Source: an optimization exercise on an open RTL-to-GDS flow (aim: a short achievable clock period and few clock cycles). Production flows keep margins and buffers that such runs may drop. The RTL was checked by simulation tests, not by an equivalence proof against the original design. Some runs may be left out. An edit can pass the tests and still lose a function that they never use. Power and IR drop assume default switching activity.

[flow/design.v]
module fsm_b1 (
	input 	logic clk,
	input	logic rst,
	input 	logic req_1,
	output 	logic req_2,
	output 	logic ack_1,
	input  	logic ack_2,
	output 	logic req_int_a,
	output 	logic req_int_b,
	input  	logic ack_int_a,
	input  	logic ack_int_b,
	output  logic req_init,
	input   logic ack_init,
	output 	logic init_br,
	output	logic eoc,
	input   logic eol_a,
	input	logic eol_b
); 
	typedef enum {Wait, Req_Init, Init, Init_Br, Calc, Fill_First, Wait_Fill_First, Wait_Calc, Wait_Ack_Fill, Req_Fill, Wait_Ack, Stage_Two, End} fsm_t;
	fsm_t state, next_state;
	logic next_ack_1, stage_2, next_stage_2;
	always_ff @ ( posedge clk )
		begin
			if (rst == 1'b0)
				begin
					ack_1   <= 1'b0;
					stage_2 <= 1'b0;
					state   <= Wait;
				end
			else
				begin
					stage_2 <= next_stage_2;
					ack_1   <= next_ack_1;
					state   <= next_state;
				end
		end
	always_comb 
		begin
			init_br    	= 1'b0;
			req_int_a  	= 1'b0;
			req_int_b  	= 1'b0;
			req_2      	= 1'b0;		
			req_init   	= 1'b0;
			eoc 		= 1'b0;
			next_ack_1 	 = ack_1;
			next_stage_2 = stage_2;
			next_state 	 = state;
			case (state)
				Wait: begin
					next_ack_1 = 1'b0;
					next_stage_2    = 1'b0;
					if( req_1 == 1'b0 ) begin
							next_state = Req_Init;
					end
				end
				Req_Init : begin
					req_init   = 1'b1;
					next_ack_1 = 1'b1;
					next_state = Init;
				end
				Init :
					if ( ack_init == 1'b0 ) begin
						next_state = Init_Br;
					end
				Init_Br : begin
					init_br    = 1'b1;
					next_state = Calc;
				end
				Calc:
					if ( ack_int_a == 1'b0 && ack_int_b == 1'b0 ) begin
						next_state = Fill_First;
					end
				Fill_First : begin
					req_2 = 1'b1;
					next_state = Wait_Fill_First;
				end
				Wait_Fill_First : begin
					if ( ack_2 == 1'b0 ) begin
						next_state = Wait_Calc;
					end
				end
				Wait_Calc: begin
					req_int_a = 1'b1;
					req_int_b = 1'b1; 
					next_state = Wait_Ack_Fill;
				end
				Wait_Ack_Fill : begin
					if ( ack_int_a == 1'b0 && ack_int_b == 1'b0 )begin
							next_state = Req_Fill;
					end
				end
				Req_Fill: begin
					req_2 = 1'b1;
					next_state = Wait_Ack;
				end
				Wait_Ack: begin
					req_2 = 1'b0;
					if ( eoc == 1'b1 ) begin
						next_state = Wait;
					end
					else if ( ( stage_2 == 1'b1 && (eol_a == 1'b1 || eol_b == 1'b1 ) ) && ack_int_a == 1'b0 && ack_int_b == 1'b0 && ack_2 == 1'b0 )begin
						next_state = End;					
					end
					else if ( ( eol_a == 1'b1 && eol_b == 1'b1 ) && ack_int_a == 1'b0 && ack_int_b == 1'b0 && ack_2 == 1'b0 ) begin
						next_state = End;
					end
					else if ( ( eol_a == 1'b1 || eol_b == 1'b1 ) && ack_int_a == 1'b0 && ack_int_b == 1'b0 && ack_2 == 1'b0 ) begin
						next_state = Stage_Two;
					end
					else begin
						if ( ack_2 == 1'b0 ) begin
							next_state = Wait_Calc;
						end
					end
				end
				Stage_Two : begin
					next_stage_2 = 1'b1;
					next_state   = Req_Init;				
				end
				End : begin
					eoc = 1'b1;
					next_state = Wait;
				end
				default : begin
					req_init   	= 1'b0;
					next_ack_1 	= 1'b0;
					req_int_a  	= 1'b0;
					req_int_b  	= 1'b0;
					init_br    	= 1'b0;
					req_2      	= 1'b0;
					next_state 	= Wait;
				end
				endcase
		end
endmodule 
module initiator (
	input 	logic clk,
	input	logic rst,
	input 	logic req_init,
	output 	logic ack_init,
	input	logic eoc,
	input   logic [23:0] point_a,
    input   logic [23:0] point_b,
    input   logic [23:0] point_c,
    input   logic [23:0] point_out_a,
    input   logic [23:0] point_out_b,
    output  logic [23:0] point_max,
    output  logic [23:0] point_1,
    output  logic [23:0] point_2
); 
	typedef enum {Wait, Init_Max, Calc_Max, Req_Init_Br_Max, Wait_Eol, Init_Min, Calc_Min, Req_Init_Br_Min, End} fsm_t;
	fsm_t state, next_state;
    logic [23:0] a, b, c, next_point_max, next_point_1, next_point_2;
    logic [23:0] next_a, next_b, next_c;
    always_ff @ ( posedge clk )
		begin
			if ( rst == 1'b0 )
				begin
					a         <= 0;
					b	      <= 0;
					c	      <= 0;
					point_max <= 0;
					point_1   <= 0;
					point_2   <= 0;
					state     <= Wait;
				end
			else
				begin
                    a         <= next_a;
                    b         <= next_b;
                    c         <= next_c;
                    point_max <= next_point_max;
                    point_1   <= next_point_1;
                    point_2   <= next_point_2;
					state     <= next_state;
				end
		end
    always_comb begin
            ack_init       = 1'b0;
            next_a         = a;
            next_b         = b;
            next_c         = c;
            next_point_max = point_max;
            next_point_1   = point_1;
            next_point_2   = point_2;
            next_state     = state;
            case (state)
                Wait: begin
                    if ( req_init == 1'b1 ) begin
                            next_state = Init_Max; 
                    end
                end
                Init_Max : begin
                	ack_init = 1'b1;
                	next_state    = Calc_Max;
                end
                Calc_Max: begin
                		ack_init = 1'b1;
                		if ( point_a[15:8] == point_b[15:8] && point_a[15:8] < point_c[15:8] ) begin
                			    next_point_max = point_c;
                                next_point_1   = point_b;
                                next_point_2   = point_a;
                                next_a = point_c;
                                next_b = point_a;
                                next_c = point_c;
                				next_state = Req_Init_Br_Max;
                		end
                		else if ( point_c[15:8] == point_b[15:8] && point_c[15:8] < point_a[15:8] ) begin
                			    next_point_max = point_a;
                                next_point_1   = point_b;
                                next_point_2   = point_c;
                                next_a = point_a;
                                next_b = point_b;
                                next_c = point_c;
                				next_state = Req_Init_Br_Max;
                		end
                		else if ( point_a[15:8] == point_c[15:8] && point_a[15:8] < point_b[15:8] ) begin
                			    next_point_max = point_b;
                                next_point_1   = point_c;
                                next_point_2   = point_a;
                                next_a = point_b;
                                next_b = point_a;
                                next_c = point_c;
                				next_state = Req_Init_Br_Max;
                		end
                        else if ( point_a[15:8] <= point_b[15:8] && point_a[15:8] <= point_c[15:8] ) begin
                                next_point_max = point_a;
                                next_point_1   = point_b;
                                next_point_2   = point_c;
                                next_a = point_a;
                                next_b = point_b;
                                next_c = point_c;
                				next_state = Req_Init_Br_Max;
                            end
                        else if ( point_b[15:8] <= point_a[15:8] && point_b[15:8] <= point_c[15:8] ) begin
                                next_point_max = point_b;
                                next_point_1   = point_a;
                                next_point_2   = point_c;
                                next_a = point_b;
                                next_b = point_a;
                                next_c = point_c;
                				next_state = Req_Init_Br_Max;
                        end
                        else if ( point_c[15:8] <= point_a[15:8] && point_c[15:8] <= point_b[15:8] ) begin
                                next_point_max = point_c;
                                next_point_1   = point_a;
                                next_point_2   = point_b;
                                next_a = point_c;
                                next_b = point_a;
                                next_c = point_b;
                				next_state = Req_Init_Br_Max;
                        end
                        else
                            begin
                                next_state = End;
                            end
                end
                Req_Init_Br_Max: begin
                	ack_init    = 1'b1;
                	next_state  = Wait_Eol;
                end
                Wait_Eol: begin
                    if ( req_init == 1'b1 ) begin
                    	next_state = Init_Min;
                    end
                    else if ( eoc ) begin
                    	next_state = End;
                    end
                end
                Init_Min : begin
                    ack_init      = 1'b1;
                	next_state    = Calc_Min;
                end
                Calc_Min: begin
                	ack_init   = 1'b1;
                	next_state = Req_Init_Br_Min;
                	if ( point_out_b == b ) begin
                		next_point_max = c;
                		next_point_1   = b;
                		next_point_2   = point_out_a;
                	end
                	else if ( point_out_b == c ) begin
                		next_point_max = b;
                		next_point_1   = c;
                		next_point_2   = point_out_a;
                	end
                	else if ( point_out_a == b ) begin
                		next_point_max = c;
                		next_point_1   = b;
                		next_point_2   = point_out_b;
                	end
                	else if ( point_out_a == c ) begin
                		next_point_max = b;
                		next_point_1   = c;
                		next_point_2   = point_out_b;
                	end
                end
                Req_Init_Br_Min : begin
                	ack_init    = 1'b1;
                	next_state  = End;
                end
                End: begin
                	next_state     = Wait;
                end
            default : begin
            	ack_init   = 1'b0;
            	next_state      = Wait;
            end 
            endcase
        end
endmodule
module brensenham_line (
	input logic clk,  
	input logic rst,
	input  logic req,
	output logic ack,
	input  logic init,
	input  logic eoc,
	output logic eol,
	input  logic [23:0] point_a,   
	input  logic [23:0] point_b,   
	output logic [23:0] point_out  
);
	logic [7:0] dx, next_dx;
	logic [7:0] dy, next_dy;
	logic [7:0] dz, next_dz;
	logic [7:0] x1, next_x1;
	logic [7:0] y1, next_y1, i_y1;
	logic [7:0] z1, next_z1, i_z1;
	logic [7:0] y_old, next_y_old;
	logic [7:0] xs, next_xs;
	logic [7:0] ys, next_ys;
	logic [7:0] zs, next_zs;
	logic [23:0] p_o, next_p_o;
	logic [8:0] p1, next_p1, i_p1;
	logic [8:0] p2, next_p2, i_p2;
	typedef enum {Wait,Init,Axis,Calc_x,Calc_y,Calc_z, Wait_x,Wait_y,Wait_z, Inter_x, Inter_z, End} fsm_t;  
	fsm_t state,next_state;
  always_ff @( posedge clk ) begin 
	if( rst == 1'b0 ) begin
		state <= Wait;
		p1    <= 0;
		p2    <= 0;
		x1    <= 0;
		y1    <= 0;
		z1    <= 0;
		p_o   <= 0;
		y_old <= 0;
		dx <= next_dx;
	    dy <= next_dy;
		dz <= next_dz;
	end
	else begin
			p1 <= next_p1;
			p2 <= next_p2;
			x1 <= next_x1;
			y1 <= next_y1;
			z1 <= next_z1;
			xs <= next_xs;
			ys <= next_ys;
			zs <= next_zs;
			dx <= next_dx;
			dy <= next_dy;
			dz <= next_dz;
			p_o 	<= next_p_o;
			state   <= next_state;
			y_old   <= next_y_old;
	end
  end
  always_comb begin
		next_p1 = p1;
		next_p2 = p2;
		next_x1 = x1;
		next_y1 = y1;
		next_z1 = z1;
		next_dx = dx;
		next_dy = dy;
		next_dz = dz;
		next_xs = xs;
		next_ys = ys;
		next_zs = zs;
		next_y_old = y_old;
		next_p_o = p_o;
		next_state = state;
		i_y1 = y_old;
		ack = 1'b0;
		eol = 1'b0;
		point_out = p_o;
		i_p1=0;
		i_p2=0;
		i_z1=0;
	  case (state)
	  	Wait : begin
			next_p1 = 0;
			next_p2 = 0;
			next_x1 = 0;
			next_y1 = 0;
			next_z1 = 0;
			next_y_old = 0;
			  if( init == 1'b1 ) begin
				  next_state = Init;
			  end
		end 
		Init : begin
			ack  = 1'b1	;
			next_dx = (point_a[23:16]<point_b[23:16])? (point_b[23:16]-point_a[23:16])     : (point_a[23:16]-point_b[23:16]);
			next_dy = (point_a[15:8]<point_b[15:8])?   (point_b[15:8]-point_a[15:8])       : (point_a[15:8]-point_b[15:8]);
			next_dz = (point_a[7:0]<point_b[7:0])?     (point_b[7:0]-point_a[7:0])         : (point_a[7:0]-point_b[7:0]);
			next_xs = (point_a[23:16]<point_b[23:16])? 1 : -1;
			next_ys = (point_a[15:8] <point_b[15:8])?  1 : -1;
			next_zs = (point_a[7:0]  <point_b[7:0])?   1 : -1;
			next_x1 = point_a[23:16];
			next_y1 = point_a[15:8];
			next_z1 = point_a[7:0];
			next_y_old = point_a[15:8];
			next_state = Axis;
			end
		Axis : begin
			ack  = 1'b1;
			if( dx >= dy && dx >= dz) begin 
				next_p1 = 2*dy - dx;
				next_p2 = 2*dz - dx;
				next_state = Wait_x;
			end
			else if (dy >= dx && dy >=dz ) begin 
				next_p1 = 2*dx - dy;
				next_p2 = 2*dz - dy;
				next_state = Wait_y;
			end
			else begin
				next_p1 = 2*dy - dz;
				next_p2 = 2*dx - dz;
				next_state = Wait_z;
			end
		end 
		Calc_x : begin 
			ack = 1'b1;
			next_x1 = x1 + xs;
			if(p1[8] == 1'b0) begin
				next_y1 = y1 + ys;
				i_y1 = y1 + ys;
				i_p1 = - 2 * dx;
			end
			else begin
				i_p1 = 0;
				end
			if(p2[8] == 1'b0) begin
				next_z1 = z1 + zs;
				i_p2 = - 2 * dx;
			end
			else begin
				i_p2 = 0;
				end
			next_p1 = p1 + i_p1 + 2 * dy;
			next_p2 = p2 + i_p2 + 2 * dz;
			if (y_old == i_y1 &&  i_y1 != point_b[15:8] ) begin
				next_state = Calc_x;
				next_y_old = y_old;
			end
			else begin
				next_y_old = i_y1;
				next_state = Inter_x;
			end 
		end 
		Calc_y : begin
			ack = 1'b1;
			next_y1 = y1 + ys;
			if(p1[8] == 1'b0) begin
				next_x1 = x1 + xs;
				i_p1 = - 2 * dy;
			end
			else begin
				i_p1 = 0;
			end
			if(p2[8] == 1'b0) begin
				next_z1 = z1 + zs;
				i_p2 = - 2 * dy;
			end 
			else begin
				i_p2 = 0;
			end
			next_p1 = p1 + i_p1 + 2 * dx;
			next_p2 = p2 + i_p2 + 2 * dz;
			next_y_old = y_old + ys;
			next_state = Wait_y;
		end
		Calc_z : begin 
			ack = 1'b1;
			next_z1 = z1 + zs;
			i_z1 = z1 + zs;
			if(p1[8] == 1'b0) begin
				next_y1 = y1 + ys;
				i_y1 = y1 + ys;
				i_p1 = - 2 * dz;
			end 
			else begin
				i_p1 = 0;
			end 
			if(p2[8] == 1'b0) begin
				next_x1 = x1 + xs;
				i_p2 = - 2 * dz;
			end 
			else begin
				i_p2 = 0;
			end
			next_p1 = p1 + i_p1 + 2 * dy;
			next_p2 = p2 + i_p2 + 2 * dx;
			if (y_old == i_y1 && i_y1 != point_b[15:8] && i_z1 != point_b[7:0]) begin
				next_state = Calc_z;
				next_y_old = y_old;
			end
			else begin
				next_state = Inter_z;
			end 
		end
		Wait_x : begin
			next_p_o[23:16]  = x1;
			next_p_o[15:8]   = y1;
			next_p_o[7:0]    = z1;
			point_out[23:16] = x1;
			point_out[15:8]  = y1;
			point_out[7:0]   = z1;
			if( req ==1'b1 && x1 != point_b[23:16] ) begin
				next_state = Calc_x;
			end
			else if (  x1 == point_b[23:16] && y1 == point_b[15:8] && z1 == point_b[7:0]) begin
				next_state = End;
			end
			else if( init == 1'b1) begin
			next_state = Init;
			end
		end
		Wait_y : begin 
			next_p_o[23:16]  = x1;
			next_p_o[15:8]   = y1;
			next_p_o[7:0]    = z1;
			point_out[23:16] = x1;
			point_out[15:8]  = y1;
			point_out[7:0]   = z1;
			if( req ==1'b1 && y1 != point_b[15:8]  ) begin
				next_state = Calc_y;
			end
			else if ( x1 == point_b[23:16] && y1 == point_b[15:8] && z1 == point_b[7:0]) begin
				next_state = End;
			end
			else if( init == 1'b1) begin
			next_state = Init;
			end
		end
		Wait_z : begin 
			next_p_o[23:16]  = x1;
			next_p_o[15:8]   = y1;
			next_p_o[7:0]    = z1;
			point_out[23:16] = x1;
			point_out[15:8]  = y1;
			point_out[7:0]   = z1;
			if( req == 1'b1 && z1 != point_b[7:0]) begin
				next_state = Calc_z;
			end
			else if ( x1 == point_b[23:16] && y1 == point_b[15:8] && z1 == point_b[7:0]) begin
				next_state = End;
			end
			else if( init == 1'b1) begin
			next_state = Init;
			end
		end
		Inter_x : begin
			ack = 1'b1;
			if ( ( x1 != point_b[23:16] || z1 != point_b[7:0] ) && y1 == point_b[15:8] ) begin
				next_state = Calc_x;
			end
			else begin
				next_state = Wait_x;
			end			
		end
		Inter_z : begin
			ack = 1'b1;
			if ( ( x1 != point_b[23:16] || z1 != point_b[7:0] ) && y1 == point_b[15:8] ) begin
				next_state = Calc_z;
			end
			else begin
				next_state = Wait_z;
			end	
		end
		End : begin
		eol = 1'b1;
		if(init == 1'b1) begin
			next_state = Init;
			end 
		else if( eoc == 1'b1 ) begin
			next_state = Wait;
		end 
		end 
	  default : begin
	  		next_p1 = p1;
		next_p2 = p2;
		next_x1 = x1;
		next_y1 = y1;
		next_z1 = z1;
		next_dx = dx;
		next_dy = dy;
		next_dz = dz;
		next_xs = xs;
		next_ys = ys;
		next_zs = zs;
		next_p_o = p_o;
		next_state = state;
		ack = 1'b0;
		point_out = p_o;
	  end
	  endcase
	end
endmodule 
module b1( 
    input  logic clk,
    input  logic rst,
    input  logic req_1,
    output logic ack_1,
    output logic req_2,
    input  logic ack_2,
    input  logic [23:0] point_a,
    input  logic [23:0] point_b,
    input  logic [23:0] point_c,
    output logic [23:0] point_out_a,
    output logic [23:0] point_out_b
);
logic req_int_a, req_int_b, ack_int_a, ack_int_b;
logic req_init, eoc, eol_a, eol_b, ack_init, init_br;
logic [23:0] point_max, point_1, point_2;
fsm_b1 u_fsm_b1(
	.clk 		  ( clk ),
	.rst 		  ( rst ),
	.req_1 		  ( req_1 ),
	.req_2 		  ( req_2 ),
	.ack_1 		  ( ack_1 ),
	.ack_2 	      ( ack_2 ),
	.req_int_a    ( req_int_a ),
	.req_int_b    ( req_int_b ),
	.ack_int_a    ( ack_int_a ),
	.ack_int_b 	  ( ack_int_b ),
	.req_init     ( req_init ),
	.ack_init     ( ack_init ),
    .init_br      ( init_br ),
    .eoc          ( eoc ),
    .eol_a		  ( eol_a ),
    .eol_b        ( eol_b )
);
initiator u_initiator (
	.clk 		 ( clk ),
	.rst 		 ( rst ),
	.req_init    ( req_init ),
	.ack_init 	 ( ack_init ),
	.eoc         ( eoc ),
	.point_a 	 ( point_a ),
    .point_b 	 ( point_b ),
    .point_c     ( point_c ),
    .point_out_a ( point_out_a ),
    .point_out_b ( point_out_b ),
    .point_max   ( point_max ),
    .point_1     ( point_1 ),
    .point_2	 ( point_2 )
);
brensenham_line u_bresenham_line_a (
	.clk       ( clk ),  
	.rst       ( rst ),
	.req 	   ( req_int_a ),
	.ack 	   ( ack_int_a ),
	.init 	   ( init_br ),
	.eol       ( eol_a ),
	.eoc 	   ( eoc ),
	.point_a   ( point_max ),   
	.point_b   ( point_1 ),   
	.point_out ( point_out_a )  
);
brensenham_line u_bresenham_line_b (
	.clk       ( clk ),  
	.rst       ( rst ),
	.req 	   ( req_int_b ),
	.ack 	   ( ack_int_b ),
	.init 	   ( init_br ),
	.eol       ( eol_b   ),
	.eoc       ( eoc ),
	.point_a   ( point_max ),   
	.point_b   ( point_2 ),   
	.point_out ( point_out_b )  
);
endmodule 
module b2_with_z (
    input  logic clk, 
    input  logic rst,
    input  logic req_2,
    output logic ack_2, 
    input  logic [23:0] point_out_a,  
    input  logic [23:0] point_out_b, 
    input  logic [23:0] rgb,
    output logic [7:0]  rdata,
    output logic [7:0]  gdata,
    output logic [7:0]  bdata,
    output logic [15:0] waddr,
    output logic [15:0] raddr,
    output logic we,
    output logic [7:0] zdata_out,
    output logic wez,
    input  logic [7:0] zdata_in
); 
    typedef enum {Wait, Initiate_b,Axis_b, Calc_x_b,X_axis, Z_axis, Calc_z_b, Wait_x_b, Wait_z_b, Calc_Addr,Wait_Addr, Wait_To_Write, Write_RGB, End} fsm_t;
    fsm_t state, next_state;
    reg [15:0] next_waddr, next_raddr;
    reg [7:0]  next_rdata, next_gdata, next_bdata, next_zdata;
	logic [7:0] dx, next_dx;
	logic [7:0] dz, next_dz;
	logic [7:0] x1, next_x1;
	logic [7:0] z1, next_z1;
	logic [7:0] xs, next_xs;
	logic [7:0] zs, next_zs;
	logic [8:0] p2, next_p2, i_p2;
    logic axis, next_axis;
    always_ff @(posedge clk) begin
        if ( rst == 1'b0 ) begin
            state       <= Wait;
            waddr       <= 0;
            rdata       <= 0;
            gdata       <= 0;
            bdata       <= 0;
            dx          <= 0;
            dz          <= 0;
            x1          <= 0;
            z1          <= 0;
            xs          <= 0;
            zs          <= 0;
            p2          <= 0;
            axis        <= 0;
            zdata_out   <= 0;
            raddr		<= 0;
        end
        else begin
        	raddr       <= next_raddr;
            rdata       <= next_rdata;
            gdata       <= next_gdata;
            bdata       <= next_bdata;
            zdata_out   <= next_zdata;
            waddr       <= next_waddr;
            state       <= next_state;
            dx          <= next_dx;
            dz          <= next_dz;
            x1          <= next_x1;
            z1          <= next_z1;
            xs          <= next_xs;
            zs          <= next_zs;
            p2          <= next_p2;
            axis        <= next_axis;
        end
    end
    always_comb begin
    	next_state   = state;	
    	next_rdata   = rdata;
    	next_gdata   = gdata;
    	next_bdata   = bdata;
        next_zdata   = zdata_out ;
        next_dx      = dx;
        next_dz      = dz;
        next_x1      = x1;
        next_z1      = z1;
        next_xs      = xs;
        next_zs      = zs;
        next_p2      = p2;
        next_axis    = axis;
		ack_2        = 1'b0;
    	we 		     = 1'b0;
        wez 		 = 1'b0;
		i_p2 		 = 1'b0;
		next_waddr[15:8]   = point_out_b[15:8];
       	next_waddr[7:0]    = x1;
        next_raddr[15:8]   = point_out_b[15:8];
        next_raddr[7:0]    = x1;
        case (state)
            Wait:
                if ( req_2 == 1'b1 ) begin
                    next_state = Initiate_b;
                end
            Initiate_b: begin
                ack_2      = 1'b1; 
				next_state = Calc_Addr;
                next_dx = (point_out_a[23:16]<point_out_b[23:16])? (point_out_b[23:16]-point_out_a[23:16])     : (point_out_a[23:16]-point_out_b[23:16]);
                next_dz = (point_out_a[7:0]<point_out_b[7:0])?     (point_out_b[7:0]-point_out_a[7:0])         : (point_out_a[7:0]-point_out_b[7:0]);
                next_xs = (point_out_a[23:16]<point_out_b[23:16])? 1 : -1;
                next_zs = (point_out_a[7:0]  <point_out_b[7:0])?   1 : -1;
                next_x1 = point_out_a[23:16];
                next_z1 = point_out_a[7:0];
                next_state = Axis_b;
            end
            Axis_b : begin
                ack_2 = 1'b1;
                if( dx >= dz) begin 
				    next_p2    = 2*dz - dx;
				    next_state = X_axis;
			    end
                else begin
                    next_p2    = 2*dx - dz;
                    next_state = Z_axis;
                end
            end
            X_axis : begin
            	ack_2     = 1'b1;
            	next_axis  = 1'b1;
            	next_state = Calc_Addr;
            end 
            Z_axis : begin
            	ack_2     = 1'b1;
            	next_axis  = 1'b0;
            	next_state = Calc_Addr;
            end 
            Calc_x_b : begin
                ack_2     = 1'b1;
                next_axis = 1'b1; 
                next_x1   = x1 + xs;
			    if(p2[8] == 1'b0) begin
			    	next_z1 = z1 + zs;
			    	i_p2    = 2 * dx;
			    end
			    else begin
				    i_p2 = 0;
			    end
                next_p2    = p2 - i_p2 + 2 * dz;
                next_state = Calc_Addr;
            end
            Calc_z_b : begin
                ack_2     = 1'b1;
                next_axis = 1'b0;
                next_z1   = z1 + zs;
			    if(p2[8] == 1'b0) begin
				    next_x1 = x1 + xs;
				    i_p2    = 2 * dz;
			    end 
			    else begin
				    i_p2 = 0;
			    end
			    next_p2    = p2 - i_p2 + 2 * dx;
                next_state = Calc_Addr;
            end
            Calc_Addr: begin
                ack_2              = 1'b1;	
                next_zdata = z1;
                next_state         = Wait_Addr;
            end
            Wait_Addr : begin
            	ack_2              = 1'b1;
            	next_state = Wait_To_Write;
            end
            Wait_To_Write: begin
                ack_2      = 1'b1;
                next_rdata = ( rgb[23:16] < z1 ) ? 0 : rgb[23:16] - z1;
                next_gdata = ( rgb[15:8] < z1 ) ? 0 : rgb[15:8] - z1;
                next_bdata = ( rgb[7:0] < z1 ) ? 0 : rgb[7:0] - z1;
                if( zdata_in < z1 && zdata_in != 0 )begin
                    if(x1 == point_out_b[23:16] && z1 == point_out_b[7:0]) begin
                        next_state   = End;
                    end  
                    else if(axis == 1'b1) begin
                        next_state   = Calc_x_b;
                    end
                    else begin
                        next_state   = Calc_z_b;
                    end
                end
                else begin
                	next_state = Write_RGB;
                end
            end
            Write_RGB : begin
                ack_2        = 1'b1;
                we           = 1'b1;
                wez          = 1'b1;
                if(x1 == point_out_b[23:16] && z1 == point_out_b[7:0]) begin
                    next_state   = End;
                end  
                else if(axis == 1'b1) begin
                    next_state   = Calc_x_b;
                end
                else begin
                    next_state   = Calc_z_b;
                end
            end
            End: begin
               ack_2      = 1'b1;
               next_state = Wait; 
            end
            default: begin
            	we		   = 1'b0;
                ack_2      = 1'b0;
            	next_state = Wait;
            	end 
        endcase        
    end
endmodule 
module zbuf_raster (
    input  logic        clk,
    input  logic        rst,
    input  logic        req_1,
    output logic        ack_1,
    input  logic [23:0] point_a,
    input  logic [23:0] point_b,
    input  logic [23:0] point_c,
    input  logic [23:0] rgb,
    output logic        we,
    output logic [15:0] waddr,
    output logic [7:0]  rdata,
    output logic [7:0]  gdata,
    output logic [7:0]  bdata,
    output logic [7:0]  zdata_out,
    output logic [15:0] raddr,
    input  logic [7:0]  zdata_in
);
logic [23:0] point_out_a, point_out_b;
logic req_2, ack_2, wez;
b1 u_b1(
    .clk         ( clk ),
    .rst         ( rst ),
    .req_1       ( req_1 ),
    .ack_1       ( ack_1 ),
    .req_2       ( req_2 ),
    .ack_2       ( ack_2 ),
    .point_a     ( point_a ),
    .point_b     ( point_b ),
    .point_c     ( point_c ),
    .point_out_a ( point_out_a ),
    .point_out_b ( point_out_b )
);
b2_with_z u_b2_with_z (
    .clk         ( clk ),
    .rst         ( rst ),
    .req_2       ( req_2 ),
    .ack_2       ( ack_2 ),
    .point_out_a ( point_out_a ),
    .point_out_b ( point_out_b ),
    .rgb         ( rgb ),
    .rdata       ( rdata ),
    .gdata       ( gdata ),
    .bdata       ( bdata ),
    .waddr       ( waddr ),
    .zdata_in    ( zdata_in ),
    .zdata_out   ( zdata_out ),
    .wez         ( wez ),
    .raddr       ( raddr ),
    .we          ( we )
);
endmodule
[flow/run.sh]
#!/bin/bash
# synth_recipe.tcl (not shown) runs the flow's synth.tcl, then flattens the netlist and writes it again
# the make line also repeats each setting of config.mk as NAME=value (left out here)
make -C /OpenROAD-flow-scripts/flow DESIGN_CONFIG=/design/flow/config.mk WORK_HOME=/design/flow/orfs CLKGATE_MAP_FILE= SYNTH_SCRIPT=/design/flow/synth_recipe.tcl finish
[flow/config.mk]
export PLATFORM = sky130hd
export DESIGN_NAME = zbuf_raster
export DESIGN_NICKNAME = zbuf_raster
export VERILOG_FILES = /design/flow/design.v
export SDC_FILE = /design/flow/constraint.sdc
export NUM_CORES = 4
export LEC_CHECK = 0
export CAP_MARGIN = 20
export CORE_MARGIN = 2
export CORE_UTILIZATION = 40
export SLEW_MARGIN = 20
[flow/constraint.sdc]
create_clock -name core_clock -period 6.0 [get_ports {clk}]
set_input_delay 1.2000 -clock core_clock [delete_from_list [all_inputs] [get_ports {clk}]]
set_output_delay 1.2000 -clock core_clock [all_outputs]
set_load 0.01 [all_outputs]
==> flow_summary.yaml, run 1 <==
worst_setup_path:
  reg2reg_from: "u_b1.u_bresenham_line_a.dx[3]"
  worstRegToRegCells: 18
  crit_required_ns: 6.52
  path_depth: 18
  setup.worst_path.end: "u_b1.u_bresenham_line_a.p1[8]"
  rrSetupSlack_ns: 0.51
  path_delay_family: "adder cells"
final_layout:
  fillers: 12900
  final_common_cell: "inv_1"
  num-multi-input-gates: 4930
  multi_input_area_share_pct: 64.7
  final_cell_mix: "inv_1, ha_1, nor2_1"
logic_synthesis:
  synth.most_common_cell: "inv_1"
  synthFlopType: "dfxtp_1"
  synth-seq-cells: 508
  synth_compound_area_share_pct: 24.0
placed_design:
  dp_cells: 8125
global_route:
  use_met3_pct: 4.86
hold_path:
  hp-start: "u_b1.u_bresenham_line_a.state[28]"
pwr:
  pg_clk_uw: 4390
  p_clk_share_pct: 12.3
run_status:
  status: "complete, no violations"
floorplan:
  die_h_um: 365
clock_tree:
  cts_buffers: 67
detailed_routing:
  drt_iter0_drc: 5032
Testbench counts for the RTL of run 1, summed over its fixed seeds: cycles 719,944.
run_1/m2.png
Drawn at 1.5 px/µm. Cells faint in the background.
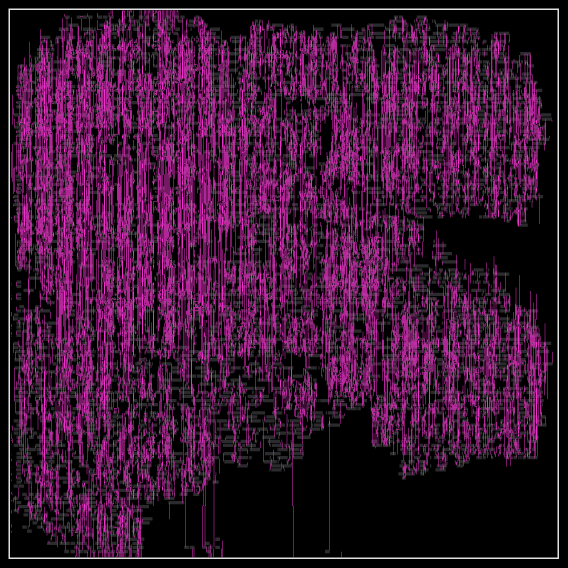
nets with wire on the layer: 5858
main direction: vertical
wire length on this layer: 87.8 mm
final wirelength: 201000 µm
via count: 48800
met2 Use GR: 46.0%

run_1/class_map.png
Drawn at 1 px/µm.
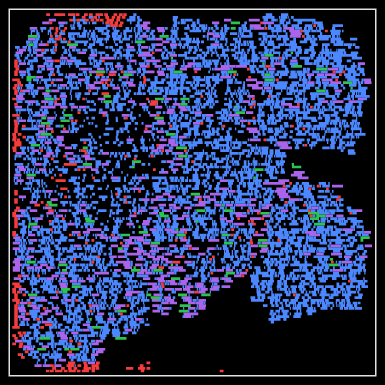
| color | class | cells | share of their area |
|---|---|---|---|
| purple | registers | 508 | 19% |
| blue | remaining logic cells | 5513 | 71% |
| green | clock drivers and dummy loads | 120 | 4.2% |
| red | remaining buffers and delay cells | 363 | 5.8% |

run_1/ir_map.png
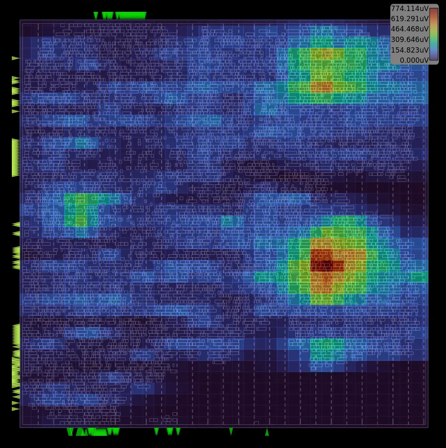
internal power: 18000 µW
Sw Pwr: 17700 µW
total power: 35700 µW
power per cell area: 610 nW/µm²

run_1/route_heat.png
Drawn at 1 px/µm. The die is cut into 37 by 37 equal tiles; dark blue is low, red is high, scaled to the fullest tile. Values are wire area over tile area, all layers added.
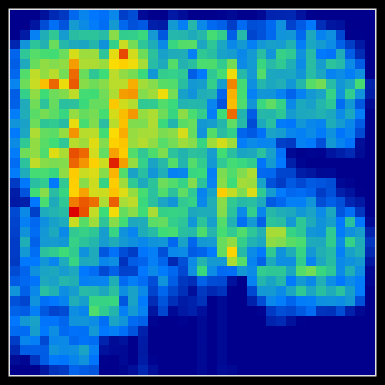
tiles over half the peak: 20%
fullest tile: 0.80
nearly empty tiles: 17%
mean over tiles: 0.25
densest ninth of the die: west
emptiest ninth of the die: south
Tot GR Track Use: 29.7%
routed len/inst: 24.4 µm

## Run 2: files that changed since run 1, shown whole
==> flow/design.v <==
module fsm_b1 (
    input  logic clk,
    input  logic rst,
    input  logic req_1,
    output logic busy_next,        
    input  logic emit_ok,
    output logic emit,
    output logic init_br,
    output logic go,
    output logic stage2,
    output logic load,             
    input  logic busy_a,
    input  logic busy_b,
    input  logic eol_a,
    input  logic eol_b
);
    typedef enum logic [2:0] {Wait, Setup, Init, Axis, First, Row, Min} fsm_t;
    fsm_t state, next_state;
    logic next_stage2;
    always_ff @(posedge clk) begin
        if (rst == 1'b0) begin
            state  <= Wait;
            stage2 <= 1'b0;
        end else begin
            state  <= next_state;
            stage2 <= next_stage2;
        end
    end
    always_comb begin
        next_state  = state;
        next_stage2 = stage2;
        emit    = 1'b0;
        init_br = 1'b0;
        go      = 1'b0;
        load    = 1'b0;
        case (state)
            Wait: begin
                next_stage2 = 1'b0;
                if (req_1 == 1'b0) next_state = Setup;
            end
            Setup: begin
                load = 1'b1;
                next_state = Init;
            end
            Init: begin
                init_br = 1'b1;
                next_state = Axis;
            end
            Axis: next_state = First;
            First:
                if (emit_ok) begin
                    emit = 1'b1;
                    go   = 1'b1;
                    next_state = Row;
                end
            Row:
                if (!busy_a && !busy_b && emit_ok) begin
                    emit = 1'b1;
                    if ((stage2 && (eol_a || eol_b)) || (eol_a && eol_b)) begin
                        next_state = Wait;
                    end else if (eol_a || eol_b) begin
                        next_stage2 = 1'b1;
                        next_state = Min;
                    end else begin
                        go = 1'b1;
                    end
                end
            Min: begin
                load = 1'b1;
                next_state = Init;
            end
            default: next_state = Wait;
        endcase
        busy_next = (next_state != Wait);
    end
endmodule
module initiator (
    input  logic        stage2,       
    input  logic [23:0] point_a,
    input  logic [23:0] point_b,
    input  logic [23:0] point_c,
    input  logic [23:0] point_out_a,
    input  logic [23:0] point_out_b,
    input  logic [23:0] b,            
    input  logic [23:0] c,
    input  logic [23:0] point_max,    
    input  logic [23:0] point_1,
    input  logic [23:0] point_2,
    output logic [23:0] next_point_max,
    output logic [23:0] next_point_1,
    output logic [23:0] next_point_2,
    output logic [23:0] next_b,
    output logic [23:0] next_c
);
    logic [7:0] ya, yb, yc;
    assign ya = point_a[15:8];
    assign yb = point_b[15:8];
    assign yc = point_c[15:8];
    always_comb begin
        next_point_max = point_max;
        next_point_1   = point_1;
        next_point_2   = point_2;
        next_b         = b;
        next_c         = c;
        if (!stage2) begin
            if (ya == yb && ya < yc) begin
                next_point_max = point_c; next_point_1 = point_b; next_point_2 = point_a;
                next_b = point_a; next_c = point_c;
            end else if (yc == yb && yc < ya) begin
                next_point_max = point_a; next_point_1 = point_b; next_point_2 = point_c;
                next_b = point_b; next_c = point_c;
            end else if (ya == yc && ya < yb) begin
                next_point_max = point_b; next_point_1 = point_c; next_point_2 = point_a;
                next_b = point_a; next_c = point_c;
            end else if (ya <= yb && ya <= yc) begin
                next_point_max = point_a; next_point_1 = point_b; next_point_2 = point_c;
                next_b = point_b; next_c = point_c;
            end else if (yb <= ya && yb <= yc) begin
                next_point_max = point_b; next_point_1 = point_a; next_point_2 = point_c;
                next_b = point_a; next_c = point_c;
            end else begin
                next_point_max = point_c; next_point_1 = point_a; next_point_2 = point_b;
                next_b = point_a; next_c = point_b;
            end
        end else begin
            if (point_out_b == b) begin
                next_point_max = c; next_point_1 = b; next_point_2 = point_out_a;
            end else if (point_out_b == c) begin
                next_point_max = b; next_point_1 = c; next_point_2 = point_out_a;
            end else if (point_out_a == b) begin
                next_point_max = c; next_point_1 = b; next_point_2 = point_out_b;
            end else if (point_out_a == c) begin
                next_point_max = b; next_point_1 = c; next_point_2 = point_out_b;
            end
        end
    end
endmodule
module brensenham_line (
    input  logic clk,
    input  logic rst,
    input  logic init,
    input  logic go,
    output logic busy,
    output logic at_b,
    input  logic [23:0] point_a,    
    input  logic [23:0] point_b,    
    output logic [23:0] point_out
);
    localparam logic [1:0] MX = 2'd0, MY = 2'd1, MZ = 2'd2;
    logic [7:0] x, y, z;
    logic [7:0] xb, yb, zb;
    logic [7:0] dx, dy, dz;
    logic       xs, ys, zs;           
    logic       setup;                
    logic [1:0] mode;
    logic [8:0] p1, p2;
    logic [8:0] ia1, ib1, ia2, ib2;       
    logic [7:0] xb_m, yb_m, zb_m;     
    logic [7:0] yo_m;                 
    logic       yo_ne_yb;             
    assign point_out = {x, y, z};
    assign at_b = (x == xb) && (y == yb) && (z == zb);
    function [7:0] stp;
        input [7:0] v;
        input       s;
        stp = s ? v + 8'd1 : v - 8'd1;
    endfunction
    logic [7:0] nx, ny, nz;
    logic [8:0] np1, np2;
    logic       cont;                 
    logic       guard;                
    always_comb begin
        nx = x; ny = y; nz = z;
        np1 = p1 + (p1[8] ? ib1 : ia1);
        np2 = p2 + (p2[8] ? ib2 : ia2);
        cont = 1'b0;
        guard = 1'b0;
        case (mode)
            MX: begin
                nx = stp(x, xs);
                if (!p1[8]) ny = stp(y, ys);
                if (!p2[8]) nz = stp(z, zs);
                guard = (x != xb);
                cont = (p1[8] && (y != yb))
                    || (((x != xb_m) || (p2[8] ? (z != zb) : (z != zb_m)))
                        && (p1[8] ? (y == yb) : (y == yb_m)));
            end
            MY: begin
                ny = stp(y, ys);
                if (!p1[8]) nx = stp(x, xs);
                if (!p2[8]) nz = stp(z, zs);
                guard = (y != yb);
                cont = 1'b0;
            end
            default: begin
                nz = stp(z, zs);
                if (!p1[8]) ny = stp(y, ys);
                if (!p2[8]) nx = stp(x, xs);
                guard = (z != zb);
                cont = ((p1[8] ? yo_ne_yb : ((y == yo_m) && (y != yb_m))) && (z != zb_m))
                    || (((p2[8] ? (x != xb) : (x != xb_m)) || (z != zb_m))
                        && (p1[8] ? (y == yb) : (y == yb_m)));
            end
        endcase
    end
    logic step;
    assign step = busy || (go && guard);
    always_ff @(posedge clk) begin
        if (rst == 1'b0) begin
            busy  <= 1'b0;
            setup <= 1'b0;
        end else begin
            setup <= init;
            if (init) begin
                busy <= 1'b0;
                x  <= point_a[23:16];
                y  <= point_a[15:8];
                z  <= point_a[7:0];
                xb <= point_b[23:16];
                yb <= point_b[15:8];
                zb <= point_b[7:0];
                xs <= point_a[23:16] < point_b[23:16];
                ys <= point_a[15:8]  < point_b[15:8];
                zs <= point_a[7:0]   < point_b[7:0];
                dx <= (point_a[23:16] < point_b[23:16]) ? point_b[23:16] - point_a[23:16] : point_a[23:16] - point_b[23:16];
                dy <= (point_a[15:8]  < point_b[15:8])  ? point_b[15:8]  - point_a[15:8]  : point_a[15:8]  - point_b[15:8];
                dz <= (point_a[7:0]   < point_b[7:0])   ? point_b[7:0]   - point_a[7:0]   : point_a[7:0]   - point_b[7:0];
            end else if (setup) begin
                xb_m     <= stp(xb, !xs);
                yb_m     <= stp(yb, !ys);
                zb_m     <= stp(zb, !zs);
                yo_m     <= stp(y, !ys);
                yo_ne_yb <= (y != yb);
                if (dx >= dy && dx >= dz) begin
                    mode <= MX;
                    p1 <= 9'(2*dy - dx);
                    p2 <= 9'(2*dz - dx);
                    ia1 <= 9'(2*dy - 2*dx);
                    ib1 <= 9'(2*dy);
                    ia2 <= 9'(2*dz - 2*dx);
                    ib2 <= 9'(2*dz);
                end else if (dy >= dx && dy >= dz) begin
                    mode <= MY;
                    p1 <= 9'(2*dx - dy);
                    p2 <= 9'(2*dz - dy);
                    ia1 <= 9'(2*dx - 2*dy);
                    ib1 <= 9'(2*dx);
                    ia2 <= 9'(2*dz - 2*dy);
                    ib2 <= 9'(2*dz);
                end else begin
                    mode <= MZ;
                    p1 <= 9'(2*dy - dz);
                    p2 <= 9'(2*dx - dz);
                    ia1 <= 9'(2*dy - 2*dz);
                    ib1 <= 9'(2*dy);
                    ia2 <= 9'(2*dx - 2*dz);
                    ib2 <= 9'(2*dx);
                end
            end else if (step) begin
                x  <= nx;
                y  <= ny;
                z  <= nz;
                p1 <= np1;
                p2 <= np2;
                busy <= cont;
            end
        end
    end
endmodule
module b1 (
    input  logic clk,
    input  logic rst,
    input  logic req_1,
    output logic busy_next,
    input  logic emit_ok,
    output logic emit,
    input  logic [23:0] point_a,
    input  logic [23:0] point_b,
    input  logic [23:0] point_c,
    output logic [23:0] point_out_a,
    output logic [23:0] point_out_b
);
    logic init_br, go, stage2, load;
    logic busy_a, busy_b, eol_a, eol_b;
    logic [23:0] point_max, point_1, point_2, reg_b, reg_c;
    logic [23:0] n_max, n_1, n_2, n_b, n_c;
    fsm_b1 u_fsm_b1 (
        .clk       ( clk ),
        .rst       ( rst ),
        .req_1     ( req_1 ),
        .busy_next ( busy_next ),
        .emit_ok   ( emit_ok ),
        .emit      ( emit ),
        .init_br   ( init_br ),
        .go        ( go ),
        .stage2    ( stage2 ),
        .load      ( load ),
        .busy_a    ( busy_a ),
        .busy_b    ( busy_b ),
        .eol_a     ( eol_a ),
        .eol_b     ( eol_b )
    );
    initiator u_initiator (
        .stage2         ( stage2 ),
        .point_a        ( point_a ),
        .point_b        ( point_b ),
        .point_c        ( point_c ),
        .point_out_a    ( point_out_a ),
        .point_out_b    ( point_out_b ),
        .b              ( reg_b ),
        .c              ( reg_c ),
        .point_max      ( point_max ),
        .point_1        ( point_1 ),
        .point_2        ( point_2 ),
        .next_point_max ( n_max ),
        .next_point_1   ( n_1 ),
        .next_point_2   ( n_2 ),
        .next_b         ( n_b ),
        .next_c         ( n_c )
    );
    always_ff @(posedge clk) begin
        if (load) begin
            point_max <= n_max;
            point_1   <= n_1;
            point_2   <= n_2;
            reg_b     <= n_b;
            reg_c     <= n_c;
        end
    end
    brensenham_line u_bresenham_line_a (
        .clk       ( clk ),
        .rst       ( rst ),
        .init      ( init_br ),
        .go        ( go ),
        .busy      ( busy_a ),
        .at_b      ( eol_a ),
        .point_a   ( point_max ),
        .point_b   ( point_1 ),
        .point_out ( point_out_a )
    );
    brensenham_line u_bresenham_line_b (
        .clk       ( clk ),
        .rst       ( rst ),
        .init      ( init_br ),
        .go        ( go ),
        .busy      ( busy_b ),
        .at_b      ( eol_b ),
        .point_a   ( point_max ),
        .point_b   ( point_2 ),
        .point_out ( point_out_b )
    );
endmodule
module b2_with_z #(
    parameter int K = 4
) (
    input  logic clk,
    input  logic rst,
    input  logic emit,          
    output logic emit_ok,       
    output logic pending,       
    input  logic [23:0] point_out_a,
    input  logic [23:0] point_out_b,
    input  logic [23:0] rgb,
    output logic [7:0]  rdata,
    output logic [7:0]  gdata,
    output logic [7:0]  bdata,
    output logic [15:0] waddr,
    output logic [15:0] raddr,
    output logic we,
    output logic [7:0] zdata_out,
    input  logic [7:0] zdata_in
);
    localparam int DEPTH = 8;
    localparam int W = 8*5 + 3 + 9*2 + 9*K + 9*K + 8*K + 8*K;
    logic       c_v;
    logic [7:0] c_xa, c_za, c_xb, c_zb, c_y, c_dx, c_dz;
    logic       c_xs, c_zs;    
    logic [7:0] i_xa, i_za, i_y, i_xb, i_zb;
    logic       i_xs, i_zs, i_axis;
    logic [8:0] i_p2, i_inca;
    logic [9*K-1:0] i_m;
    logic [9*K-1:0] i_n;
    logic [8*K-1:0] i_ze;
    logic [8*K-1:0] i_zz;
    logic [W-1:0] q_in;
    logic [W-1:0] q [DEPTH];
    logic [2:0] q_rd, q_wr;
    logic [3:0] q_cnt, q_cnt_next;
    logic [W-1:0] qh;
    logic       s_v;
    logic [7:0] s_x, s_z, s_y, s_xb, s_zb;
    logic       s_xs, s_zs, s_axis;
    logic [8:0] s_p2, s_inca;
    logic [9*K-1:0] s_m;
    logic [9*K-1:0] s_n;
    logic [8*K-1:0] s_ze;
    logic [8*K-1:0] s_zz;
    logic [7:0] h_xa, h_za, h_y, h_xb, h_zb;
    logic       h_xs, h_zs, h_axis;
    logic [8:0] h_p2, h_inca;
    logic [9*K-1:0] h_m;
    logic [9*K-1:0] h_n;
    logic [8*K-1:0] h_ze;
    logic [8*K-1:0] h_zz;
    logic        v1;
    logic [15:0] a1;
    logic [7:0]  z1;
    logic        we3;
    logic [15:0] a3;
    logic [7:0]  z3;
    logic s_last, pop, push;
    always_comb begin
        i_xa = c_xa; i_za = c_za; i_y = c_y; i_xb = c_xb; i_zb = c_zb;
        i_xs = c_xs; i_zs = c_zs;
        i_axis = (c_dx >= c_dz);
        if (i_axis) begin
            i_p2   = 9'(2*c_dz - c_dx);
            i_inca = 9'(2*c_dz - 2*c_dx);
            for (int j = 0; j < K; j++) begin
                i_m[9*(j) +: 9] = 9'((j+1)*2*c_dz);
                i_n[9*(j) +: 9] = 9'((j+1)*2*c_dz - 2*c_dx);
            end
        end else begin
            i_p2   = 9'(2*c_dx - c_dz);
            i_inca = 9'(2*c_dx - 2*c_dz);
            for (int j = 0; j < K; j++) begin
                i_m[9*(j) +: 9] = 9'((j+1)*2*c_dx);
                i_n[9*(j) +: 9] = 9'((j+1)*2*c_dx - 2*c_dz);
            end
        end
        for (int j = 0; j < K; j++) begin
            i_ze[8*(j) +: 8] = c_zs ? 8'(c_zb - j) : 8'(c_zb + j);
            i_zz[8*(j) +: 8] = c_zs ? 8'(0 - j)    : 8'(j);
        end
        q_in = '0;
        q_in[39:0] = {i_xa, i_za, i_y, i_xb, i_zb};
        q_in[42:40] = {i_xs, i_zs, i_axis};
        q_in[60:43] = {i_p2, i_inca};
        for (int j = 0; j < K; j++) begin
            q_in[61 + 9*j +: 9]         = i_m[9*(j) +: 9];
            q_in[61 + 9*K + 9*j +: 9]   = i_n[9*(j) +: 9];
            q_in[61 + 18*K + 8*j +: 8]  = i_ze[8*(j) +: 8];
            q_in[61 + 26*K + 8*j +: 8]  = i_zz[8*(j) +: 8];
        end
    end
    assign qh = q[q_rd];
    always_comb begin
        {h_xa, h_za, h_y, h_xb, h_zb} = qh[39:0];
        {h_xs, h_zs, h_axis} = qh[42:40];
        {h_p2, h_inca} = qh[60:43];
        for (int j = 0; j < K; j++) begin
            h_m[9*(j) +: 9]  = qh[61 + 9*j +: 9];
            h_n[9*(j) +: 9]  = qh[61 + 9*K + 9*j +: 9];
            h_ze[8*(j) +: 8] = qh[61 + 18*K + 8*j +: 8];
            h_zz[8*(j) +: 8] = qh[61 + 26*K + 8*j +: 8];
        end
    end
    logic [8:0] pj [K+1];
    logic [8:0] pn [K];
    logic [7:0] zj [K+1];
    logic       inc [K];      
    logic       endj [K];     
    logic [7:0] g_zmin;
    logic [7:0] nx_x, nx_z;
    logic [8:0] nx_p;
    always_comb begin
        pj[0] = s_p2;
        zj[0] = s_z;
        for (int j = 1; j <= K; j++) begin
            pj[j] = s_p2 + s_m[9*(j-1) +: 9];
            zj[j] = s_zs ? 8'(s_z + j) : 8'(s_z - j);
        end
        for (int j = 0; j < K; j++) begin
            pn[j] = s_p2 + s_n[9*(j) +: 9];
            endj[j] = (s_x == s_xb) && (s_z == s_ze[8*(j) +: 8]);
        end
        inc[0] = 1'b1;
        for (int j = 1; j < K; j++)
            inc[j] = inc[j-1] && !s_axis && pj[j-1][8] && !endj[j-1]
                     && (s_z != s_zz[8*(j) +: 8]) && (s_z != 8'd0);
        s_last = 1'b0;
        g_zmin = s_z;
        nx_x = s_x; nx_z = s_z; nx_p = s_p2;
        for (int j = 0; j < K; j++) begin
            if (inc[j] && (j == K-1 || !inc[j+1])) begin
                s_last = endj[j];
                g_zmin = s_zs ? s_z : zj[j];
                nx_z = zj[j+1];
                if (s_axis) begin
                    nx_x = s_xs ? s_x + 8'd1 : s_x - 8'd1;
                    nx_p = pj[j][8] ? pj[1] : pn[0];
                    nx_z = pj[j][8] ? s_z : zj[1];
                end else begin
                    nx_x = pj[j][8] ? s_x : (s_xs ? s_x + 8'd1 : s_x - 8'd1);
                    nx_p = pj[j][8] ? pj[j+1] : pn[j];
                end
            end
        end
    end
    assign push   = c_v;
    assign pop    = (q_cnt != 0) && (!s_v || s_last);
    assign emit_ok = ({1'b0, q_cnt} + c_v) <= DEPTH-1;
    logic [7:0] zd;
    logic       wr1;
    always_comb begin
        if (we && waddr == a1)      zd = zdata_out;
        else if (we3 && a3 == a1)   zd = z3;
        else                        zd = zdata_in;
        wr1 = v1 && ((zd == 8'd0) || !(zd < z1));
    end
    logic s_v_next;
    assign s_v_next = pop || (s_v && !s_last);
    assign q_cnt_next = q_cnt + (push ? 4'd1 : 4'd0) - (pop ? 4'd1 : 4'd0);
    assign pending = emit || c_v || (q_cnt_next != 0) || s_v_next || s_v || v1;
    always_ff @(posedge clk) begin
        if (rst == 1'b0) begin
            c_v   <= 1'b0;
            q_rd  <= 0;
            q_wr  <= 0;
            q_cnt <= 0;
            s_v   <= 1'b0;
            v1    <= 1'b0;
            we    <= 1'b0;
            we3   <= 1'b0;
        end else begin
            c_v  <= emit;
            c_xa <= point_out_a[23:16];
            c_za <= point_out_a[7:0];
            c_xb <= point_out_b[23:16];
            c_y  <= point_out_b[15:8];
            c_zb <= point_out_b[7:0];
            c_xs <= point_out_a[23:16] < point_out_b[23:16];
            c_zs <= point_out_a[7:0]   < point_out_b[7:0];
            c_dx <= (point_out_a[23:16] < point_out_b[23:16]) ? point_out_b[23:16] - point_out_a[23:16]
                                                              : point_out_a[23:16] - point_out_b[23:16];
            c_dz <= (point_out_a[7:0] < point_out_b[7:0]) ? point_out_b[7:0] - point_out_a[7:0]
                                                          : point_out_a[7:0] - point_out_b[7:0];
            if (push) begin
                q[q_wr] <= q_in;
                q_wr    <= q_wr + 1'b1;
            end
            if (pop) q_rd <= q_rd + 1'b1;
            q_cnt <= q_cnt_next;
            s_v <= s_v_next;
            if (pop) begin
                s_x <= h_xa; s_z <= h_za; s_y <= h_y; s_xb <= h_xb; s_zb <= h_zb;
                s_xs <= h_xs; s_zs <= h_zs; s_axis <= h_axis;
                s_p2 <= h_p2; s_inca <= h_inca;
                s_m <= h_m; s_n <= h_n; s_ze <= h_ze; s_zz <= h_zz;
            end else if (s_v) begin
                s_x  <= nx_x;
                s_z  <= nx_z;
                s_p2 <= nx_p;
            end
            v1 <= s_v;
            a1 <= {s_y, s_x};
            z1 <= g_zmin;
            we        <= wr1;
            waddr     <= a1;
            zdata_out <= z1;
            rdata     <= (rgb[23:16] < z1) ? 8'd0 : rgb[23:16] - z1;
            gdata     <= (rgb[15:8]  < z1) ? 8'd0 : rgb[15:8]  - z1;
            bdata     <= (rgb[7:0]   < z1) ? 8'd0 : rgb[7:0]   - z1;
            we3 <= we;
            a3  <= waddr;
            z3  <= zdata_out;
        end
    end
    assign raddr = {s_y, s_x};
endmodule
module zbuf_raster (
    input  logic        clk,
    input  logic        rst,
    input  logic        req_1,
    output logic        ack_1,
    input  logic [23:0] point_a,
    input  logic [23:0] point_b,
    input  logic [23:0] point_c,
    input  logic [23:0] rgb,
    output logic        we,
    output logic [15:0] waddr,
    output logic [7:0]  rdata,
    output logic [7:0]  gdata,
    output logic [7:0]  bdata,
    output logic [7:0]  zdata_out,
    output logic [15:0] raddr,
    input  logic [7:0]  zdata_in
);
logic [23:0] point_out_a, point_out_b;
logic emit, emit_ok, b1_busy, fill_pending;
b1 u_b1(
    .clk         ( clk ),
    .rst         ( rst ),
    .req_1       ( req_1 ),
    .busy_next   ( b1_busy ),
    .emit_ok     ( emit_ok ),
    .emit        ( emit ),
    .point_a     ( point_a ),
    .point_b     ( point_b ),
    .point_c     ( point_c ),
    .point_out_a ( point_out_a ),
    .point_out_b ( point_out_b )
);
b2_with_z u_b2_with_z (
    .clk         ( clk ),
    .rst         ( rst ),
    .emit        ( emit ),
    .emit_ok     ( emit_ok ),
    .pending     ( fill_pending ),
    .point_out_a ( point_out_a ),
    .point_out_b ( point_out_b ),
    .rgb         ( rgb ),
    .rdata       ( rdata ),
    .gdata       ( gdata ),
    .bdata       ( bdata ),
    .waddr       ( waddr ),
    .zdata_in    ( zdata_in ),
    .zdata_out   ( zdata_out ),
    .raddr       ( raddr ),
    .we          ( we )
);
always_ff @(posedge clk) begin
    if (rst == 1'b0) ack_1 <= 1'b0;
    else             ack_1 <= b1_busy | fill_pending;
end
endmodule
run_2/ir_map.png
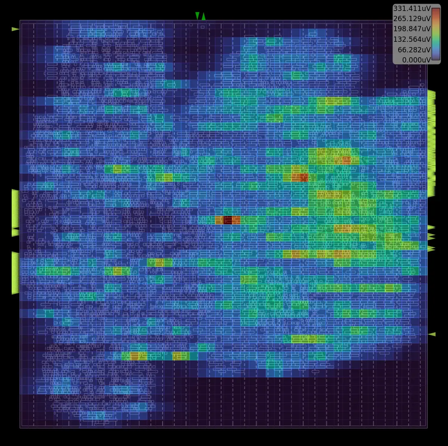
Sw Pwr: 13500 µW
power per cell area: 387 nW/µm²
internal power: 26000 µW

run_2/route_heat.png
The die is cut into 24 by 24 equal tiles; dark blue is low, red is high, scaled to the fullest tile. Values are wire area over tile area, all layers added.
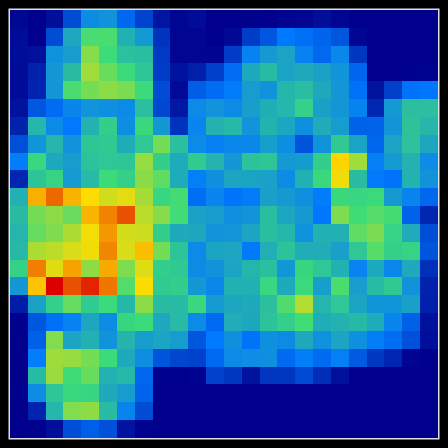
mean over tiles: 0.18
emptiest ninth of the die: south-east
nearly empty tiles: 18%

==> flow_summary.yaml, run 2 <==
final_layout:
  num-multi-input-gates: 4559
  multi_input_area_share_pct: 38.3
  nonClkBufAreaFrac_pct: 2.81
  top_register: "u_b2_with_z.q"
  fillers: 20100
  nNonClkBuffers: 288
  final_common_cell: "edfxtp_1"
  final_util_pct: 45.3
  final_cell_mix: "edfxtp_1, ha_1, inv_1"
  reg_top3: "u_b2_with_z.q x896, u_b2_with_z.s_n x30, u_b2_with_z.s_ze x30"
  area_delta_synth_final_pct: 12.6
placed_design:
  dpl_cell_area_um2: 96200
  dp_cells: 9946
pwr:
  pg_clk_uw: 10900
  p_clk_share_pct: 27.6
  power_leader: "registers"
  total_power_uw: 39500
clock_tree:
  cts_buffers: 177
  cts-root-buf: "clkbuf_16"
  cts_resized: 0
detailed_routing:
  drt_iter0_drc: 5604
  vias: 58200
  drc_errors: 0
  wirelength_um: 257000
  dr_wl_met2_um: 119000
  wl_per_cell_um: 25.0
logic_synthesis:
  synthSimpleGateAreaFrac_pct: 5.54
  muxShareOfSynthArea_pct: 9.61
  synth-seq-cells: 1631
  synthFlopType: "edfxtp_1"
  synthDistinctLibCells: 88
  synth.most_common_cell: "edfxtp_1"
  synth_compound_area_share_pct: 11.4
timing:
  fin_setup_tns_ns: 0
  worst_pin_slew_ns: 1.08
  finalMaxSlewViolations: 0
  skew_ns: 0.0411
  hold_violations: 0
worst_setup_path:
  critPathCaptureType: "register"
  path_depth: 20
  worstRegToRegCells: 20
  path_delay_family: "compound AO/OA/AOI/OAI gates"
  reg2reg_from: "u_b2_with_z.s_zz[30]"
  crit_required_ns: 6.72
  setup.worst_path.end: "ack_1"
  rrSetupSlack_ns: 0.82
hold_path:
  hold_path_class: "reg -> reg"
  hp-start: "u_b2_with_z.s_y[1]"
run_status:
  status: "complete, no violations"
floorplan:
  die_h_um: 480
  die_x_um: 480
  tap_cells: 2992
  io_pins: 173
  rows: 174
global_route:
  use_met3_pct: 3.26
  grt_use_met2_pct: 35.6
  grt_usage_pct: 22.0
Testbench counts for the RTL of run 2, summed over its fixed seeds: cycles 118,787.
run_2/m2.png
Drawn at 1 px/µm. Cells faint in the background.
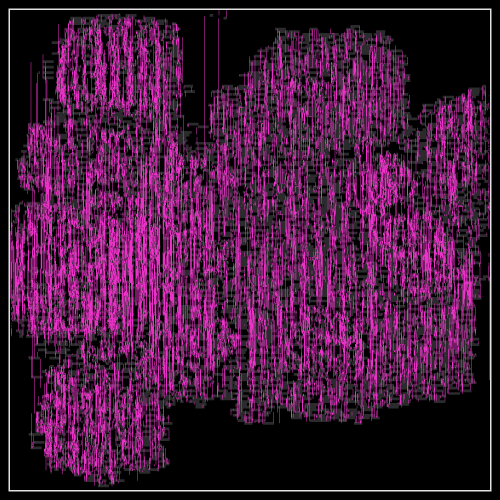

## Run 3: files that changed since run 2, shown whole
==> flow/design.v <==
module fsm_b1 (
    input  logic clk,
    input  logic rst,
    input  logic req_1,
    output logic busy_next,        
    input  logic emit_ok,
    output logic emit,
    output logic init_br,
    output logic go,
    output logic stage2,
    output logic load,             
    input  logic busy_a,
    input  logic busy_b,
    input  logic eol_a,
    input  logic eol_b
);
    typedef enum logic [2:0] {Wait, Setup, Init, Axis, First, Row, Min} fsm_t;
    fsm_t state, next_state;
    logic next_stage2;
    always_ff @(posedge clk) begin
        if (rst == 1'b0) begin
            state  <= Wait;
            stage2 <= 1'b0;
        end else begin
            state  <= next_state;
            stage2 <= next_stage2;
        end
    end
    always_comb begin
        next_state  = state;
        next_stage2 = stage2;
        emit    = 1'b0;
        init_br = 1'b0;
        go      = 1'b0;
        load    = 1'b0;
        case (state)
            Wait: begin
                next_stage2 = 1'b0;
                if (req_1 == 1'b0) next_state = Setup;
            end
            Setup: begin
                load = 1'b1;
                next_state = Init;
            end
            Init: begin
                init_br = 1'b1;
                next_state = Axis;
            end
            Axis: next_state = First;
            First:
                if (emit_ok) begin
                    emit = 1'b1;
                    go   = 1'b1;
                    next_state = Row;
                end
            Row:
                if (!busy_a && !busy_b && emit_ok) begin
                    emit = 1'b1;
                    if ((stage2 && (eol_a || eol_b)) || (eol_a && eol_b)) begin
                        next_state = Wait;
                    end else if (eol_a || eol_b) begin
                        next_stage2 = 1'b1;
                        next_state = Min;
                    end else begin
                        go = 1'b1;
                    end
                end
            Min: begin
                load = 1'b1;
                next_state = Init;
            end
            default: next_state = Wait;
        endcase
        busy_next = (next_state != Wait);
    end
endmodule
module initiator (
    input  logic        stage2,       
    input  logic [23:0] point_a,
    input  logic [23:0] point_b,
    input  logic [23:0] point_c,
    input  logic [23:0] point_out_a,
    input  logic [23:0] point_out_b,
    input  logic [23:0] b,            
    input  logic [23:0] c,
    input  logic [23:0] point_max,    
    input  logic [23:0] point_1,
    input  logic [23:0] point_2,
    output logic [23:0] next_point_max,
    output logic [23:0] next_point_1,
    output logic [23:0] next_point_2,
    output logic [23:0] next_b,
    output logic [23:0] next_c
);
    logic [7:0] ya, yb, yc;
    assign ya = point_a[15:8];
    assign yb = point_b[15:8];
    assign yc = point_c[15:8];
    always_comb begin
        next_point_max = point_max;
        next_point_1   = point_1;
        next_point_2   = point_2;
        next_b         = b;
        next_c         = c;
        if (!stage2) begin
            if (ya == yb && ya < yc) begin
                next_point_max = point_c; next_point_1 = point_b; next_point_2 = point_a;
                next_b = point_a; next_c = point_c;
            end else if (yc == yb && yc < ya) begin
                next_point_max = point_a; next_point_1 = point_b; next_point_2 = point_c;
                next_b = point_b; next_c = point_c;
            end else if (ya == yc && ya < yb) begin
                next_point_max = point_b; next_point_1 = point_c; next_point_2 = point_a;
                next_b = point_a; next_c = point_c;
            end else if (ya <= yb && ya <= yc) begin
                next_point_max = point_a; next_point_1 = point_b; next_point_2 = point_c;
                next_b = point_b; next_c = point_c;
            end else if (yb <= ya && yb <= yc) begin
                next_point_max = point_b; next_point_1 = point_a; next_point_2 = point_c;
                next_b = point_a; next_c = point_c;
            end else begin
                next_point_max = point_c; next_point_1 = point_a; next_point_2 = point_b;
                next_b = point_a; next_c = point_b;
            end
        end else begin
            if (point_out_b == b) begin
                next_point_max = c; next_point_1 = b; next_point_2 = point_out_a;
            end else if (point_out_b == c) begin
                next_point_max = b; next_point_1 = c; next_point_2 = point_out_a;
            end else if (point_out_a == b) begin
                next_point_max = c; next_point_1 = b; next_point_2 = point_out_b;
            end else if (point_out_a == c) begin
                next_point_max = b; next_point_1 = c; next_point_2 = point_out_b;
            end
        end
    end
endmodule
module brensenham_line (
    input  logic clk,
    input  logic rst,
    input  logic init,
    input  logic go,
    output logic busy,
    output logic at_b,
    input  logic [23:0] point_a,    
    input  logic [23:0] point_b,    
    output logic [23:0] point_out
);
    localparam logic [1:0] MX = 2'd0, MY = 2'd1, MZ = 2'd2;
    logic [7:0] x, y, z;
    logic [7:0] xb, yb, zb;
    logic [7:0] dx, dy, dz;
    logic       xs, ys, zs;           
    logic       setup;                
    logic [1:0] mode;
    logic [8:0] p1, p2;
    logic [8:0] ia1, ib1, ia2, ib2;       
    logic [7:0] xb_m, yb_m, zb_m;     
    logic [7:0] yo_m;                 
    logic       yo_ne_yb;             
    assign point_out = {x, y, z};
    assign at_b = (x == xb) && (y == yb) && (z == zb);
    function [7:0] stp;
        input [7:0] v;
        input       s;
        stp = s ? v + 8'd1 : v - 8'd1;
    endfunction
    logic [7:0] nx, ny, nz;
    logic [8:0] np1, np2;
    logic       cont;                 
    logic       guard;                
    always_comb begin
        nx = x; ny = y; nz = z;
        np1 = p1 + (p1[8] ? ib1 : ia1);
        np2 = p2 + (p2[8] ? ib2 : ia2);
        cont = 1'b0;
        guard = 1'b0;
        case (mode)
            MX: begin
                nx = stp(x, xs);
                if (!p1[8]) ny = stp(y, ys);
                if (!p2[8]) nz = stp(z, zs);
                guard = (x != xb);
                cont = (p1[8] && (y != yb))
                    || (((x != xb_m) || (p2[8] ? (z != zb) : (z != zb_m)))
                        && (p1[8] ? (y == yb) : (y == yb_m)));
            end
            MY: begin
                ny = stp(y, ys);
                if (!p1[8]) nx = stp(x, xs);
                if (!p2[8]) nz = stp(z, zs);
                guard = (y != yb);
                cont = 1'b0;
            end
            default: begin
                nz = stp(z, zs);
                if (!p1[8]) ny = stp(y, ys);
                if (!p2[8]) nx = stp(x, xs);
                guard = (z != zb);
                cont = ((p1[8] ? yo_ne_yb : ((y == yo_m) && (y != yb_m))) && (z != zb_m))
                    || (((p2[8] ? (x != xb) : (x != xb_m)) || (z != zb_m))
                        && (p1[8] ? (y == yb) : (y == yb_m)));
            end
        endcase
    end
    logic step;
    assign step = busy || (go && guard);
    always_ff @(posedge clk) begin
        if (rst == 1'b0) begin
            busy  <= 1'b0;
            setup <= 1'b0;
        end else begin
            setup <= init;
            if (init) begin
                busy <= 1'b0;
                x  <= point_a[23:16];
                y  <= point_a[15:8];
                z  <= point_a[7:0];
                xb <= point_b[23:16];
                yb <= point_b[15:8];
                zb <= point_b[7:0];
                xs <= point_a[23:16] < point_b[23:16];
                ys <= point_a[15:8]  < point_b[15:8];
                zs <= point_a[7:0]   < point_b[7:0];
                dx <= (point_a[23:16] < point_b[23:16]) ? point_b[23:16] - point_a[23:16] : point_a[23:16] - point_b[23:16];
                dy <= (point_a[15:8]  < point_b[15:8])  ? point_b[15:8]  - point_a[15:8]  : point_a[15:8]  - point_b[15:8];
                dz <= (point_a[7:0]   < point_b[7:0])   ? point_b[7:0]   - point_a[7:0]   : point_a[7:0]   - point_b[7:0];
            end else if (setup) begin
                xb_m     <= stp(xb, !xs);
                yb_m     <= stp(yb, !ys);
                zb_m     <= stp(zb, !zs);
                yo_m     <= stp(y, !ys);
                yo_ne_yb <= (y != yb);
                if (dx >= dy && dx >= dz) begin
                    mode <= MX;
                    p1 <= 9'(2*dy - dx);
                    p2 <= 9'(2*dz - dx);
                    ia1 <= 9'(2*dy - 2*dx);
                    ib1 <= 9'(2*dy);
                    ia2 <= 9'(2*dz - 2*dx);
                    ib2 <= 9'(2*dz);
                end else if (dy >= dx && dy >= dz) begin
                    mode <= MY;
                    p1 <= 9'(2*dx - dy);
                    p2 <= 9'(2*dz - dy);
                    ia1 <= 9'(2*dx - 2*dy);
                    ib1 <= 9'(2*dx);
                    ia2 <= 9'(2*dz - 2*dy);
                    ib2 <= 9'(2*dz);
                end else begin
                    mode <= MZ;
                    p1 <= 9'(2*dy - dz);
                    p2 <= 9'(2*dx - dz);
                    ia1 <= 9'(2*dy - 2*dz);
                    ib1 <= 9'(2*dy);
                    ia2 <= 9'(2*dx - 2*dz);
                    ib2 <= 9'(2*dx);
                end
            end else if (step) begin
                x  <= nx;
                y  <= ny;
                z  <= nz;
                p1 <= np1;
                p2 <= np2;
                busy <= cont;
            end
        end
    end
endmodule
module b1 (
    input  logic clk,
    input  logic rst,
    input  logic req_1,
    output logic busy_next,
    input  logic emit_ok,
    output logic emit,
    input  logic [23:0] point_a,
    input  logic [23:0] point_b,
    input  logic [23:0] point_c,
    output logic [23:0] point_out_a,
    output logic [23:0] point_out_b
);
    logic init_br, go, stage2, load;
    logic busy_a, busy_b, eol_a, eol_b;
    logic [23:0] point_max, point_1, point_2, reg_b, reg_c;
    logic [23:0] n_max, n_1, n_2, n_b, n_c;
    fsm_b1 u_fsm_b1 (
        .clk       ( clk ),
        .rst       ( rst ),
        .req_1     ( req_1 ),
        .busy_next ( busy_next ),
        .emit_ok   ( emit_ok ),
        .emit      ( emit ),
        .init_br   ( init_br ),
        .go        ( go ),
        .stage2    ( stage2 ),
        .load      ( load ),
        .busy_a    ( busy_a ),
        .busy_b    ( busy_b ),
        .eol_a     ( eol_a ),
        .eol_b     ( eol_b )
    );
    initiator u_initiator (
        .stage2         ( stage2 ),
        .point_a        ( point_a ),
        .point_b        ( point_b ),
        .point_c        ( point_c ),
        .point_out_a    ( point_out_a ),
        .point_out_b    ( point_out_b ),
        .b              ( reg_b ),
        .c              ( reg_c ),
        .point_max      ( point_max ),
        .point_1        ( point_1 ),
        .point_2        ( point_2 ),
        .next_point_max ( n_max ),
        .next_point_1   ( n_1 ),
        .next_point_2   ( n_2 ),
        .next_b         ( n_b ),
        .next_c         ( n_c )
    );
    always_ff @(posedge clk) begin
        if (load) begin
            point_max <= n_max;
            point_1   <= n_1;
            point_2   <= n_2;
            reg_b     <= n_b;
            reg_c     <= n_c;
        end
    end
    brensenham_line u_bresenham_line_a (
        .clk       ( clk ),
        .rst       ( rst ),
        .init      ( init_br ),
        .go        ( go ),
        .busy      ( busy_a ),
        .at_b      ( eol_a ),
        .point_a   ( point_max ),
        .point_b   ( point_1 ),
        .point_out ( point_out_a )
    );
    brensenham_line u_bresenham_line_b (
        .clk       ( clk ),
        .rst       ( rst ),
        .init      ( init_br ),
        .go        ( go ),
        .busy      ( busy_b ),
        .at_b      ( eol_b ),
        .point_a   ( point_max ),
        .point_b   ( point_2 ),
        .point_out ( point_out_b )
    );
endmodule
module b2_with_z #(
    parameter int K = 4
) (
    input  logic clk,
    input  logic rst,
    input  logic emit,          
    output logic emit_ok,       
    output logic pending,       
    input  logic [23:0] point_out_a,
    input  logic [23:0] point_out_b,
    input  logic [23:0] rgb,
    output logic [7:0]  rdata,
    output logic [7:0]  gdata,
    output logic [7:0]  bdata,
    output logic [15:0] waddr,
    output logic [15:0] raddr,
    output logic we,
    output logic [7:0] zdata_out,
    input  logic [7:0] zdata_in
);
    localparam int DEPTH = 8;
    localparam int NM = 2*K;        
    localparam int W = 52 + K + 18*NM + 16*K;
    logic       c_v;
    logic [7:0] c_xa, c_za, c_xb, c_zb, c_y, c_dx, c_dz;
    logic       c_xs, c_zs;    
    logic       d_v;
    logic [7:0] d_xa, d_za, d_xb, d_zb, d_y;
    logic       d_xs, d_zs, d_axis;
    logic [8:0] d_p0, d_inca, d_incb;
    logic       e_v;
    logic [7:0] e_xa, e_za, e_xb, e_zb, e_y;
    logic       e_xs, e_zs, e_axis;
    logic [8:0] e_p0, e_inca;
    logic [9*NM-1:0] e_m;
    logic [W-1:0] f_q;
    logic       f_v;
    logic [W-1:0] q [DEPTH];
    logic [2:0] q_rd, q_wr;
    logic [3:0] q_cnt;
    logic [3:0] occ;              
    logic [W-1:0] qh;
    logic       s_v;
    logic [7:0] s_x, s_z, s_y, s_xb;
    logic       s_xs, s_zs, s_axis;
    logic [8:0] s_p;              
    logic [K-1:0] s_s;            
    logic [9*NM-1:0] s_m, s_mn;   
    logic [8*K-1:0] s_ze, s_zz;
    logic        v1;
    logic [15:0] a1;
    logic [7:0]  z1;
    logic        f2, f3;          
    logic        we3;
    logic [15:0] a3;
    logic [7:0]  z3;
    logic pop;
    always_ff @(posedge clk) begin
        if (rst == 1'b0) begin
            c_v <= 1'b0; d_v <= 1'b0; e_v <= 1'b0; f_v <= 1'b0;
        end else begin
            c_v <= emit; d_v <= c_v; e_v <= d_v; f_v <= e_v;
        end
        c_xa <= point_out_a[23:16];
        c_za <= point_out_a[7:0];
        c_xb <= point_out_b[23:16];
        c_y  <= point_out_b[15:8];
        c_zb <= point_out_b[7:0];
        c_xs <= point_out_a[23:16] < point_out_b[23:16];
        c_zs <= point_out_a[7:0]   < point_out_b[7:0];
        c_dx <= (point_out_a[23:16] < point_out_b[23:16]) ? point_out_b[23:16] - point_out_a[23:16]
                                                          : point_out_a[23:16] - point_out_b[23:16];
        c_dz <= (point_out_a[7:0] < point_out_b[7:0]) ? point_out_b[7:0] - point_out_a[7:0]
                                                      : point_out_a[7:0] - point_out_b[7:0];
        d_xa <= c_xa; d_za <= c_za; d_xb <= c_xb; d_zb <= c_zb; d_y <= c_y;
        d_xs <= c_xs; d_zs <= c_zs;
        d_axis <= (c_dx >= c_dz);
        if (c_dx >= c_dz) begin
            d_p0   <= 9'(2*c_dz - c_dx);
            d_inca <= 9'(2*c_dz - 2*c_dx);
            d_incb <= 9'(2*c_dz);
        end else begin
            d_p0   <= 9'(2*c_dx - c_dz);
            d_inca <= 9'(2*c_dx - 2*c_dz);
            d_incb <= 9'(2*c_dx);
        end
        e_xa <= d_xa; e_za <= d_za; e_xb <= d_xb; e_zb <= d_zb; e_y <= d_y;
        e_xs <= d_xs; e_zs <= d_zs; e_axis <= d_axis;
        e_p0 <= d_p0; e_inca <= d_inca;
        for (int j = 0; j < NM; j++) e_m[9*j +: 9] <= 9'(j * d_incb);
        f_q <= f_next;
    end
    logic [W-1:0] f_next;
    always_comb begin
        f_next = '0;
        f_next[39:0]  = {e_xa, e_za, e_y, e_xb, e_zb};
        f_next[42:40] = {e_xs, e_zs, e_axis};
        f_next[51:43] = e_p0;
        for (int j = 0; j < K; j++) begin
            f_next[52 + j] = e_sp[j][8];
            f_next[52 + K + 8*j +: 8]       = e_zs ? 8'(e_zb - j) : 8'(e_zb + j);
            f_next[52 + K + 8*K + 8*j +: 8] = e_zs ? 8'(0 - j) : 8'(j);
        end
        for (int j = 0; j < NM; j++) begin
            f_next[52 + 17*K + 9*j +: 9]      = e_m[9*j +: 9];
            f_next[52 + 17*K + 9*NM + 9*j +: 9] = 9'(e_m[9*j +: 9] + e_inca);
        end
    end
    logic [8:0] e_sp [K];
    always_comb
        for (int j = 0; j < K; j++) e_sp[j] = 9'(e_p0 + e_m[9*j +: 9]);
    assign qh = q[q_rd];
    assign emit_ok = (occ <= DEPTH - 1);
    logic [8*K-1:0] h_ze, h_zz;
    logic [9*NM-1:0] h_m, h_mn;
    always_comb begin
        h_ze = qh[52 + K +: 8*K];
        h_zz = qh[52 + 9*K +: 8*K];
        h_m  = qh[52 + 17*K +: 9*NM];
        h_mn = qh[52 + 17*K + 9*NM +: 9*NM];
    end
    logic [8:0] am [NM];      
    logic [8:0] an [NM];      
    logic [7:0] zj [K+1];     
    logic       endj [K];     
    logic       inc [K+1];    
    logic       sel [K];      
    logic       s_last;
    logic [7:0] g_zmin, nx_x, nx_z;
    logic [8:0] nx_p;
    logic [K-1:0] nx_s;
    always_comb begin
        for (int j = 0; j < NM; j++) begin
            am[j] = s_p + s_m[9*j +: 9];
            an[j] = s_p + s_mn[9*j +: 9];
        end
        zj[0] = s_z;
        for (int j = 1; j <= K; j++) zj[j] = s_zs ? 8'(s_z + j) : 8'(s_z - j);
        for (int j = 0; j < K; j++) endj[j] = (s_x == s_xb) && (s_z == s_ze[8*j +: 8]);
        inc[0] = 1'b1;
        for (int j = 1; j < K; j++)
            inc[j] = inc[j-1] && !s_axis && s_s[j-1] && !endj[j-1]
                     && (s_z != s_zz[8*j +: 8]) && (s_z != 8'd0);
        inc[K] = 1'b0;
        for (int j = 0; j < K; j++) sel[j] = inc[j] && !inc[j+1];
        s_last = 1'b0;
        g_zmin = s_z;
        nx_x = s_x; nx_z = s_z; nx_p = s_p; nx_s = s_s;
        for (int j = 0; j < K; j++) begin
            if (sel[j]) begin
                s_last = endj[j];
                g_zmin = s_zs ? s_z : zj[j];
                if (s_s[j]) begin
                    nx_p = am[j+1];
                    for (int i = 0; i < K; i++) nx_s[i] = am[j+1+i][8];
                    nx_x = s_axis ? (s_xs ? s_x + 8'd1 : s_x - 8'd1) : s_x;
                    nx_z = s_axis ? s_z : zj[j+1];
                end else begin
                    nx_p = an[j];
                    for (int i = 0; i < K; i++) nx_s[i] = an[j+i][8];
                    nx_x = s_xs ? s_x + 8'd1 : s_x - 8'd1;
                    nx_z = zj[j+1];
                end
            end
        end
    end
    assign pop = (q_cnt != 0) && (!s_v || s_last);
    logic wr1, t_in, t2, t3;
    always_comb begin
        t_in = (zdata_in == 8'd0) || !(zdata_in < z1);
        t2   = (zdata_out == 8'd0) || !(zdata_out < z1);
        t3   = (z3 == 8'd0) || !(z3 < z1);
        if (f2 && we)        wr1 = v1 && t2;
        else if (f3 && we3)  wr1 = v1 && t3;
        else                 wr1 = v1 && t_in;
    end
    assign pending = emit || (occ != 0) || s_v || v1;
    always_ff @(posedge clk) begin
        if (rst == 1'b0) begin
            q_rd  <= 0;
            q_wr  <= 0;
            q_cnt <= 0;
            occ   <= 0;
            s_v   <= 1'b0;
            v1    <= 1'b0;
            we    <= 1'b0;
            we3   <= 1'b0;
        end else begin
            if (f_v) begin
                q[q_wr] <= f_q;
                q_wr    <= q_wr + 1'b1;
            end
            if (pop) q_rd <= q_rd + 1'b1;
            q_cnt <= q_cnt + (f_v ? 4'd1 : 4'd0) - (pop ? 4'd1 : 4'd0);
            occ   <= occ + (emit ? 4'd1 : 4'd0) - (pop ? 4'd1 : 4'd0);
            s_v   <= pop || (s_v && !s_last);
            v1    <= s_v;
            we    <= wr1;
            we3   <= we;
        end
        if (pop) begin
            {s_x, s_z, s_y, s_xb} <= qh[39:8];
            {s_xs, s_zs, s_axis}  <= qh[42:40];
            s_p  <= qh[51:43];
            s_s  <= qh[52 +: K];
            s_ze <= h_ze;
            s_zz <= h_zz;
            s_m  <= h_m;
            s_mn <= h_mn;
        end else begin
            s_x <= nx_x;
            s_z <= nx_z;
            s_p <= nx_p;
            s_s <= nx_s;
        end
        a1 <= {s_y, s_x};
        z1 <= g_zmin;
        f2 <= (a1 == {s_y, s_x});
        f3 <= (waddr == {s_y, s_x});
        waddr     <= a1;
        zdata_out <= z1;
        rdata     <= (rgb[23:16] < z1) ? 8'd0 : rgb[23:16] - z1;
        gdata     <= (rgb[15:8]  < z1) ? 8'd0 : rgb[15:8]  - z1;
        bdata     <= (rgb[7:0]   < z1) ? 8'd0 : rgb[7:0]   - z1;
        a3  <= waddr;
        z3  <= zdata_out;
    end
    assign raddr = {s_y, s_x};
endmodule
module zbuf_raster (
    input  logic        clk,
    input  logic        rst,
    input  logic        req_1,
    output logic        ack_1,
    input  logic [23:0] point_a,
    input  logic [23:0] point_b,
    input  logic [23:0] point_c,
    input  logic [23:0] rgb,
    output logic        we,
    output logic [15:0] waddr,
    output logic [7:0]  rdata,
    output logic [7:0]  gdata,
    output logic [7:0]  bdata,
    output logic [7:0]  zdata_out,
    output logic [15:0] raddr,
    input  logic [7:0]  zdata_in
);
logic [23:0] point_out_a, point_out_b;
logic emit, emit_ok, b1_busy, fill_pending;
logic [23:0] pa_r, pb_r, pc_r, rgb_r;
always_ff @(posedge clk) begin
    pa_r  <= point_a;
    pb_r  <= point_b;
    pc_r  <= point_c;
    rgb_r <= rgb;
end
b1 u_b1(
    .clk         ( clk ),
    .rst         ( rst ),
    .req_1       ( req_1 ),
    .busy_next   ( b1_busy ),
    .emit_ok     ( emit_ok ),
    .emit        ( emit ),
    .point_a     ( pa_r ),
    .point_b     ( pb_r ),
    .point_c     ( pc_r ),
    .point_out_a ( point_out_a ),
    .point_out_b ( point_out_b )
);
b2_with_z u_b2_with_z (
    .clk         ( clk ),
    .rst         ( rst ),
    .emit        ( emit ),
    .emit_ok     ( emit_ok ),
    .pending     ( fill_pending ),
    .point_out_a ( point_out_a ),
    .point_out_b ( point_out_b ),
    .rgb         ( rgb_r ),
    .rdata       ( rdata ),
    .gdata       ( gdata ),
    .bdata       ( bdata ),
    .waddr       ( waddr ),
    .zdata_in    ( zdata_in ),
    .zdata_out   ( zdata_out ),
    .raddr       ( raddr ),
    .we          ( we )
);
always_ff @(posedge clk) begin
    if (rst == 1'b0) ack_1 <= 1'b0;
    else             ack_1 <= b1_busy | fill_pending;
end
endmodule
==> flow/config.mk <==
export PLATFORM = sky130hd
export DESIGN_NAME = zbuf_raster
export DESIGN_NICKNAME = zbuf_raster
export VERILOG_FILES = /design/flow/design.v
export SDC_FILE = /design/flow/constraint.sdc
export NUM_CORES = 4
export LEC_CHECK = 0
export ABC_CLOCK_PERIOD_IN_PS = 2500
export CAP_MARGIN = 20
export CORE_MARGIN = 2
export CORE_UTILIZATION = 40
export SETUP_SLACK_MARGIN = 3.0
export SLEW_MARGIN = 20
export TNS_END_PERCENT = 100
run_3/m2.png
Drawn at 1 px/µm. Cells faint in the background.
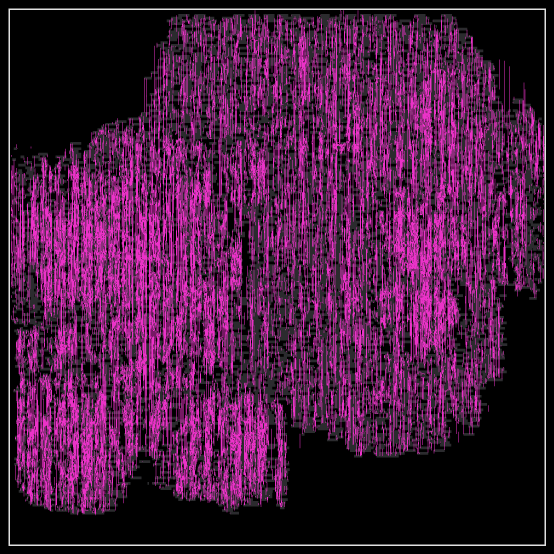
nets with wire on the layer: 8630
wire length on this layer: 160 mm

==> flow_summary.yaml, run 3 <==
run_status:
  status: "complete, no violations"
detailed_routing:
  drt_iter0_drc: 6328
  drc_errors: 0
  dr_wl_met2_um: 160000
  wl_per_cell_um: 26.0
  wirelength_um: 339000
  vias: 72400
final_layout:
  top_register: "u_b2_with_z.q"
  final_common_cell: "edfxtp_1"
  final_cell_mix: "edfxtp_1, ha_1, dfxtp_1"
  num-multi-input-gates: 5041
  fillers: 23600
  area_delta_synth_final_pct: 23.3
  nNonClkBuffers: 966
  multi_input_area_share_pct: 34.6
  nonClkBufAreaFrac_pct: 7.35
worst_setup_path:
  rrSetupSlack_ns: 2.60
  reg2reg_from: "u_b2_with_z.s_zz[30]"
  critPathCaptureType: "register"
  worstRegToRegCells: 17
  crit_required_ns: 6.80
  setup.worst_path.end: "u_b2_with_z.occ[2]"
  path_delay_family: "compound AO/OA/AOI/OAI gates"
hold_path:
  hp-start: "u_b2_with_z.d_xb[2]"
  hold_path_class: "reg -> reg"
pwr:
  power_leader: "combinational cells"
  p_sw_uw: 21500
  p_int_uw: 40700
  total_power_uw: 62200
  p_clk_share_pct: 24.9
  pg_clk_uw: 15500
  pwr_density_cell_nw_per_um2: 448
logic_synthesis:
  muxShareOfSynthArea_pct: 9.73
  synth-seq-cells: 2378
  synthDistinctLibCells: 102
  synth.most_common_cell: "edfxtp_1"
global_route:
  grt_usage_pct: 22.8
  grt_use_met2_pct: 37.4
floorplan:
  die_h_um: 534
  io_pins: 173
  tap_cells: 3724
clock_tree:
  cts_resized: 754
  cts-root-buf: "clkbuf_16"
flow_run:
  maxCapViolCount: 0
timing:
  skew_ns: 0.0907
  finalMaxSlewViolations: 0
  hold_violations: 0
placed_design:
  dp_cells: 11900
  dpl_cell_area_um2: 119000
Testbench counts for the RTL of run 3, summed over its fixed seeds: cycles 119,747.
run_3/class_map.png
Drawn at 1 px/µm.
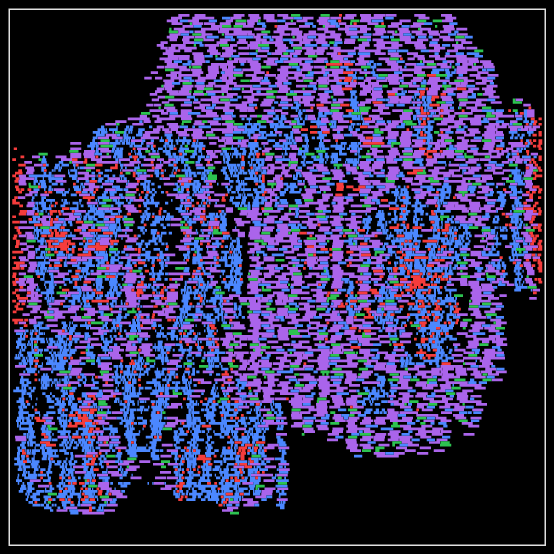
| color | class | cells | share of their area |
|---|---|---|---|
| red | remaining buffers and delay cells | 966 | 7.6% |
| blue | remaining logic cells | 5498 | 37% |
| purple | registers | 2378 | 49% |
| green | clock drivers and dummy loads | 461 | 6.2% |
FP Rows: 194
fin area: 139000 µm²
sequential share of cell area: 47.4%
final core occ: 49.6%

run_3/ir_map.png
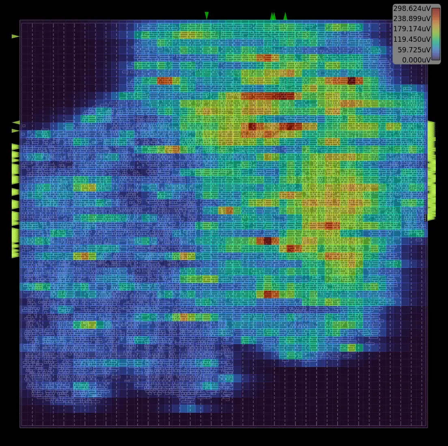

==> run 4: a larger rewrite; changed files in full <==
==> flow/design.v <==
module fsm_b1 (
    input  logic clk,
    input  logic rst,
    input  logic req_1,
    output logic busy_next,        
    input  logic emit_ok,
    output logic emit,
    output logic init_br,
    output logic go,
    output logic stage2,
    output logic load,             
    input  logic busy_a,
    input  logic busy_b,
    input  logic eol_a,
    input  logic eol_b
);
    typedef enum logic [2:0] {Wait, Setup, Init, Axis, First, Row, Min} fsm_t;
    fsm_t state, next_state;
    logic next_stage2;
    always_ff @(posedge clk) begin
        if (rst == 1'b0) begin
            state  <= Wait;
            stage2 <= 1'b0;
        end else begin
            state  <= next_state;
            stage2 <= next_stage2;
        end
    end
    always_comb begin
        next_state  = state;
        next_stage2 = stage2;
        emit    = 1'b0;
        init_br = 1'b0;
        go      = 1'b0;
        load    = 1'b0;
        case (state)
            Wait: begin
                next_stage2 = 1'b0;
                if (req_1 == 1'b0) next_state = Setup;
            end
            Setup: begin
                load = 1'b1;
                next_state = Init;
            end
            Init: begin
                init_br = 1'b1;
                next_state = Axis;
            end
            Axis: next_state = First;
            First:
                if (emit_ok) begin
                    emit = 1'b1;
                    go   = 1'b1;
                    next_state = Row;
                end
            Row:
                if (!busy_a && !busy_b && emit_ok) begin
                    emit = 1'b1;
                    if ((stage2 && (eol_a || eol_b)) || (eol_a && eol_b)) begin
                        next_state = Wait;
                    end else if (eol_a || eol_b) begin
                        next_stage2 = 1'b1;
                        next_state = Min;
                    end else begin
                        go = 1'b1;
                    end
                end
            Min: begin
                load = 1'b1;
                next_state = Init;
            end
            default: next_state = Wait;
        endcase
        busy_next = (next_state != Wait);
    end
endmodule
module initiator (
    input  logic        stage2,       
    input  logic [23:0] point_a,
    input  logic [23:0] point_b,
    input  logic [23:0] point_c,
    input  logic [23:0] point_out_a,
    input  logic [23:0] point_out_b,
    input  logic [23:0] b,            
    input  logic [23:0] c,
    input  logic [23:0] point_max,    
    input  logic [23:0] point_1,
    input  logic [23:0] point_2,
    output logic [23:0] next_point_max,
    output logic [23:0] next_point_1,
    output logic [23:0] next_point_2,
    output logic [23:0] next_b,
    output logic [23:0] next_c
);
    logic [7:0] ya, yb, yc;
    assign ya = point_a[15:8];
    assign yb = point_b[15:8];
    assign yc = point_c[15:8];
    always_comb begin
        next_point_max = point_max;
        next_point_1   = point_1;
        next_point_2   = point_2;
        next_b         = b;
        next_c         = c;
        if (!stage2) begin
            if (ya == yb && ya < yc) begin
                next_point_max = point_c; next_point_1 = point_b; next_point_2 = point_a;
                next_b = point_a; next_c = point_c;
            end else if (yc == yb && yc < ya) begin
                next_point_max = point_a; next_point_1 = point_b; next_point_2 = point_c;
                next_b = point_b; next_c = point_c;
            end else if (ya == yc && ya < yb) begin
                next_point_max = point_b; next_point_1 = point_c; next_point_2 = point_a;
                next_b = point_a; next_c = point_c;
            end else if (ya <= yb && ya <= yc) begin
                next_point_max = point_a; next_point_1 = point_b; next_point_2 = point_c;
                next_b = point_b; next_c = point_c;
            end else if (yb <= ya && yb <= yc) begin
                next_point_max = point_b; next_point_1 = point_a; next_point_2 = point_c;
                next_b = point_a; next_c = point_c;
            end else begin
                next_point_max = point_c; next_point_1 = point_a; next_point_2 = point_b;
                next_b = point_a; next_c = point_b;
            end
        end else begin
            if (point_out_b == b) begin
                next_point_max = c; next_point_1 = b; next_point_2 = point_out_a;
            end else if (point_out_b == c) begin
                next_point_max = b; next_point_1 = c; next_point_2 = point_out_a;
            end else if (point_out_a == b) begin
                next_point_max = c; next_point_1 = b; next_point_2 = point_out_b;
            end else if (point_out_a == c) begin
                next_point_max = b; next_point_1 = c; next_point_2 = point_out_b;
            end
        end
    end
endmodule
module brensenham_line (
    input  logic clk,
    input  logic rst,
    input  logic init,
    input  logic go,
    output logic busy,
    output logic at_b,
    input  logic [23:0] point_a,    
    input  logic [23:0] point_b,    
    output logic [23:0] point_out
);
    localparam logic [1:0] MX = 2'd0, MY = 2'd1, MZ = 2'd2;
    logic [7:0] x, y, z;
    logic [7:0] xb, yb, zb;
    logic [7:0] dx, dy, dz;
    logic       xs, ys, zs;           
    logic       setup;                
    logic [1:0] mode;
    logic [8:0] p1, p2;
    logic [8:0] ia1, ib1, ia2, ib2;       
    logic [7:0] xb_m, yb_m, zb_m;     
    logic [7:0] yo_m;                 
    logic       yo_ne_yb;             
    assign point_out = {x, y, z};
    assign at_b = (x == xb) && (y == yb) && (z == zb);
    function [7:0] stp;
        input [7:0] v;
        input       s;
        stp = s ? v + 8'd1 : v - 8'd1;
    endfunction
    logic [7:0] nx, ny, nz;
    logic [8:0] np1, np2;
    logic       cont;                 
    logic       guard;                
    always_comb begin
        nx = x; ny = y; nz = z;
        np1 = p1 + (p1[8] ? ib1 : ia1);
        np2 = p2 + (p2[8] ? ib2 : ia2);
        cont = 1'b0;
        guard = 1'b0;
        case (mode)
            MX: begin
                nx = stp(x, xs);
                if (!p1[8]) ny = stp(y, ys);
                if (!p2[8]) nz = stp(z, zs);
                guard = (x != xb);
                cont = (p1[8] && (y != yb))
                    || (((x != xb_m) || (p2[8] ? (z != zb) : (z != zb_m)))
                        && (p1[8] ? (y == yb) : (y == yb_m)));
            end
            MY: begin
                ny = stp(y, ys);
                if (!p1[8]) nx = stp(x, xs);
                if (!p2[8]) nz = stp(z, zs);
                guard = (y != yb);
                cont = 1'b0;
            end
            default: begin
                nz = stp(z, zs);
                if (!p1[8]) ny = stp(y, ys);
                if (!p2[8]) nx = stp(x, xs);
                guard = (z != zb);
                cont = ((p1[8] ? yo_ne_yb : ((y == yo_m) && (y != yb_m))) && (z != zb_m))
                    || (((p2[8] ? (x != xb) : (x != xb_m)) || (z != zb_m))
                        && (p1[8] ? (y == yb) : (y == yb_m)));
            end
        endcase
    end
    logic step;
    assign step = busy || (go && guard);
    always_ff @(posedge clk) begin
        if (rst == 1'b0) begin
            busy  <= 1'b0;
            setup <= 1'b0;
        end else begin
            setup <= init;
            if (init)      busy <= 1'b0;
            else if (step) busy <= cont;
        end
    end
    always_ff @(posedge clk) begin
        if (init) begin
            x  <= point_a[23:16];
            y  <= point_a[15:8];
            z  <= point_a[7:0];
            xb <= point_b[23:16];
            yb <= point_b[15:8];
            zb <= point_b[7:0];
            xs <= point_a[23:16] < point_b[23:16];
            ys <= point_a[15:8]  < point_b[15:8];
            zs <= point_a[7:0]   < point_b[7:0];
            dx <= (point_a[23:16] < point_b[23:16]) ? point_b[23:16] - point_a[23:16] : point_a[23:16] - point_b[23:16];
            dy <= (point_a[15:8]  < point_b[15:8])  ? point_b[15:8]  - point_a[15:8]  : point_a[15:8]  - point_b[15:8];
            dz <= (point_a[7:0]   < point_b[7:0])   ? point_b[7:0]   - point_a[7:0]   : point_a[7:0]   - point_b[7:0];
        end else if (setup) begin
            xb_m     <= stp(xb, !xs);
            yb_m     <= stp(yb, !ys);
            zb_m     <= stp(zb, !zs);
            yo_m     <= stp(y, !ys);
            yo_ne_yb <= (y != yb);
            if (dx >= dy && dx >= dz) begin
                mode <= MX;
                p1  <= 9'(2*dy - dx);
                p2  <= 9'(2*dz - dx);
                ia1 <= 9'(2*dy - 2*dx);
                ib1 <= 9'(2*dy);
                ia2 <= 9'(2*dz - 2*dx);
                ib2 <= 9'(2*dz);
            end else if (dy >= dx && dy >= dz) begin
                mode <= MY;
                p1  <= 9'(2*dx - dy);
                p2  <= 9'(2*dz - dy);
                ia1 <= 9'(2*dx - 2*dy);
                ib1 <= 9'(2*dx);
                ia2 <= 9'(2*dz - 2*dy);
                ib2 <= 9'(2*dz);
            end else begin
                mode <= MZ;
                p1  <= 9'(2*dy - dz);
                p2  <= 9'(2*dx - dz);
                ia1 <= 9'(2*dy - 2*dz);
                ib1 <= 9'(2*dy);
                ia2 <= 9'(2*dx - 2*dz);
                ib2 <= 9'(2*dx);
            end
        end else if (step) begin
            x  <= nx;
            y  <= ny;
            z  <= nz;
            p1 <= np1;
            p2 <= np2;
        end
    end
endmodule
module b1 (
    input  logic clk,
    input  logic rst,
    input  logic req_1,
    output logic busy_next,
    input  logic emit_ok,
    output logic emit,
    input  logic [23:0] point_a,
    input  logic [23:0] point_b,
    input  logic [23:0] point_c,
    output logic [23:0] point_out_a,
    output logic [23:0] point_out_b
);
    logic init_br, go, stage2, load;
    logic busy_a, busy_b, eol_a, eol_b;
    logic [23:0] point_max, point_1, point_2, reg_b, reg_c;
    logic [23:0] n_max, n_1, n_2, n_b, n_c;
    fsm_b1 u_fsm_b1 (
        .clk       ( clk ),
        .rst       ( rst ),
        .req_1     ( req_1 ),
        .busy_next ( busy_next ),
        .emit_ok   ( emit_ok ),
        .emit      ( emit ),
        .init_br   ( init_br ),
        .go        ( go ),
        .stage2    ( stage2 ),
        .load      ( load ),
        .busy_a    ( busy_a ),
        .busy_b    ( busy_b ),
        .eol_a     ( eol_a ),
        .eol_b     ( eol_b )
    );
    initiator u_initiator (
        .stage2         ( stage2 ),
        .point_a        ( point_a ),
        .point_b        ( point_b ),
        .point_c        ( point_c ),
        .point_out_a    ( point_out_a ),
        .point_out_b    ( point_out_b ),
        .b              ( reg_b ),
        .c              ( reg_c ),
        .point_max      ( point_max ),
        .point_1        ( point_1 ),
        .point_2        ( point_2 ),
        .next_point_max ( n_max ),
        .next_point_1   ( n_1 ),
        .next_point_2   ( n_2 ),
        .next_b         ( n_b ),
        .next_c         ( n_c )
    );
    always_ff @(posedge clk) begin
        if (load) begin
            point_max <= n_max;
            point_1   <= n_1;
            point_2   <= n_2;
            reg_b     <= n_b;
            reg_c     <= n_c;
        end
    end
    brensenham_line u_bresenham_line_a (
        .clk       ( clk ),
        .rst       ( rst ),
        .init      ( init_br ),
        .go        ( go ),
        .busy      ( busy_a ),
        .at_b      ( eol_a ),
        .point_a   ( point_max ),
        .point_b   ( point_1 ),
        .point_out ( point_out_a )
    );
    brensenham_line u_bresenham_line_b (
        .clk       ( clk ),
        .rst       ( rst ),
        .init      ( init_br ),
        .go        ( go ),
        .busy      ( busy_b ),
        .at_b      ( eol_b ),
        .point_a   ( point_max ),
        .point_b   ( point_2 ),
        .point_out ( point_out_b )
    );
endmodule
module b2_with_z #(
    parameter int K = 4
) (
    input  logic clk,
    input  logic rst,
    input  logic emit,          
    output logic emit_ok,       
    output logic pending,       
    input  logic [23:0] point_out_a,
    input  logic [23:0] point_out_b,
    input  logic [23:0] rgb,
    output logic [7:0]  rdata,
    output logic [7:0]  gdata,
    output logic [7:0]  bdata,
    output logic [15:0] waddr,
    output logic [15:0] raddr,
    output logic we,
    output logic [7:0] zdata_out,
    input  logic [7:0] zdata_in
);
    localparam int DEPTH = 8;
    localparam int NM = 2*K;        
    localparam int LK = (K >= 8) ? 3 : (K >= 4) ? 2 : 1;    
    localparam int O_PT  = 0;                  
    localparam int O_FL  = 32;                 
    localparam int O_XBM = 36;                 
    localparam int O_P0  = 44;                 
    localparam int O_S0  = 53;                 
    localparam int O_ZQ  = O_S0 + K;           
    localparam int O_ZE  = O_ZQ + K;           
    localparam int O_M   = O_ZE + 8*NM;        
    localparam int O_MN  = O_M + 9*NM;         
    localparam int W     = O_MN + 9*NM;
    logic       c_v;
    logic [7:0] c_xa, c_za, c_xb, c_zb, c_y, c_dx, c_dz;
    logic       c_xs, c_zs;    
    logic       d_v;
    logic [7:0] d_xa, d_za, d_xb, d_zb, d_y;
    logic       d_xs, d_zs, d_axis;
    logic [8:0] d_p0, d_inca, d_incb;
    logic       e_v;
    logic [7:0] e_xa, e_za, e_xb, e_y, e_xbm;
    logic       e_xs, e_zs, e_axis;
    logic [8:0] e_p0, e_inca;
    logic [9*NM-1:0] e_m;
    logic [8*NM-1:0] e_ze;
    logic [W-1:0] f_q;
    logic       f_v;
    logic [W-1:0] q [DEPTH];
    logic [2:0] q_rd, q_wr;
    logic [DEPTH-1:0] q_cnt;      
    logic [DEPTH-1:0] occ;        
    logic [W-1:0] qh;
    logic       s_v;
    logic [7:0] s_x, s_z, s_y, s_xbm;
    logic       s_xs, s_zs, s_axis;
    logic       s_xeq;            
    logic [K-1:0] s_zq;           
    logic [8:0] s_p;              
    logic [K-1:0] s_s;            
    logic [9*NM-1:0] s_m, s_mn;   
    logic [8*NM-1:0] s_ze;
    logic        v1;
    logic [15:0] a1;
    logic [7:0]  z1;
    logic        f2, f3;          
    logic        we3;
    logic [15:0] a3;
    logic [7:0]  z3;
    logic pop;
    always_ff @(posedge clk) begin
        if (rst == 1'b0) begin
            c_v <= 1'b0; d_v <= 1'b0; e_v <= 1'b0; f_v <= 1'b0;
        end else begin
            c_v <= emit; d_v <= c_v; e_v <= d_v; f_v <= e_v;
        end
        c_xa <= point_out_a[23:16];
        c_za <= point_out_a[7:0];
        c_xb <= point_out_b[23:16];
        c_y  <= point_out_b[15:8];
        c_zb <= point_out_b[7:0];
        c_xs <= point_out_a[23:16] < point_out_b[23:16];
        c_zs <= point_out_a[7:0]   < point_out_b[7:0];
        c_dx <= (point_out_a[23:16] < point_out_b[23:16]) ? point_out_b[23:16] - point_out_a[23:16]
                                                          : point_out_a[23:16] - point_out_b[23:16];
        c_dz <= (point_out_a[7:0] < point_out_b[7:0]) ? point_out_b[7:0] - point_out_a[7:0]
                                                      : point_out_a[7:0] - point_out_b[7:0];
        d_xa <= c_xa; d_za <= c_za; d_xb <= c_xb; d_zb <= c_zb; d_y <= c_y;
        d_xs <= c_xs; d_zs <= c_zs;
        d_axis <= (c_dx >= c_dz);
        if (c_dx >= c_dz) begin
            d_p0   <= 9'(2*c_dz - c_dx);
            d_inca <= 9'(2*c_dz - 2*c_dx);
            d_incb <= 9'(2*c_dz);
        end else begin
            d_p0   <= 9'(2*c_dx - c_dz);
            d_inca <= 9'(2*c_dx - 2*c_dz);
            d_incb <= 9'(2*c_dx);
        end
        e_xa <= d_xa; e_za <= d_za; e_xb <= d_xb; e_y <= d_y;
        e_xbm <= d_xs ? d_xb - 8'd1 : d_xb + 8'd1;
        e_xs <= d_xs; e_zs <= d_zs; e_axis <= d_axis;
        e_p0 <= d_p0; e_inca <= d_inca;
        for (int j = 0; j < NM; j++) begin
            e_m[9*j +: 9]  <= 9'(j * d_incb);
            e_ze[8*j +: 8] <= d_zs ? 8'(d_zb - j) : 8'(d_zb + j);
        end
        f_q <= f_next;
    end
    logic [W-1:0] f_next;
    logic [8:0] e_sp [K];
    always_comb begin
        for (int j = 0; j < K; j++) e_sp[j] = 9'(e_p0 + e_m[9*j +: 9]);
        f_next = '0;
        f_next[O_PT +: 32] = {e_xa, e_za, e_y, e_xb};
        f_next[O_FL +: 4]  = {e_xs, e_zs, e_axis, e_xa == e_xb};
        f_next[O_XBM +: 8] = e_xbm;
        f_next[O_P0 +: 9]  = e_p0;
        for (int j = 0; j < K; j++) begin
            f_next[O_S0 + j] = e_sp[j][8];
            f_next[O_ZQ + j] = (e_za == e_ze[8*j +: 8]);
        end
        f_next[O_ZE +: 8*NM] = e_ze;
        for (int j = 0; j < NM; j++) begin
            f_next[O_M + 9*j +: 9]  = e_m[9*j +: 9];
            f_next[O_MN + 9*j +: 9] = 9'(e_m[9*j +: 9] + e_inca);
        end
    end
    assign qh = q[q_rd];
    assign emit_ok = !occ[DEPTH-1];
    logic [8:0] am [NM];      
    logic [8:0] an [NM];      
    logic [7:0] zj [K+1];     
    logic       zc [NM];      
    logic       safe;         
    logic       inc [K+1];    
    logic       sel [K];      
    logic       s_last;
    logic       eq_stay, eq_move;
    logic [7:0] g_zmin, nx_x, nx_z;
    logic [8:0] nx_p;
    logic [K-1:0] nx_s, nx_zq;
    logic       nx_xeq;
    always_comb begin
        for (int j = 0; j < NM; j++) begin
            am[j] = s_p + s_m[9*j +: 9];
            an[j] = s_p + s_mn[9*j +: 9];
            zc[j] = (s_z == s_ze[8*j +: 8]);
        end
        zj[0] = s_z;
        for (int j = 1; j <= K; j++) zj[j] = s_zs ? 8'(s_z + j) : 8'(s_z - j);
        safe = s_zs ? ((s_z != 8'd0) && (s_z[7:LK] != '1)) : (s_z[7:LK] != '0);
        eq_stay = s_xeq;
        eq_move = (s_x == s_xbm);
        inc[0] = 1'b1;
        for (int j = 1; j < K; j++)
            inc[j] = inc[j-1] && !s_axis && safe && s_s[j-1] && !(s_xeq && s_zq[j-1]);
        inc[K] = 1'b0;
        for (int j = 0; j < K; j++) sel[j] = inc[j] && !inc[j+1];
        s_last = 1'b0;
        for (int j = 0; j < K; j++) s_last = s_last || (inc[j] && s_xeq && s_zq[j]);
        g_zmin = s_z;
        nx_x = s_x; nx_z = s_z; nx_p = s_p; nx_s = s_s; nx_zq = s_zq; nx_xeq = s_xeq;
        for (int j = 0; j < K; j++) begin
            if (sel[j]) begin
                g_zmin = s_zs ? s_z : zj[j];
                if (s_s[j]) begin
                    nx_p = am[j+1];
                    for (int i = 0; i < K; i++) nx_s[i] = am[j+1+i][8];
                    if (s_axis) begin
                        nx_x = s_xs ? s_x + 8'd1 : s_x - 8'd1;
                        nx_xeq = eq_move;
                        nx_z = s_z;
                        for (int i = 0; i < K; i++) nx_zq[i] = zc[i];
                    end else begin
                        nx_x = s_x;
                        nx_xeq = s_xeq;
                        nx_z = zj[j+1];
                        for (int i = 0; i < K; i++) nx_zq[i] = zc[j+1+i];
                    end
                end else begin
                    nx_p = an[j];
                    for (int i = 0; i < K; i++) nx_s[i] = an[j+i][8];
                    nx_x = s_xs ? s_x + 8'd1 : s_x - 8'd1;
                    nx_xeq = eq_move;
                    nx_z = zj[j+1];
                    for (int i = 0; i < K; i++) nx_zq[i] = zc[j+1+i];
                end
            end
        end
    end
    assign pop = q_cnt[0] && (!s_v || s_last);
    logic [DEPTH-1:0] q_cnt_up, q_cnt_dn, occ_up, occ_dn;
    assign q_cnt_up = f_v  ? {q_cnt[DEPTH-2:0], 1'b1} : q_cnt;
    assign q_cnt_dn = f_v  ? q_cnt : {1'b0, q_cnt[DEPTH-1:1]};
    assign occ_up   = emit ? {occ[DEPTH-2:0], 1'b1} : occ;
    assign occ_dn   = emit ? occ : {1'b0, occ[DEPTH-1:1]};
    logic wr1, t_in, t2, t3;
    always_comb begin
        t_in = (zdata_in == 8'd0) || !(zdata_in < z1);
        t2   = (zdata_out == 8'd0) || !(zdata_out < z1);
        t3   = (z3 == 8'd0) || !(z3 < z1);
        if (f2 && we)        wr1 = v1 && t2;
        else if (f3 && we3)  wr1 = v1 && t3;
        else                 wr1 = v1 && t_in;
    end
    assign pending = emit || occ[0] || s_v || v1;
    always_ff @(posedge clk) begin
        if (rst == 1'b0) begin
            q_rd  <= 0;
            q_wr  <= 0;
            q_cnt <= 0;
            occ   <= 0;
            s_v   <= 1'b0;
            v1    <= 1'b0;
            we    <= 1'b0;
            we3   <= 1'b0;
        end else begin
            if (f_v) q_wr <= q_wr + 1'b1;
            if (pop) q_rd <= q_rd + 1'b1;
            q_cnt <= pop ? q_cnt_dn : q_cnt_up;
            occ   <= pop ? occ_dn : occ_up;
            s_v   <= pop || (s_v && !s_last);
            v1    <= s_v;
            we    <= wr1;
            we3   <= we;
        end
        if (f_v) q[q_wr] <= f_q;
        if (pop) begin
            {s_x, s_z, s_y}  <= qh[O_PT + 8 +: 24];
            {s_xs, s_zs, s_axis, s_xeq} <= qh[O_FL +: 4];
            s_xbm <= qh[O_XBM +: 8];
            s_p   <= qh[O_P0 +: 9];
            s_s   <= qh[O_S0 +: K];
            s_zq  <= qh[O_ZQ +: K];
            s_ze  <= qh[O_ZE +: 8*NM];
            s_m   <= qh[O_M +: 9*NM];
            s_mn  <= qh[O_MN +: 9*NM];
        end else begin
            s_x   <= nx_x;
            s_z   <= nx_z;
            s_p   <= nx_p;
            s_s   <= nx_s;
            s_zq  <= nx_zq;
            s_xeq <= nx_xeq;
        end
        a1 <= {s_y, s_x};
        z1 <= g_zmin;
        f2 <= (a1 == {s_y, s_x});
        f3 <= (waddr == {s_y, s_x});
        waddr     <= a1;
        zdata_out <= z1;
        rdata     <= (rgb[23:16] < z1) ? 8'd0 : rgb[23:16] - z1;
        gdata     <= (rgb[15:8]  < z1) ? 8'd0 : rgb[15:8]  - z1;
        bdata     <= (rgb[7:0]   < z1) ? 8'd0 : rgb[7:0]   - z1;
        a3  <= waddr;
        z3  <= zdata_out;
    end
    assign raddr = {s_y, s_x};
endmodule
module zbuf_raster (
    input  logic        clk,
    input  logic        rst,
    input  logic        req_1,
    output logic        ack_1,
    input  logic [23:0] point_a,
    input  logic [23:0] point_b,
    input  logic [23:0] point_c,
    input  logic [23:0] rgb,
    output logic        we,
    output logic [15:0] waddr,
    output logic [7:0]  rdata,
    output logic [7:0]  gdata,
    output logic [7:0]  bdata,
    output logic [7:0]  zdata_out,
    output logic [15:0] raddr,
    input  logic [7:0]  zdata_in
);
logic [23:0] point_out_a, point_out_b;
logic emit, emit_ok, b1_busy, fill_pending;
logic [23:0] pa_r, pb_r, pc_r, rgb_r;
always_ff @(posedge clk) begin
    pa_r  <= point_a;
    pb_r  <= point_b;
    pc_r  <= point_c;
    rgb_r <= rgb;
end
b1 u_b1(
    .clk         ( clk ),
    .rst         ( rst ),
    .req_1       ( req_1 ),
    .busy_next   ( b1_busy ),
    .emit_ok     ( emit_ok ),
    .emit        ( emit ),
    .point_a     ( pa_r ),
    .point_b     ( pb_r ),
    .point_c     ( pc_r ),
    .point_out_a ( point_out_a ),
    .point_out_b ( point_out_b )
);
b2_with_z u_b2_with_z (
    .clk         ( clk ),
    .rst         ( rst ),
    .emit        ( emit ),
    .emit_ok     ( emit_ok ),
    .pending     ( fill_pending ),
    .point_out_a ( point_out_a ),
    .point_out_b ( point_out_b ),
    .rgb         ( rgb_r ),
    .rdata       ( rdata ),
    .gdata       ( gdata ),
    .bdata       ( bdata ),
    .waddr       ( waddr ),
    .zdata_in    ( zdata_in ),
    .zdata_out   ( zdata_out ),
    .raddr       ( raddr ),
    .we          ( we )
);
always_ff @(posedge clk) begin
    if (rst == 1'b0) ack_1 <= 1'b0;
    else             ack_1 <= b1_busy | fill_pending;
end
endmodule
==> flow/config.mk <==
export PLATFORM = sky130hd
export DESIGN_NAME = zbuf_raster
export DESIGN_NICKNAME = zbuf_raster
export VERILOG_FILES = /design/flow/design.v
export SDC_FILE = /design/flow/constraint.sdc
export NUM_CORES = 4
export LEC_CHECK = 0
export ABC_CLOCK_PERIOD_IN_PS = 2000
export CAP_MARGIN = 20
export CORE_MARGIN = 2
export CORE_UTILIZATION = 40
export SETUP_SLACK_MARGIN = 4.0
export SLEW_MARGIN = 20
export TNS_END_PERCENT = 100
run_4/ir_map.png
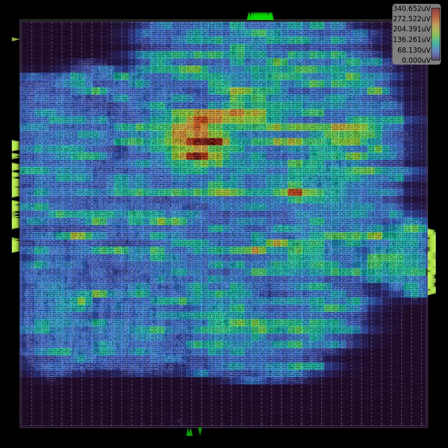
power per cell area: 412 nW/µm²
total power: 69100 µW

==> flow_summary.yaml, run 4 <==
detailed_routing:
  drc_errors: 0
  drt_iter0_drc: 9313
  vias: 85100
  wl_per_cell_um: 28.2
global_route:
  grt_use_met2_pct: 42.0
final_layout:
  final_cell_mix: "edfxtp_1, buf_4, dfxtp_1"
  final_area_um2: 168000
  nNonClkBuffers: 1640
  fillers: 24400
  top_register: "u_b2_with_z.q"
  multi_input_area_share_pct: 33.2
  final_util_pct: 53.9
  area_delta_synth_final_pct: 34.4
floorplan:
  die_h_um: 563
  tap_cells: 4140
  rows: 205
  io_pins: 173
pwr:
  p_clk_share_pct: 26.5
  pg_clk_uw: 18300
  power_leader: "registers"
timing:
  finalMaxSlewViolations: 0
  hold_violations: 0
logic_synthesis:
  synth.most_common_cell: "edfxtp_1"
  synthDistinctLibCells: 96
worst_setup_path:
  setup.worst_path.end: "u_b1.u_bresenham_line_b.dy[5]"
  path_delay_family: "compound AO/OA/AOI/OAI gates"
  worstRegToRegCells: 13
  reg2reg_from: "u_b1.point_max[8]"
  critPathCaptureType: "register"
  rrSetupSlack_ns: 2.79
  crit_required_ns: 6.60
placed_design:
  dpl_cell_area_um2: 132000
  dp_cells: 12900
run_status:
  status: "complete, no violations"
hold_path:
  hold_path_class: "reg -> reg"
flow_run:
  maxCapViolCount: 0
clock_tree:
  cts_resized: 2392
Testbench counts for the RTL of run 4, summed over its fixed seeds: cycles 119,779.
run_4/m2.png
Drawn at 1 px/µm. Cells faint in the background.
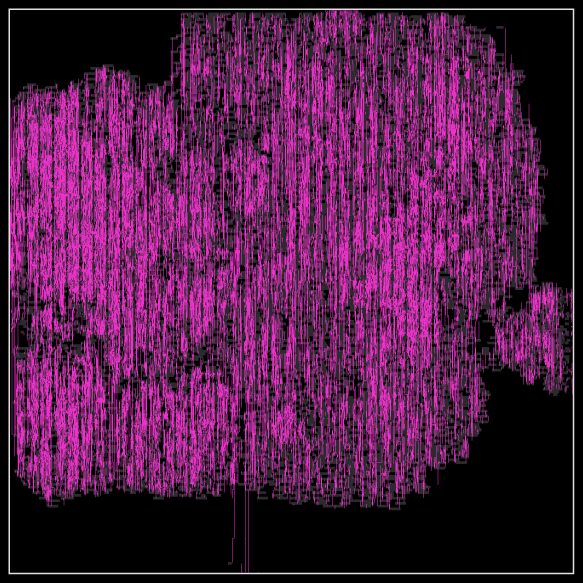
longest straight run: 209 µm
main direction: vertical
wire length on this layer: 200 mm
nets with wire on the layer: 10117

run_4/class_map.png
Drawn at 1 px/µm.
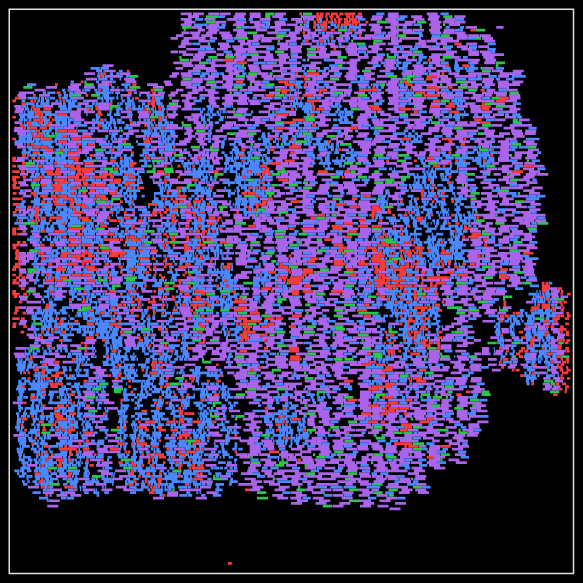

==> inputs of run 5 (changes only) <==
--- a/flow/design.v
+++ b/flow/design.v
@@ -14,7 +14,7 @@
     input  logic eol_a,
     input  logic eol_b
 );
-    typedef enum logic [2:0] {Wait, Setup, Init, Axis, First, Row, Min} fsm_t;
+    typedef enum logic [2:0] {Wait, Setup, Init, Axis, Axis2, First, Row, Min} fsm_t;
     fsm_t state, next_state;
     logic next_stage2;
     always_ff @(posedge clk) begin
@@ -46,7 +46,8 @@
                 init_br = 1'b1;
                 next_state = Axis;
             end
-            Axis: next_state = First;
+            Axis:  next_state = Axis2;
+            Axis2: next_state = First;
             First:
                 if (emit_ok) begin
                     emit = 1'b1;
@@ -79,6 +80,7 @@
     input  logic [23:0] point_a,
     input  logic [23:0] point_b,
     input  logic [23:0] point_c,
+    input  logic [7:0]  ycmp,         
     input  logic [23:0] point_out_a,
     input  logic [23:0] point_out_b,
     input  logic [23:0] b,            
@@ -92,10 +94,8 @@
     output logic [23:0] next_b,
     output logic [23:0] next_c
 );
-    logic [7:0] ya, yb, yc;
-    assign ya = point_a[15:8];
-    assign yb = point_b[15:8];
-    assign yc = point_c[15:8];
+    logic eq_ab, eq_bc, eq_ac, lt_ac, lt_ca, lt_ab, lt_ba, lt_cb;
+    assign {eq_ab, eq_bc, eq_ac, lt_ac, lt_ca, lt_ab, lt_ba, lt_cb} = ycmp;
     always_comb begin
         next_point_max = point_max;
         next_point_1   = point_1;
@@ -103,19 +103,19 @@
         next_b         = b;
         next_c         = c;
         if (!stage2) begin
-            if (ya == yb && ya < yc) begin
+            if (eq_ab && lt_ac) begin
                 next_point_max = point_c; next_point_1 = point_b; next_point_2 = point_a;
                 next_b = point_a; next_c = point_c;
-            end else if (yc == yb && yc < ya) begin
+            end else if (eq_bc && lt_ca) begin
                 next_point_max = point_a; next_point_1 = point_b; next_point_2 = point_c;
                 next_b = point_b; next_c = point_c;
-            end else if (ya == yc && ya < yb) begin
+            end else if (eq_ac && lt_ab) begin
                 next_point_max = point_b; next_point_1 = point_c; next_point_2 = point_a;
                 next_b = point_a; next_c = point_c;
-            end else if (ya <= yb && ya <= yc) begin
+            end else if (!lt_ba && !lt_ca) begin
                 next_point_max = point_a; next_point_1 = point_b; next_point_2 = point_c;
                 next_b = point_b; next_c = point_c;
-            end else if (yb <= ya && yb <= yc) begin
+            end else if (!lt_ab && !lt_cb) begin
                 next_point_max = point_b; next_point_1 = point_a; next_point_2 = point_c;
                 next_b = point_a; next_c = point_c;
             end else begin
@@ -151,7 +151,8 @@
     logic [7:0] xb, yb, zb;
     logic [7:0] dx, dy, dz;
     logic       xs, ys, zs;           
-    logic       setup;                
+    logic       setup, setup2;        
+    logic       cxy, cxz, cyz;        
     logic [1:0] mode;
     logic [8:0] p1, p2;
     logic [8:0] ia1, ib1, ia2, ib2;       
@@ -159,13 +160,15 @@
     logic [7:0] yo_m;                 
     logic       yo_ne_yb;             
     assign point_out = {x, y, z};
-    assign at_b = (x == xb) && (y == yb) && (z == zb);
+    logic eqx, eqy, eqz;
+    assign at_b = eqx && eqy && eqz;
     function [7:0] stp;
         input [7:0] v;
         input       s;
         stp = s ? v + 8'd1 : v - 8'd1;
     endfunction
     logic [7:0] nx, ny, nz;
+    logic       mvx, mvy, mvz;        
     logic [8:0] np1, np2;
     logic       cont;                 
     logic       guard;                
@@ -175,12 +178,14 @@
         np2 = p2 + (p2[8] ? ib2 : ia2);
         cont = 1'b0;
         guard = 1'b0;
+        mvx = 1'b0; mvy = 1'b0; mvz = 1'b0;
         case (mode)
             MX: begin
                 nx = stp(x, xs);
                 if (!p1[8]) ny = stp(y, ys);
                 if (!p2[8]) nz = stp(z, zs);
-                guard = (x != xb);
+                mvx = 1'b1; mvy = !p1[8]; mvz = !p2[8];
+                guard = !eqx;
                 cont = (p1[8] && (y != yb))
                     || (((x != xb_m) || (p2[8] ? (z != zb) : (z != zb_m)))
                         && (p1[8] ? (y == yb) : (y == yb_m)));
@@ -189,14 +194,16 @@
                 ny = stp(y, ys);
                 if (!p1[8]) nx = stp(x, xs);
                 if (!p2[8]) nz = stp(z, zs);
-                guard = (y != yb);
+                mvy = 1'b1; mvx = !p1[8]; mvz = !p2[8];
+                guard = !eqy;
                 cont = 1'b0;
             end
             default: begin
                 nz = stp(z, zs);
                 if (!p1[8]) ny = stp(y, ys);
                 if (!p2[8]) nx = stp(x, xs);
-                guard = (z != zb);
+                mvz = 1'b1; mvy = !p1[8]; mvx = !p2[8];
+                guard = !eqz;
                 cont = ((p1[8] ? yo_ne_yb : ((y == yo_m) && (y != yb_m))) && (z != zb_m))
                     || (((p2[8] ? (x != xb) : (x != xb_m)) || (z != zb_m))
                         && (p1[8] ? (y == yb) : (y == yb_m)));
@@ -208,9 +215,11 @@
     always_ff @(posedge clk) begin
         if (rst == 1'b0) begin
             busy  <= 1'b0;
-            setup <= 1'b0;
+            setup  <= 1'b0;
+            setup2 <= 1'b0;
         end else begin
-            setup <= init;
+            setup  <= init;
+            setup2 <= setup;
             if (init)      busy <= 1'b0;
             else if (step) busy <= cont;
         end
@@ -229,13 +238,20 @@
             dx <= (point_a[23:16] < point_b[23:16]) ? point_b[23:16] - point_a[23:16] : point_a[23:16] - point_b[23:16];
             dy <= (point_a[15:8]  < point_b[15:8])  ? point_b[15:8]  - point_a[15:8]  : point_a[15:8]  - point_b[15:8];
             dz <= (point_a[7:0]   < point_b[7:0])   ? point_b[7:0]   - point_a[7:0]   : point_a[7:0]   - point_b[7:0];
+            eqx <= (point_a[23:16] == point_b[23:16]);
+            eqy <= (point_a[15:8]  == point_b[15:8]);
+            eqz <= (point_a[7:0]   == point_b[7:0]);
         end else if (setup) begin
             xb_m     <= stp(xb, !xs);
             yb_m     <= stp(yb, !ys);
             zb_m     <= stp(zb, !zs);
             yo_m     <= stp(y, !ys);
-            yo_ne_yb <= (y != yb);
-            if (dx >= dy && dx >= dz) begin
+            yo_ne_yb <= !eqy;
+            cxy <= (dx >= dy);
+            cxz <= (dx >= dz);
+            cyz <= (dy >= dz);
+        end else if (setup2) begin
+            if (cxy && cxz) begin
                 mode <= MX;
                 p1  <= 9'(2*dy - dx);
                 p2  <= 9'(2*dz - dx);
@@ -243,7 +259,7 @@
                 ib1 <= 9'(2*dy);
                 ia2 <= 9'(2*dz - 2*dx);
                 ib2 <= 9'(2*dz);
-            end else if (dy >= dx && dy >= dz) begin
+            end else if (!cxy && cyz) begin
                 mode <= MY;
                 p1  <= 9'(2*dx - dy);
                 p2  <= 9'(2*dz - dy);
@@ -266,6 +282,9 @@
             z  <= nz;
             p1 <= np1;
             p2 <= np2;
+            if (mvx) eqx <= (x == xb_m);
+            if (mvy) eqy <= (y == yb_m);
+            if (mvz) eqz <= (z == zb_m);
         end
     end
 endmodule
@@ -279,6 +298,7 @@
     input  logic [23:0] point_a,
     input  logic [23:0] point_b,
     input  logic [23:0] point_c,
+    input  logic [7:0]  ycmp,
     output logic [23:0] point_out_a,
     output logic [23:0] point_out_b
 );
@@ -307,6 +327,7 @@
         .point_a        ( point_a ),
         .point_b        ( point_b ),
         .point_c        ( point_c ),
+        .ycmp           ( ycmp ),
         .point_out_a    ( point_out_a ),
         .point_out_b    ( point_out_b ),
         .b              ( reg_b ),
@@ -377,9 +398,9 @@
     localparam int LK = (K >= 8) ? 3 : (K >= 4) ? 2 : 1;    
     localparam int O_PT  = 0;                  
     localparam int O_FL  = 32;                 
-    localparam int O_XBM = 36;                 
-    localparam int O_P0  = 44;                 
-    localparam int O_S0  = 53;                 
+    localparam int O_XBM = 37;                 
+    localparam int O_P0  = 45;                 
+    localparam int O_S0  = 54;                 
     localparam int O_ZQ  = O_S0 + K;           
     localparam int O_ZE  = O_ZQ + K;           
     localparam int O_M   = O_ZE + 8*NM;        
@@ -409,6 +430,7 @@
     logic [7:0] s_x, s_z, s_y, s_xbm;
     logic       s_xs, s_zs, s_axis;
     logic       s_xeq;            
+    logic       s_safe;           
     logic [K-1:0] s_zq;           
     logic [8:0] s_p;              
     logic [K-1:0] s_s;            
@@ -467,7 +489,8 @@
         for (int j = 0; j < K; j++) e_sp[j] = 9'(e_p0 + e_m[9*j +: 9]);
         f_next = '0;
         f_next[O_PT +: 32] = {e_xa, e_za, e_y, e_xb};
-        f_next[O_FL +: 4]  = {e_xs, e_zs, e_axis, e_xa == e_xb};
+        f_next[O_FL +: 5]  = {e_xs, e_zs, e_axis, e_xa == e_xb,
+                              e_zs ? ((e_za != 8'd0) && (e_za <= 8'(256 - K))) : (e_za >= 8'(K))};
         f_next[O_XBM +: 8] = e_xbm;
         f_next[O_P0 +: 9]  = e_p0;
         for (int j = 0; j < K; j++) begin
@@ -494,7 +517,8 @@
     logic [7:0] g_zmin, nx_x, nx_z;
     logic [8:0] nx_p;
     logic [K-1:0] nx_s, nx_zq;
-    logic       nx_xeq;
+    logic       nx_xeq, nx_safe;
+    logic       zsafe [K+1];    
     always_comb begin
         for (int j = 0; j < NM; j++) begin
             am[j] = s_p + s_m[9*j +: 9];
@@ -503,7 +527,9 @@
         end
         zj[0] = s_z;
         for (int j = 1; j <= K; j++) zj[j] = s_zs ? 8'(s_z + j) : 8'(s_z - j);
-        safe = s_zs ? ((s_z != 8'd0) && (s_z[7:LK] != '1)) : (s_z[7:LK] != '0);
+        safe = s_safe;
+        for (int d = 0; d <= K; d++)
+            zsafe[d] = s_zs ? ((zj[d] != 8'd0) && (zj[d] <= 8'(256 - K))) : (zj[d] >= 8'(K));
         eq_stay = s_xeq;
         eq_move = (s_x == s_xbm);
         inc[0] = 1'b1;
@@ -514,7 +540,7 @@
         s_last = 1'b0;
         for (int j = 0; j < K; j++) s_last = s_last || (inc[j] && s_xeq && s_zq[j]);
         g_zmin = s_z;
-        nx_x = s_x; nx_z = s_z; nx_p = s_p; nx_s = s_s; nx_zq = s_zq; nx_xeq = s_xeq;
+        nx_x = s_x; nx_z = s_z; nx_p = s_p; nx_s = s_s; nx_zq = s_zq; nx_xeq = s_xeq; nx_safe = s_safe;
         for (int j = 0; j < K; j++) begin
             if (sel[j]) begin
                 g_zmin = s_zs ? s_z : zj[j];
@@ -525,11 +551,13 @@
                         nx_x = s_xs ? s_x + 8'd1 : s_x - 8'd1;
                         nx_xeq = eq_move;
                         nx_z = s_z;
+                        nx_safe = zsafe[0];
                         for (int i = 0; i < K; i++) nx_zq[i] = zc[i];
                     end else begin
                         nx_x = s_x;
                         nx_xeq = s_xeq;
                         nx_z = zj[j+1];
+                        nx_safe = zsafe[j+1];
                         for (int i = 0; i < K; i++) nx_zq[i] = zc[j+1+i];
                     end
                 end else begin
@@ -538,6 +566,7 @@
                     nx_x = s_xs ? s_x + 8'd1 : s_x - 8'd1;
                     nx_xeq = eq_move;
                     nx_z = zj[j+1];
+                    nx_safe = zsafe[j+1];
                     for (int i = 0; i < K; i++) nx_zq[i] = zc[j+1+i];
                 end
             end
@@ -582,7 +611,7 @@
         if (f_v) q[q_wr] <= f_q;
         if (pop) begin
             {s_x, s_z, s_y}  <= qh[O_PT + 8 +: 24];
-            {s_xs, s_zs, s_axis, s_xeq} <= qh[O_FL +: 4];
+            {s_xs, s_zs, s_axis, s_xeq, s_safe} <= qh[O_FL +: 5];
             s_xbm <= qh[O_XBM +: 8];
             s_p   <= qh[O_P0 +: 9];
             s_s   <= qh[O_S0 +: K];
@@ -597,6 +626,7 @@
             s_s   <= nx_s;
             s_zq  <= nx_zq;
             s_xeq <= nx_xeq;
+            s_safe <= nx_safe;
         end
         a1 <= {s_y, s_x};
         z1 <= g_zmin;
@@ -633,7 +663,12 @@
 logic [23:0] point_out_a, point_out_b;
 logic emit, emit_ok, b1_busy, fill_pending;
 logic [23:0] pa_r, pb_r, pc_r, rgb_r;
+logic [7:0]  ycmp;
 always_ff @(posedge clk) begin
+    ycmp  <= {point_a[15:8] == point_b[15:8], point_b[15:8] == point_c[15:8],
+              point_a[15:8] == point_c[15:8], point_a[15:8] <  point_c[15:8],
+              point_c[15:8] <  point_a[15:8], point_a[15:8] <  point_b[15:8],
+              point_b[15:8] <  point_a[15:8], point_c[15:8] <  point_b[15:8]};
     pa_r  <= point_a;
     pb_r  <= point_b;
     pc_r  <= point_c;
@@ -649,6 +684,7 @@
     .point_a     ( pa_r ),
     .point_b     ( pb_r ),
     .point_c     ( pc_r ),
+    .ycmp        ( ycmp ),
     .point_out_a ( point_out_a ),
     .point_out_b ( point_out_b )
 );
run_5/class_map.png
Drawn at 1 px/µm.
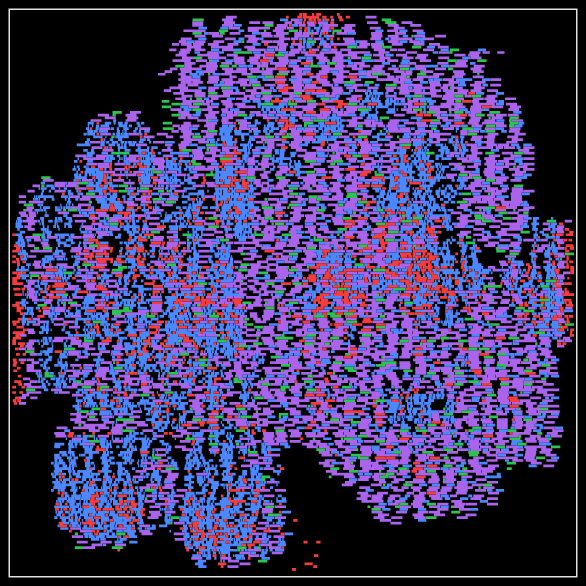
| color | class | cells | share of their area |
|---|---|---|---|
| purple | registers | 2751 | 47% |
| blue | remaining logic cells | 5920 | 36% |
| green | clock drivers and dummy loads | 552 | 6.3% |
| red | remaining buffers and delay cells | 1545 | 11% |

run_5/m2.png
Drawn at 1 px/µm. Cells faint in the background.
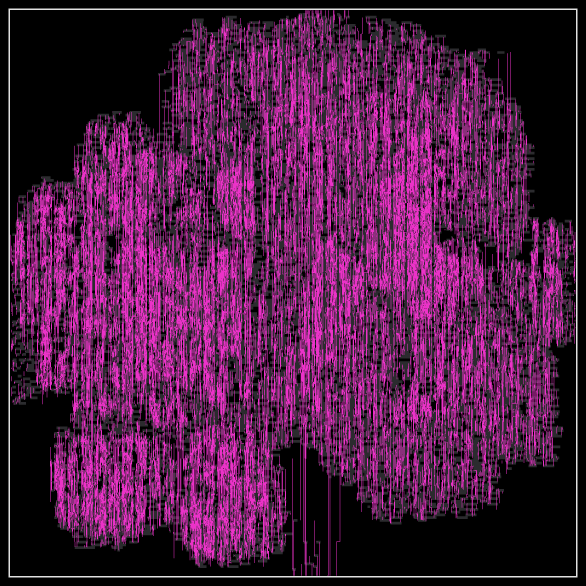
main direction: vertical
share of all routed wire: 48%
wire length on this layer: 194 mm
nets with wire on the layer: 10096
longest straight run: 228 µm
final wirelength: 405000 µm
met2 Use GR: 39.9%
via count: 84500

==> flow_summary.yaml, run 5 <==
worst_setup_path:
  worst-path-max-fanout: 5
  setup.worst_path.end: "u_b2_with_z.s_safe"
  reg2reg_from: "u_b2_with_z.s_zs"
  worstRegToRegCells: 11
  path_delay_family: "simple AND/OR/NAND/NOR gates"
  critPathCaptureType: "register"
  rrSetupSlack_ns: 2.88
detailed_routing:
  drc_errors: 0
  drt_iter0_drc: 8233
logic_synthesis:
  synth.most_common_cell: "edfxtp_1"
pwr:
  power_leader: "registers"
  p_clk_share_pct: 27.5
  pg_clk_uw: 19000
  total_power_uw: 69100
  pwr_density_cell_nw_per_um2: 411
floorplan:
  die_h_um: 566
  rows: 206
  io_pins: 173
  tap_cells: 4160
run_status:
  status: "complete, no violations"
final_layout:
  clock_cell_area_share_pct: 6.06
  area_delta_synth_final_pct: 33.1
  top_register: "u_b2_with_z.q"
  nNonClkBuffers: 1545
  multi_input_area_share_pct: 33.6
timing:
  min_period_over_period_pct: 52.0
  finalMaxSlewViolations: 0
clock_tree:
  cts_buffer_depth: 4
  cts_resized: 2271
flow_run:
  maxCapViolCount: 0
placed_design:
  dpl_cell_area_um2: 133000
  dp_cells: 13100
hold_path:
  hold_path_class: "reg -> reg"
Testbench counts for the RTL of run 5, summed over its fixed seeds: cycles 120,163.

[afterwards: timing with drivers on the ports]
No port has a modelled driver above. Below, the same layouts with a new extraction and two added sets of constraints.
Step 1 sets driving cells, clkbuf_16 on the clock port and buf_2 on the other inputs (assumed; they add their load-dependent delay and slew).
Step 2 moves the port delays by t, midway between the first and last clock arrival at a register: inputs arrive t later, outputs are due t later. That takes back most of the time a late clock gives input paths.
Slacks: no drivers / after step 1 / after step 2; pairs: no drivers / after step 1.
| run | t, ns | setup WS [ns] | hold slack, ns | worst setup path at the end |
|---|---|---|---|---|
| run 1 | 0.740 | 0.515 / 0.515 / 0.515 | 0.457 / 0.457 / 0.457 | register to register |
| run 2 | 0.918 | 0.817 / 0.817 / 0.817 | 0.452 / 0.452 / 0.452 | register to register |
| run 3 | 0.984 | 2.600 / 2.600 / 2.163 | 0.263 / 0.263 / 0.263 | input to register |
| run 4 | 0.945 | 2.787 / 2.787 / 2.787 | 0.287 / 0.287 / 0.287 | register to register |
| run 5 | 1.008 | 2.880 / 2.880 / 2.880 | 0.297 / 0.297 / 0.297 | register to register |
After both steps every run listed still meets setup and hold. The setup slack of run 3, which loses most, moves by 0.000 ns with the drivers and by -0.437 ns with both steps.
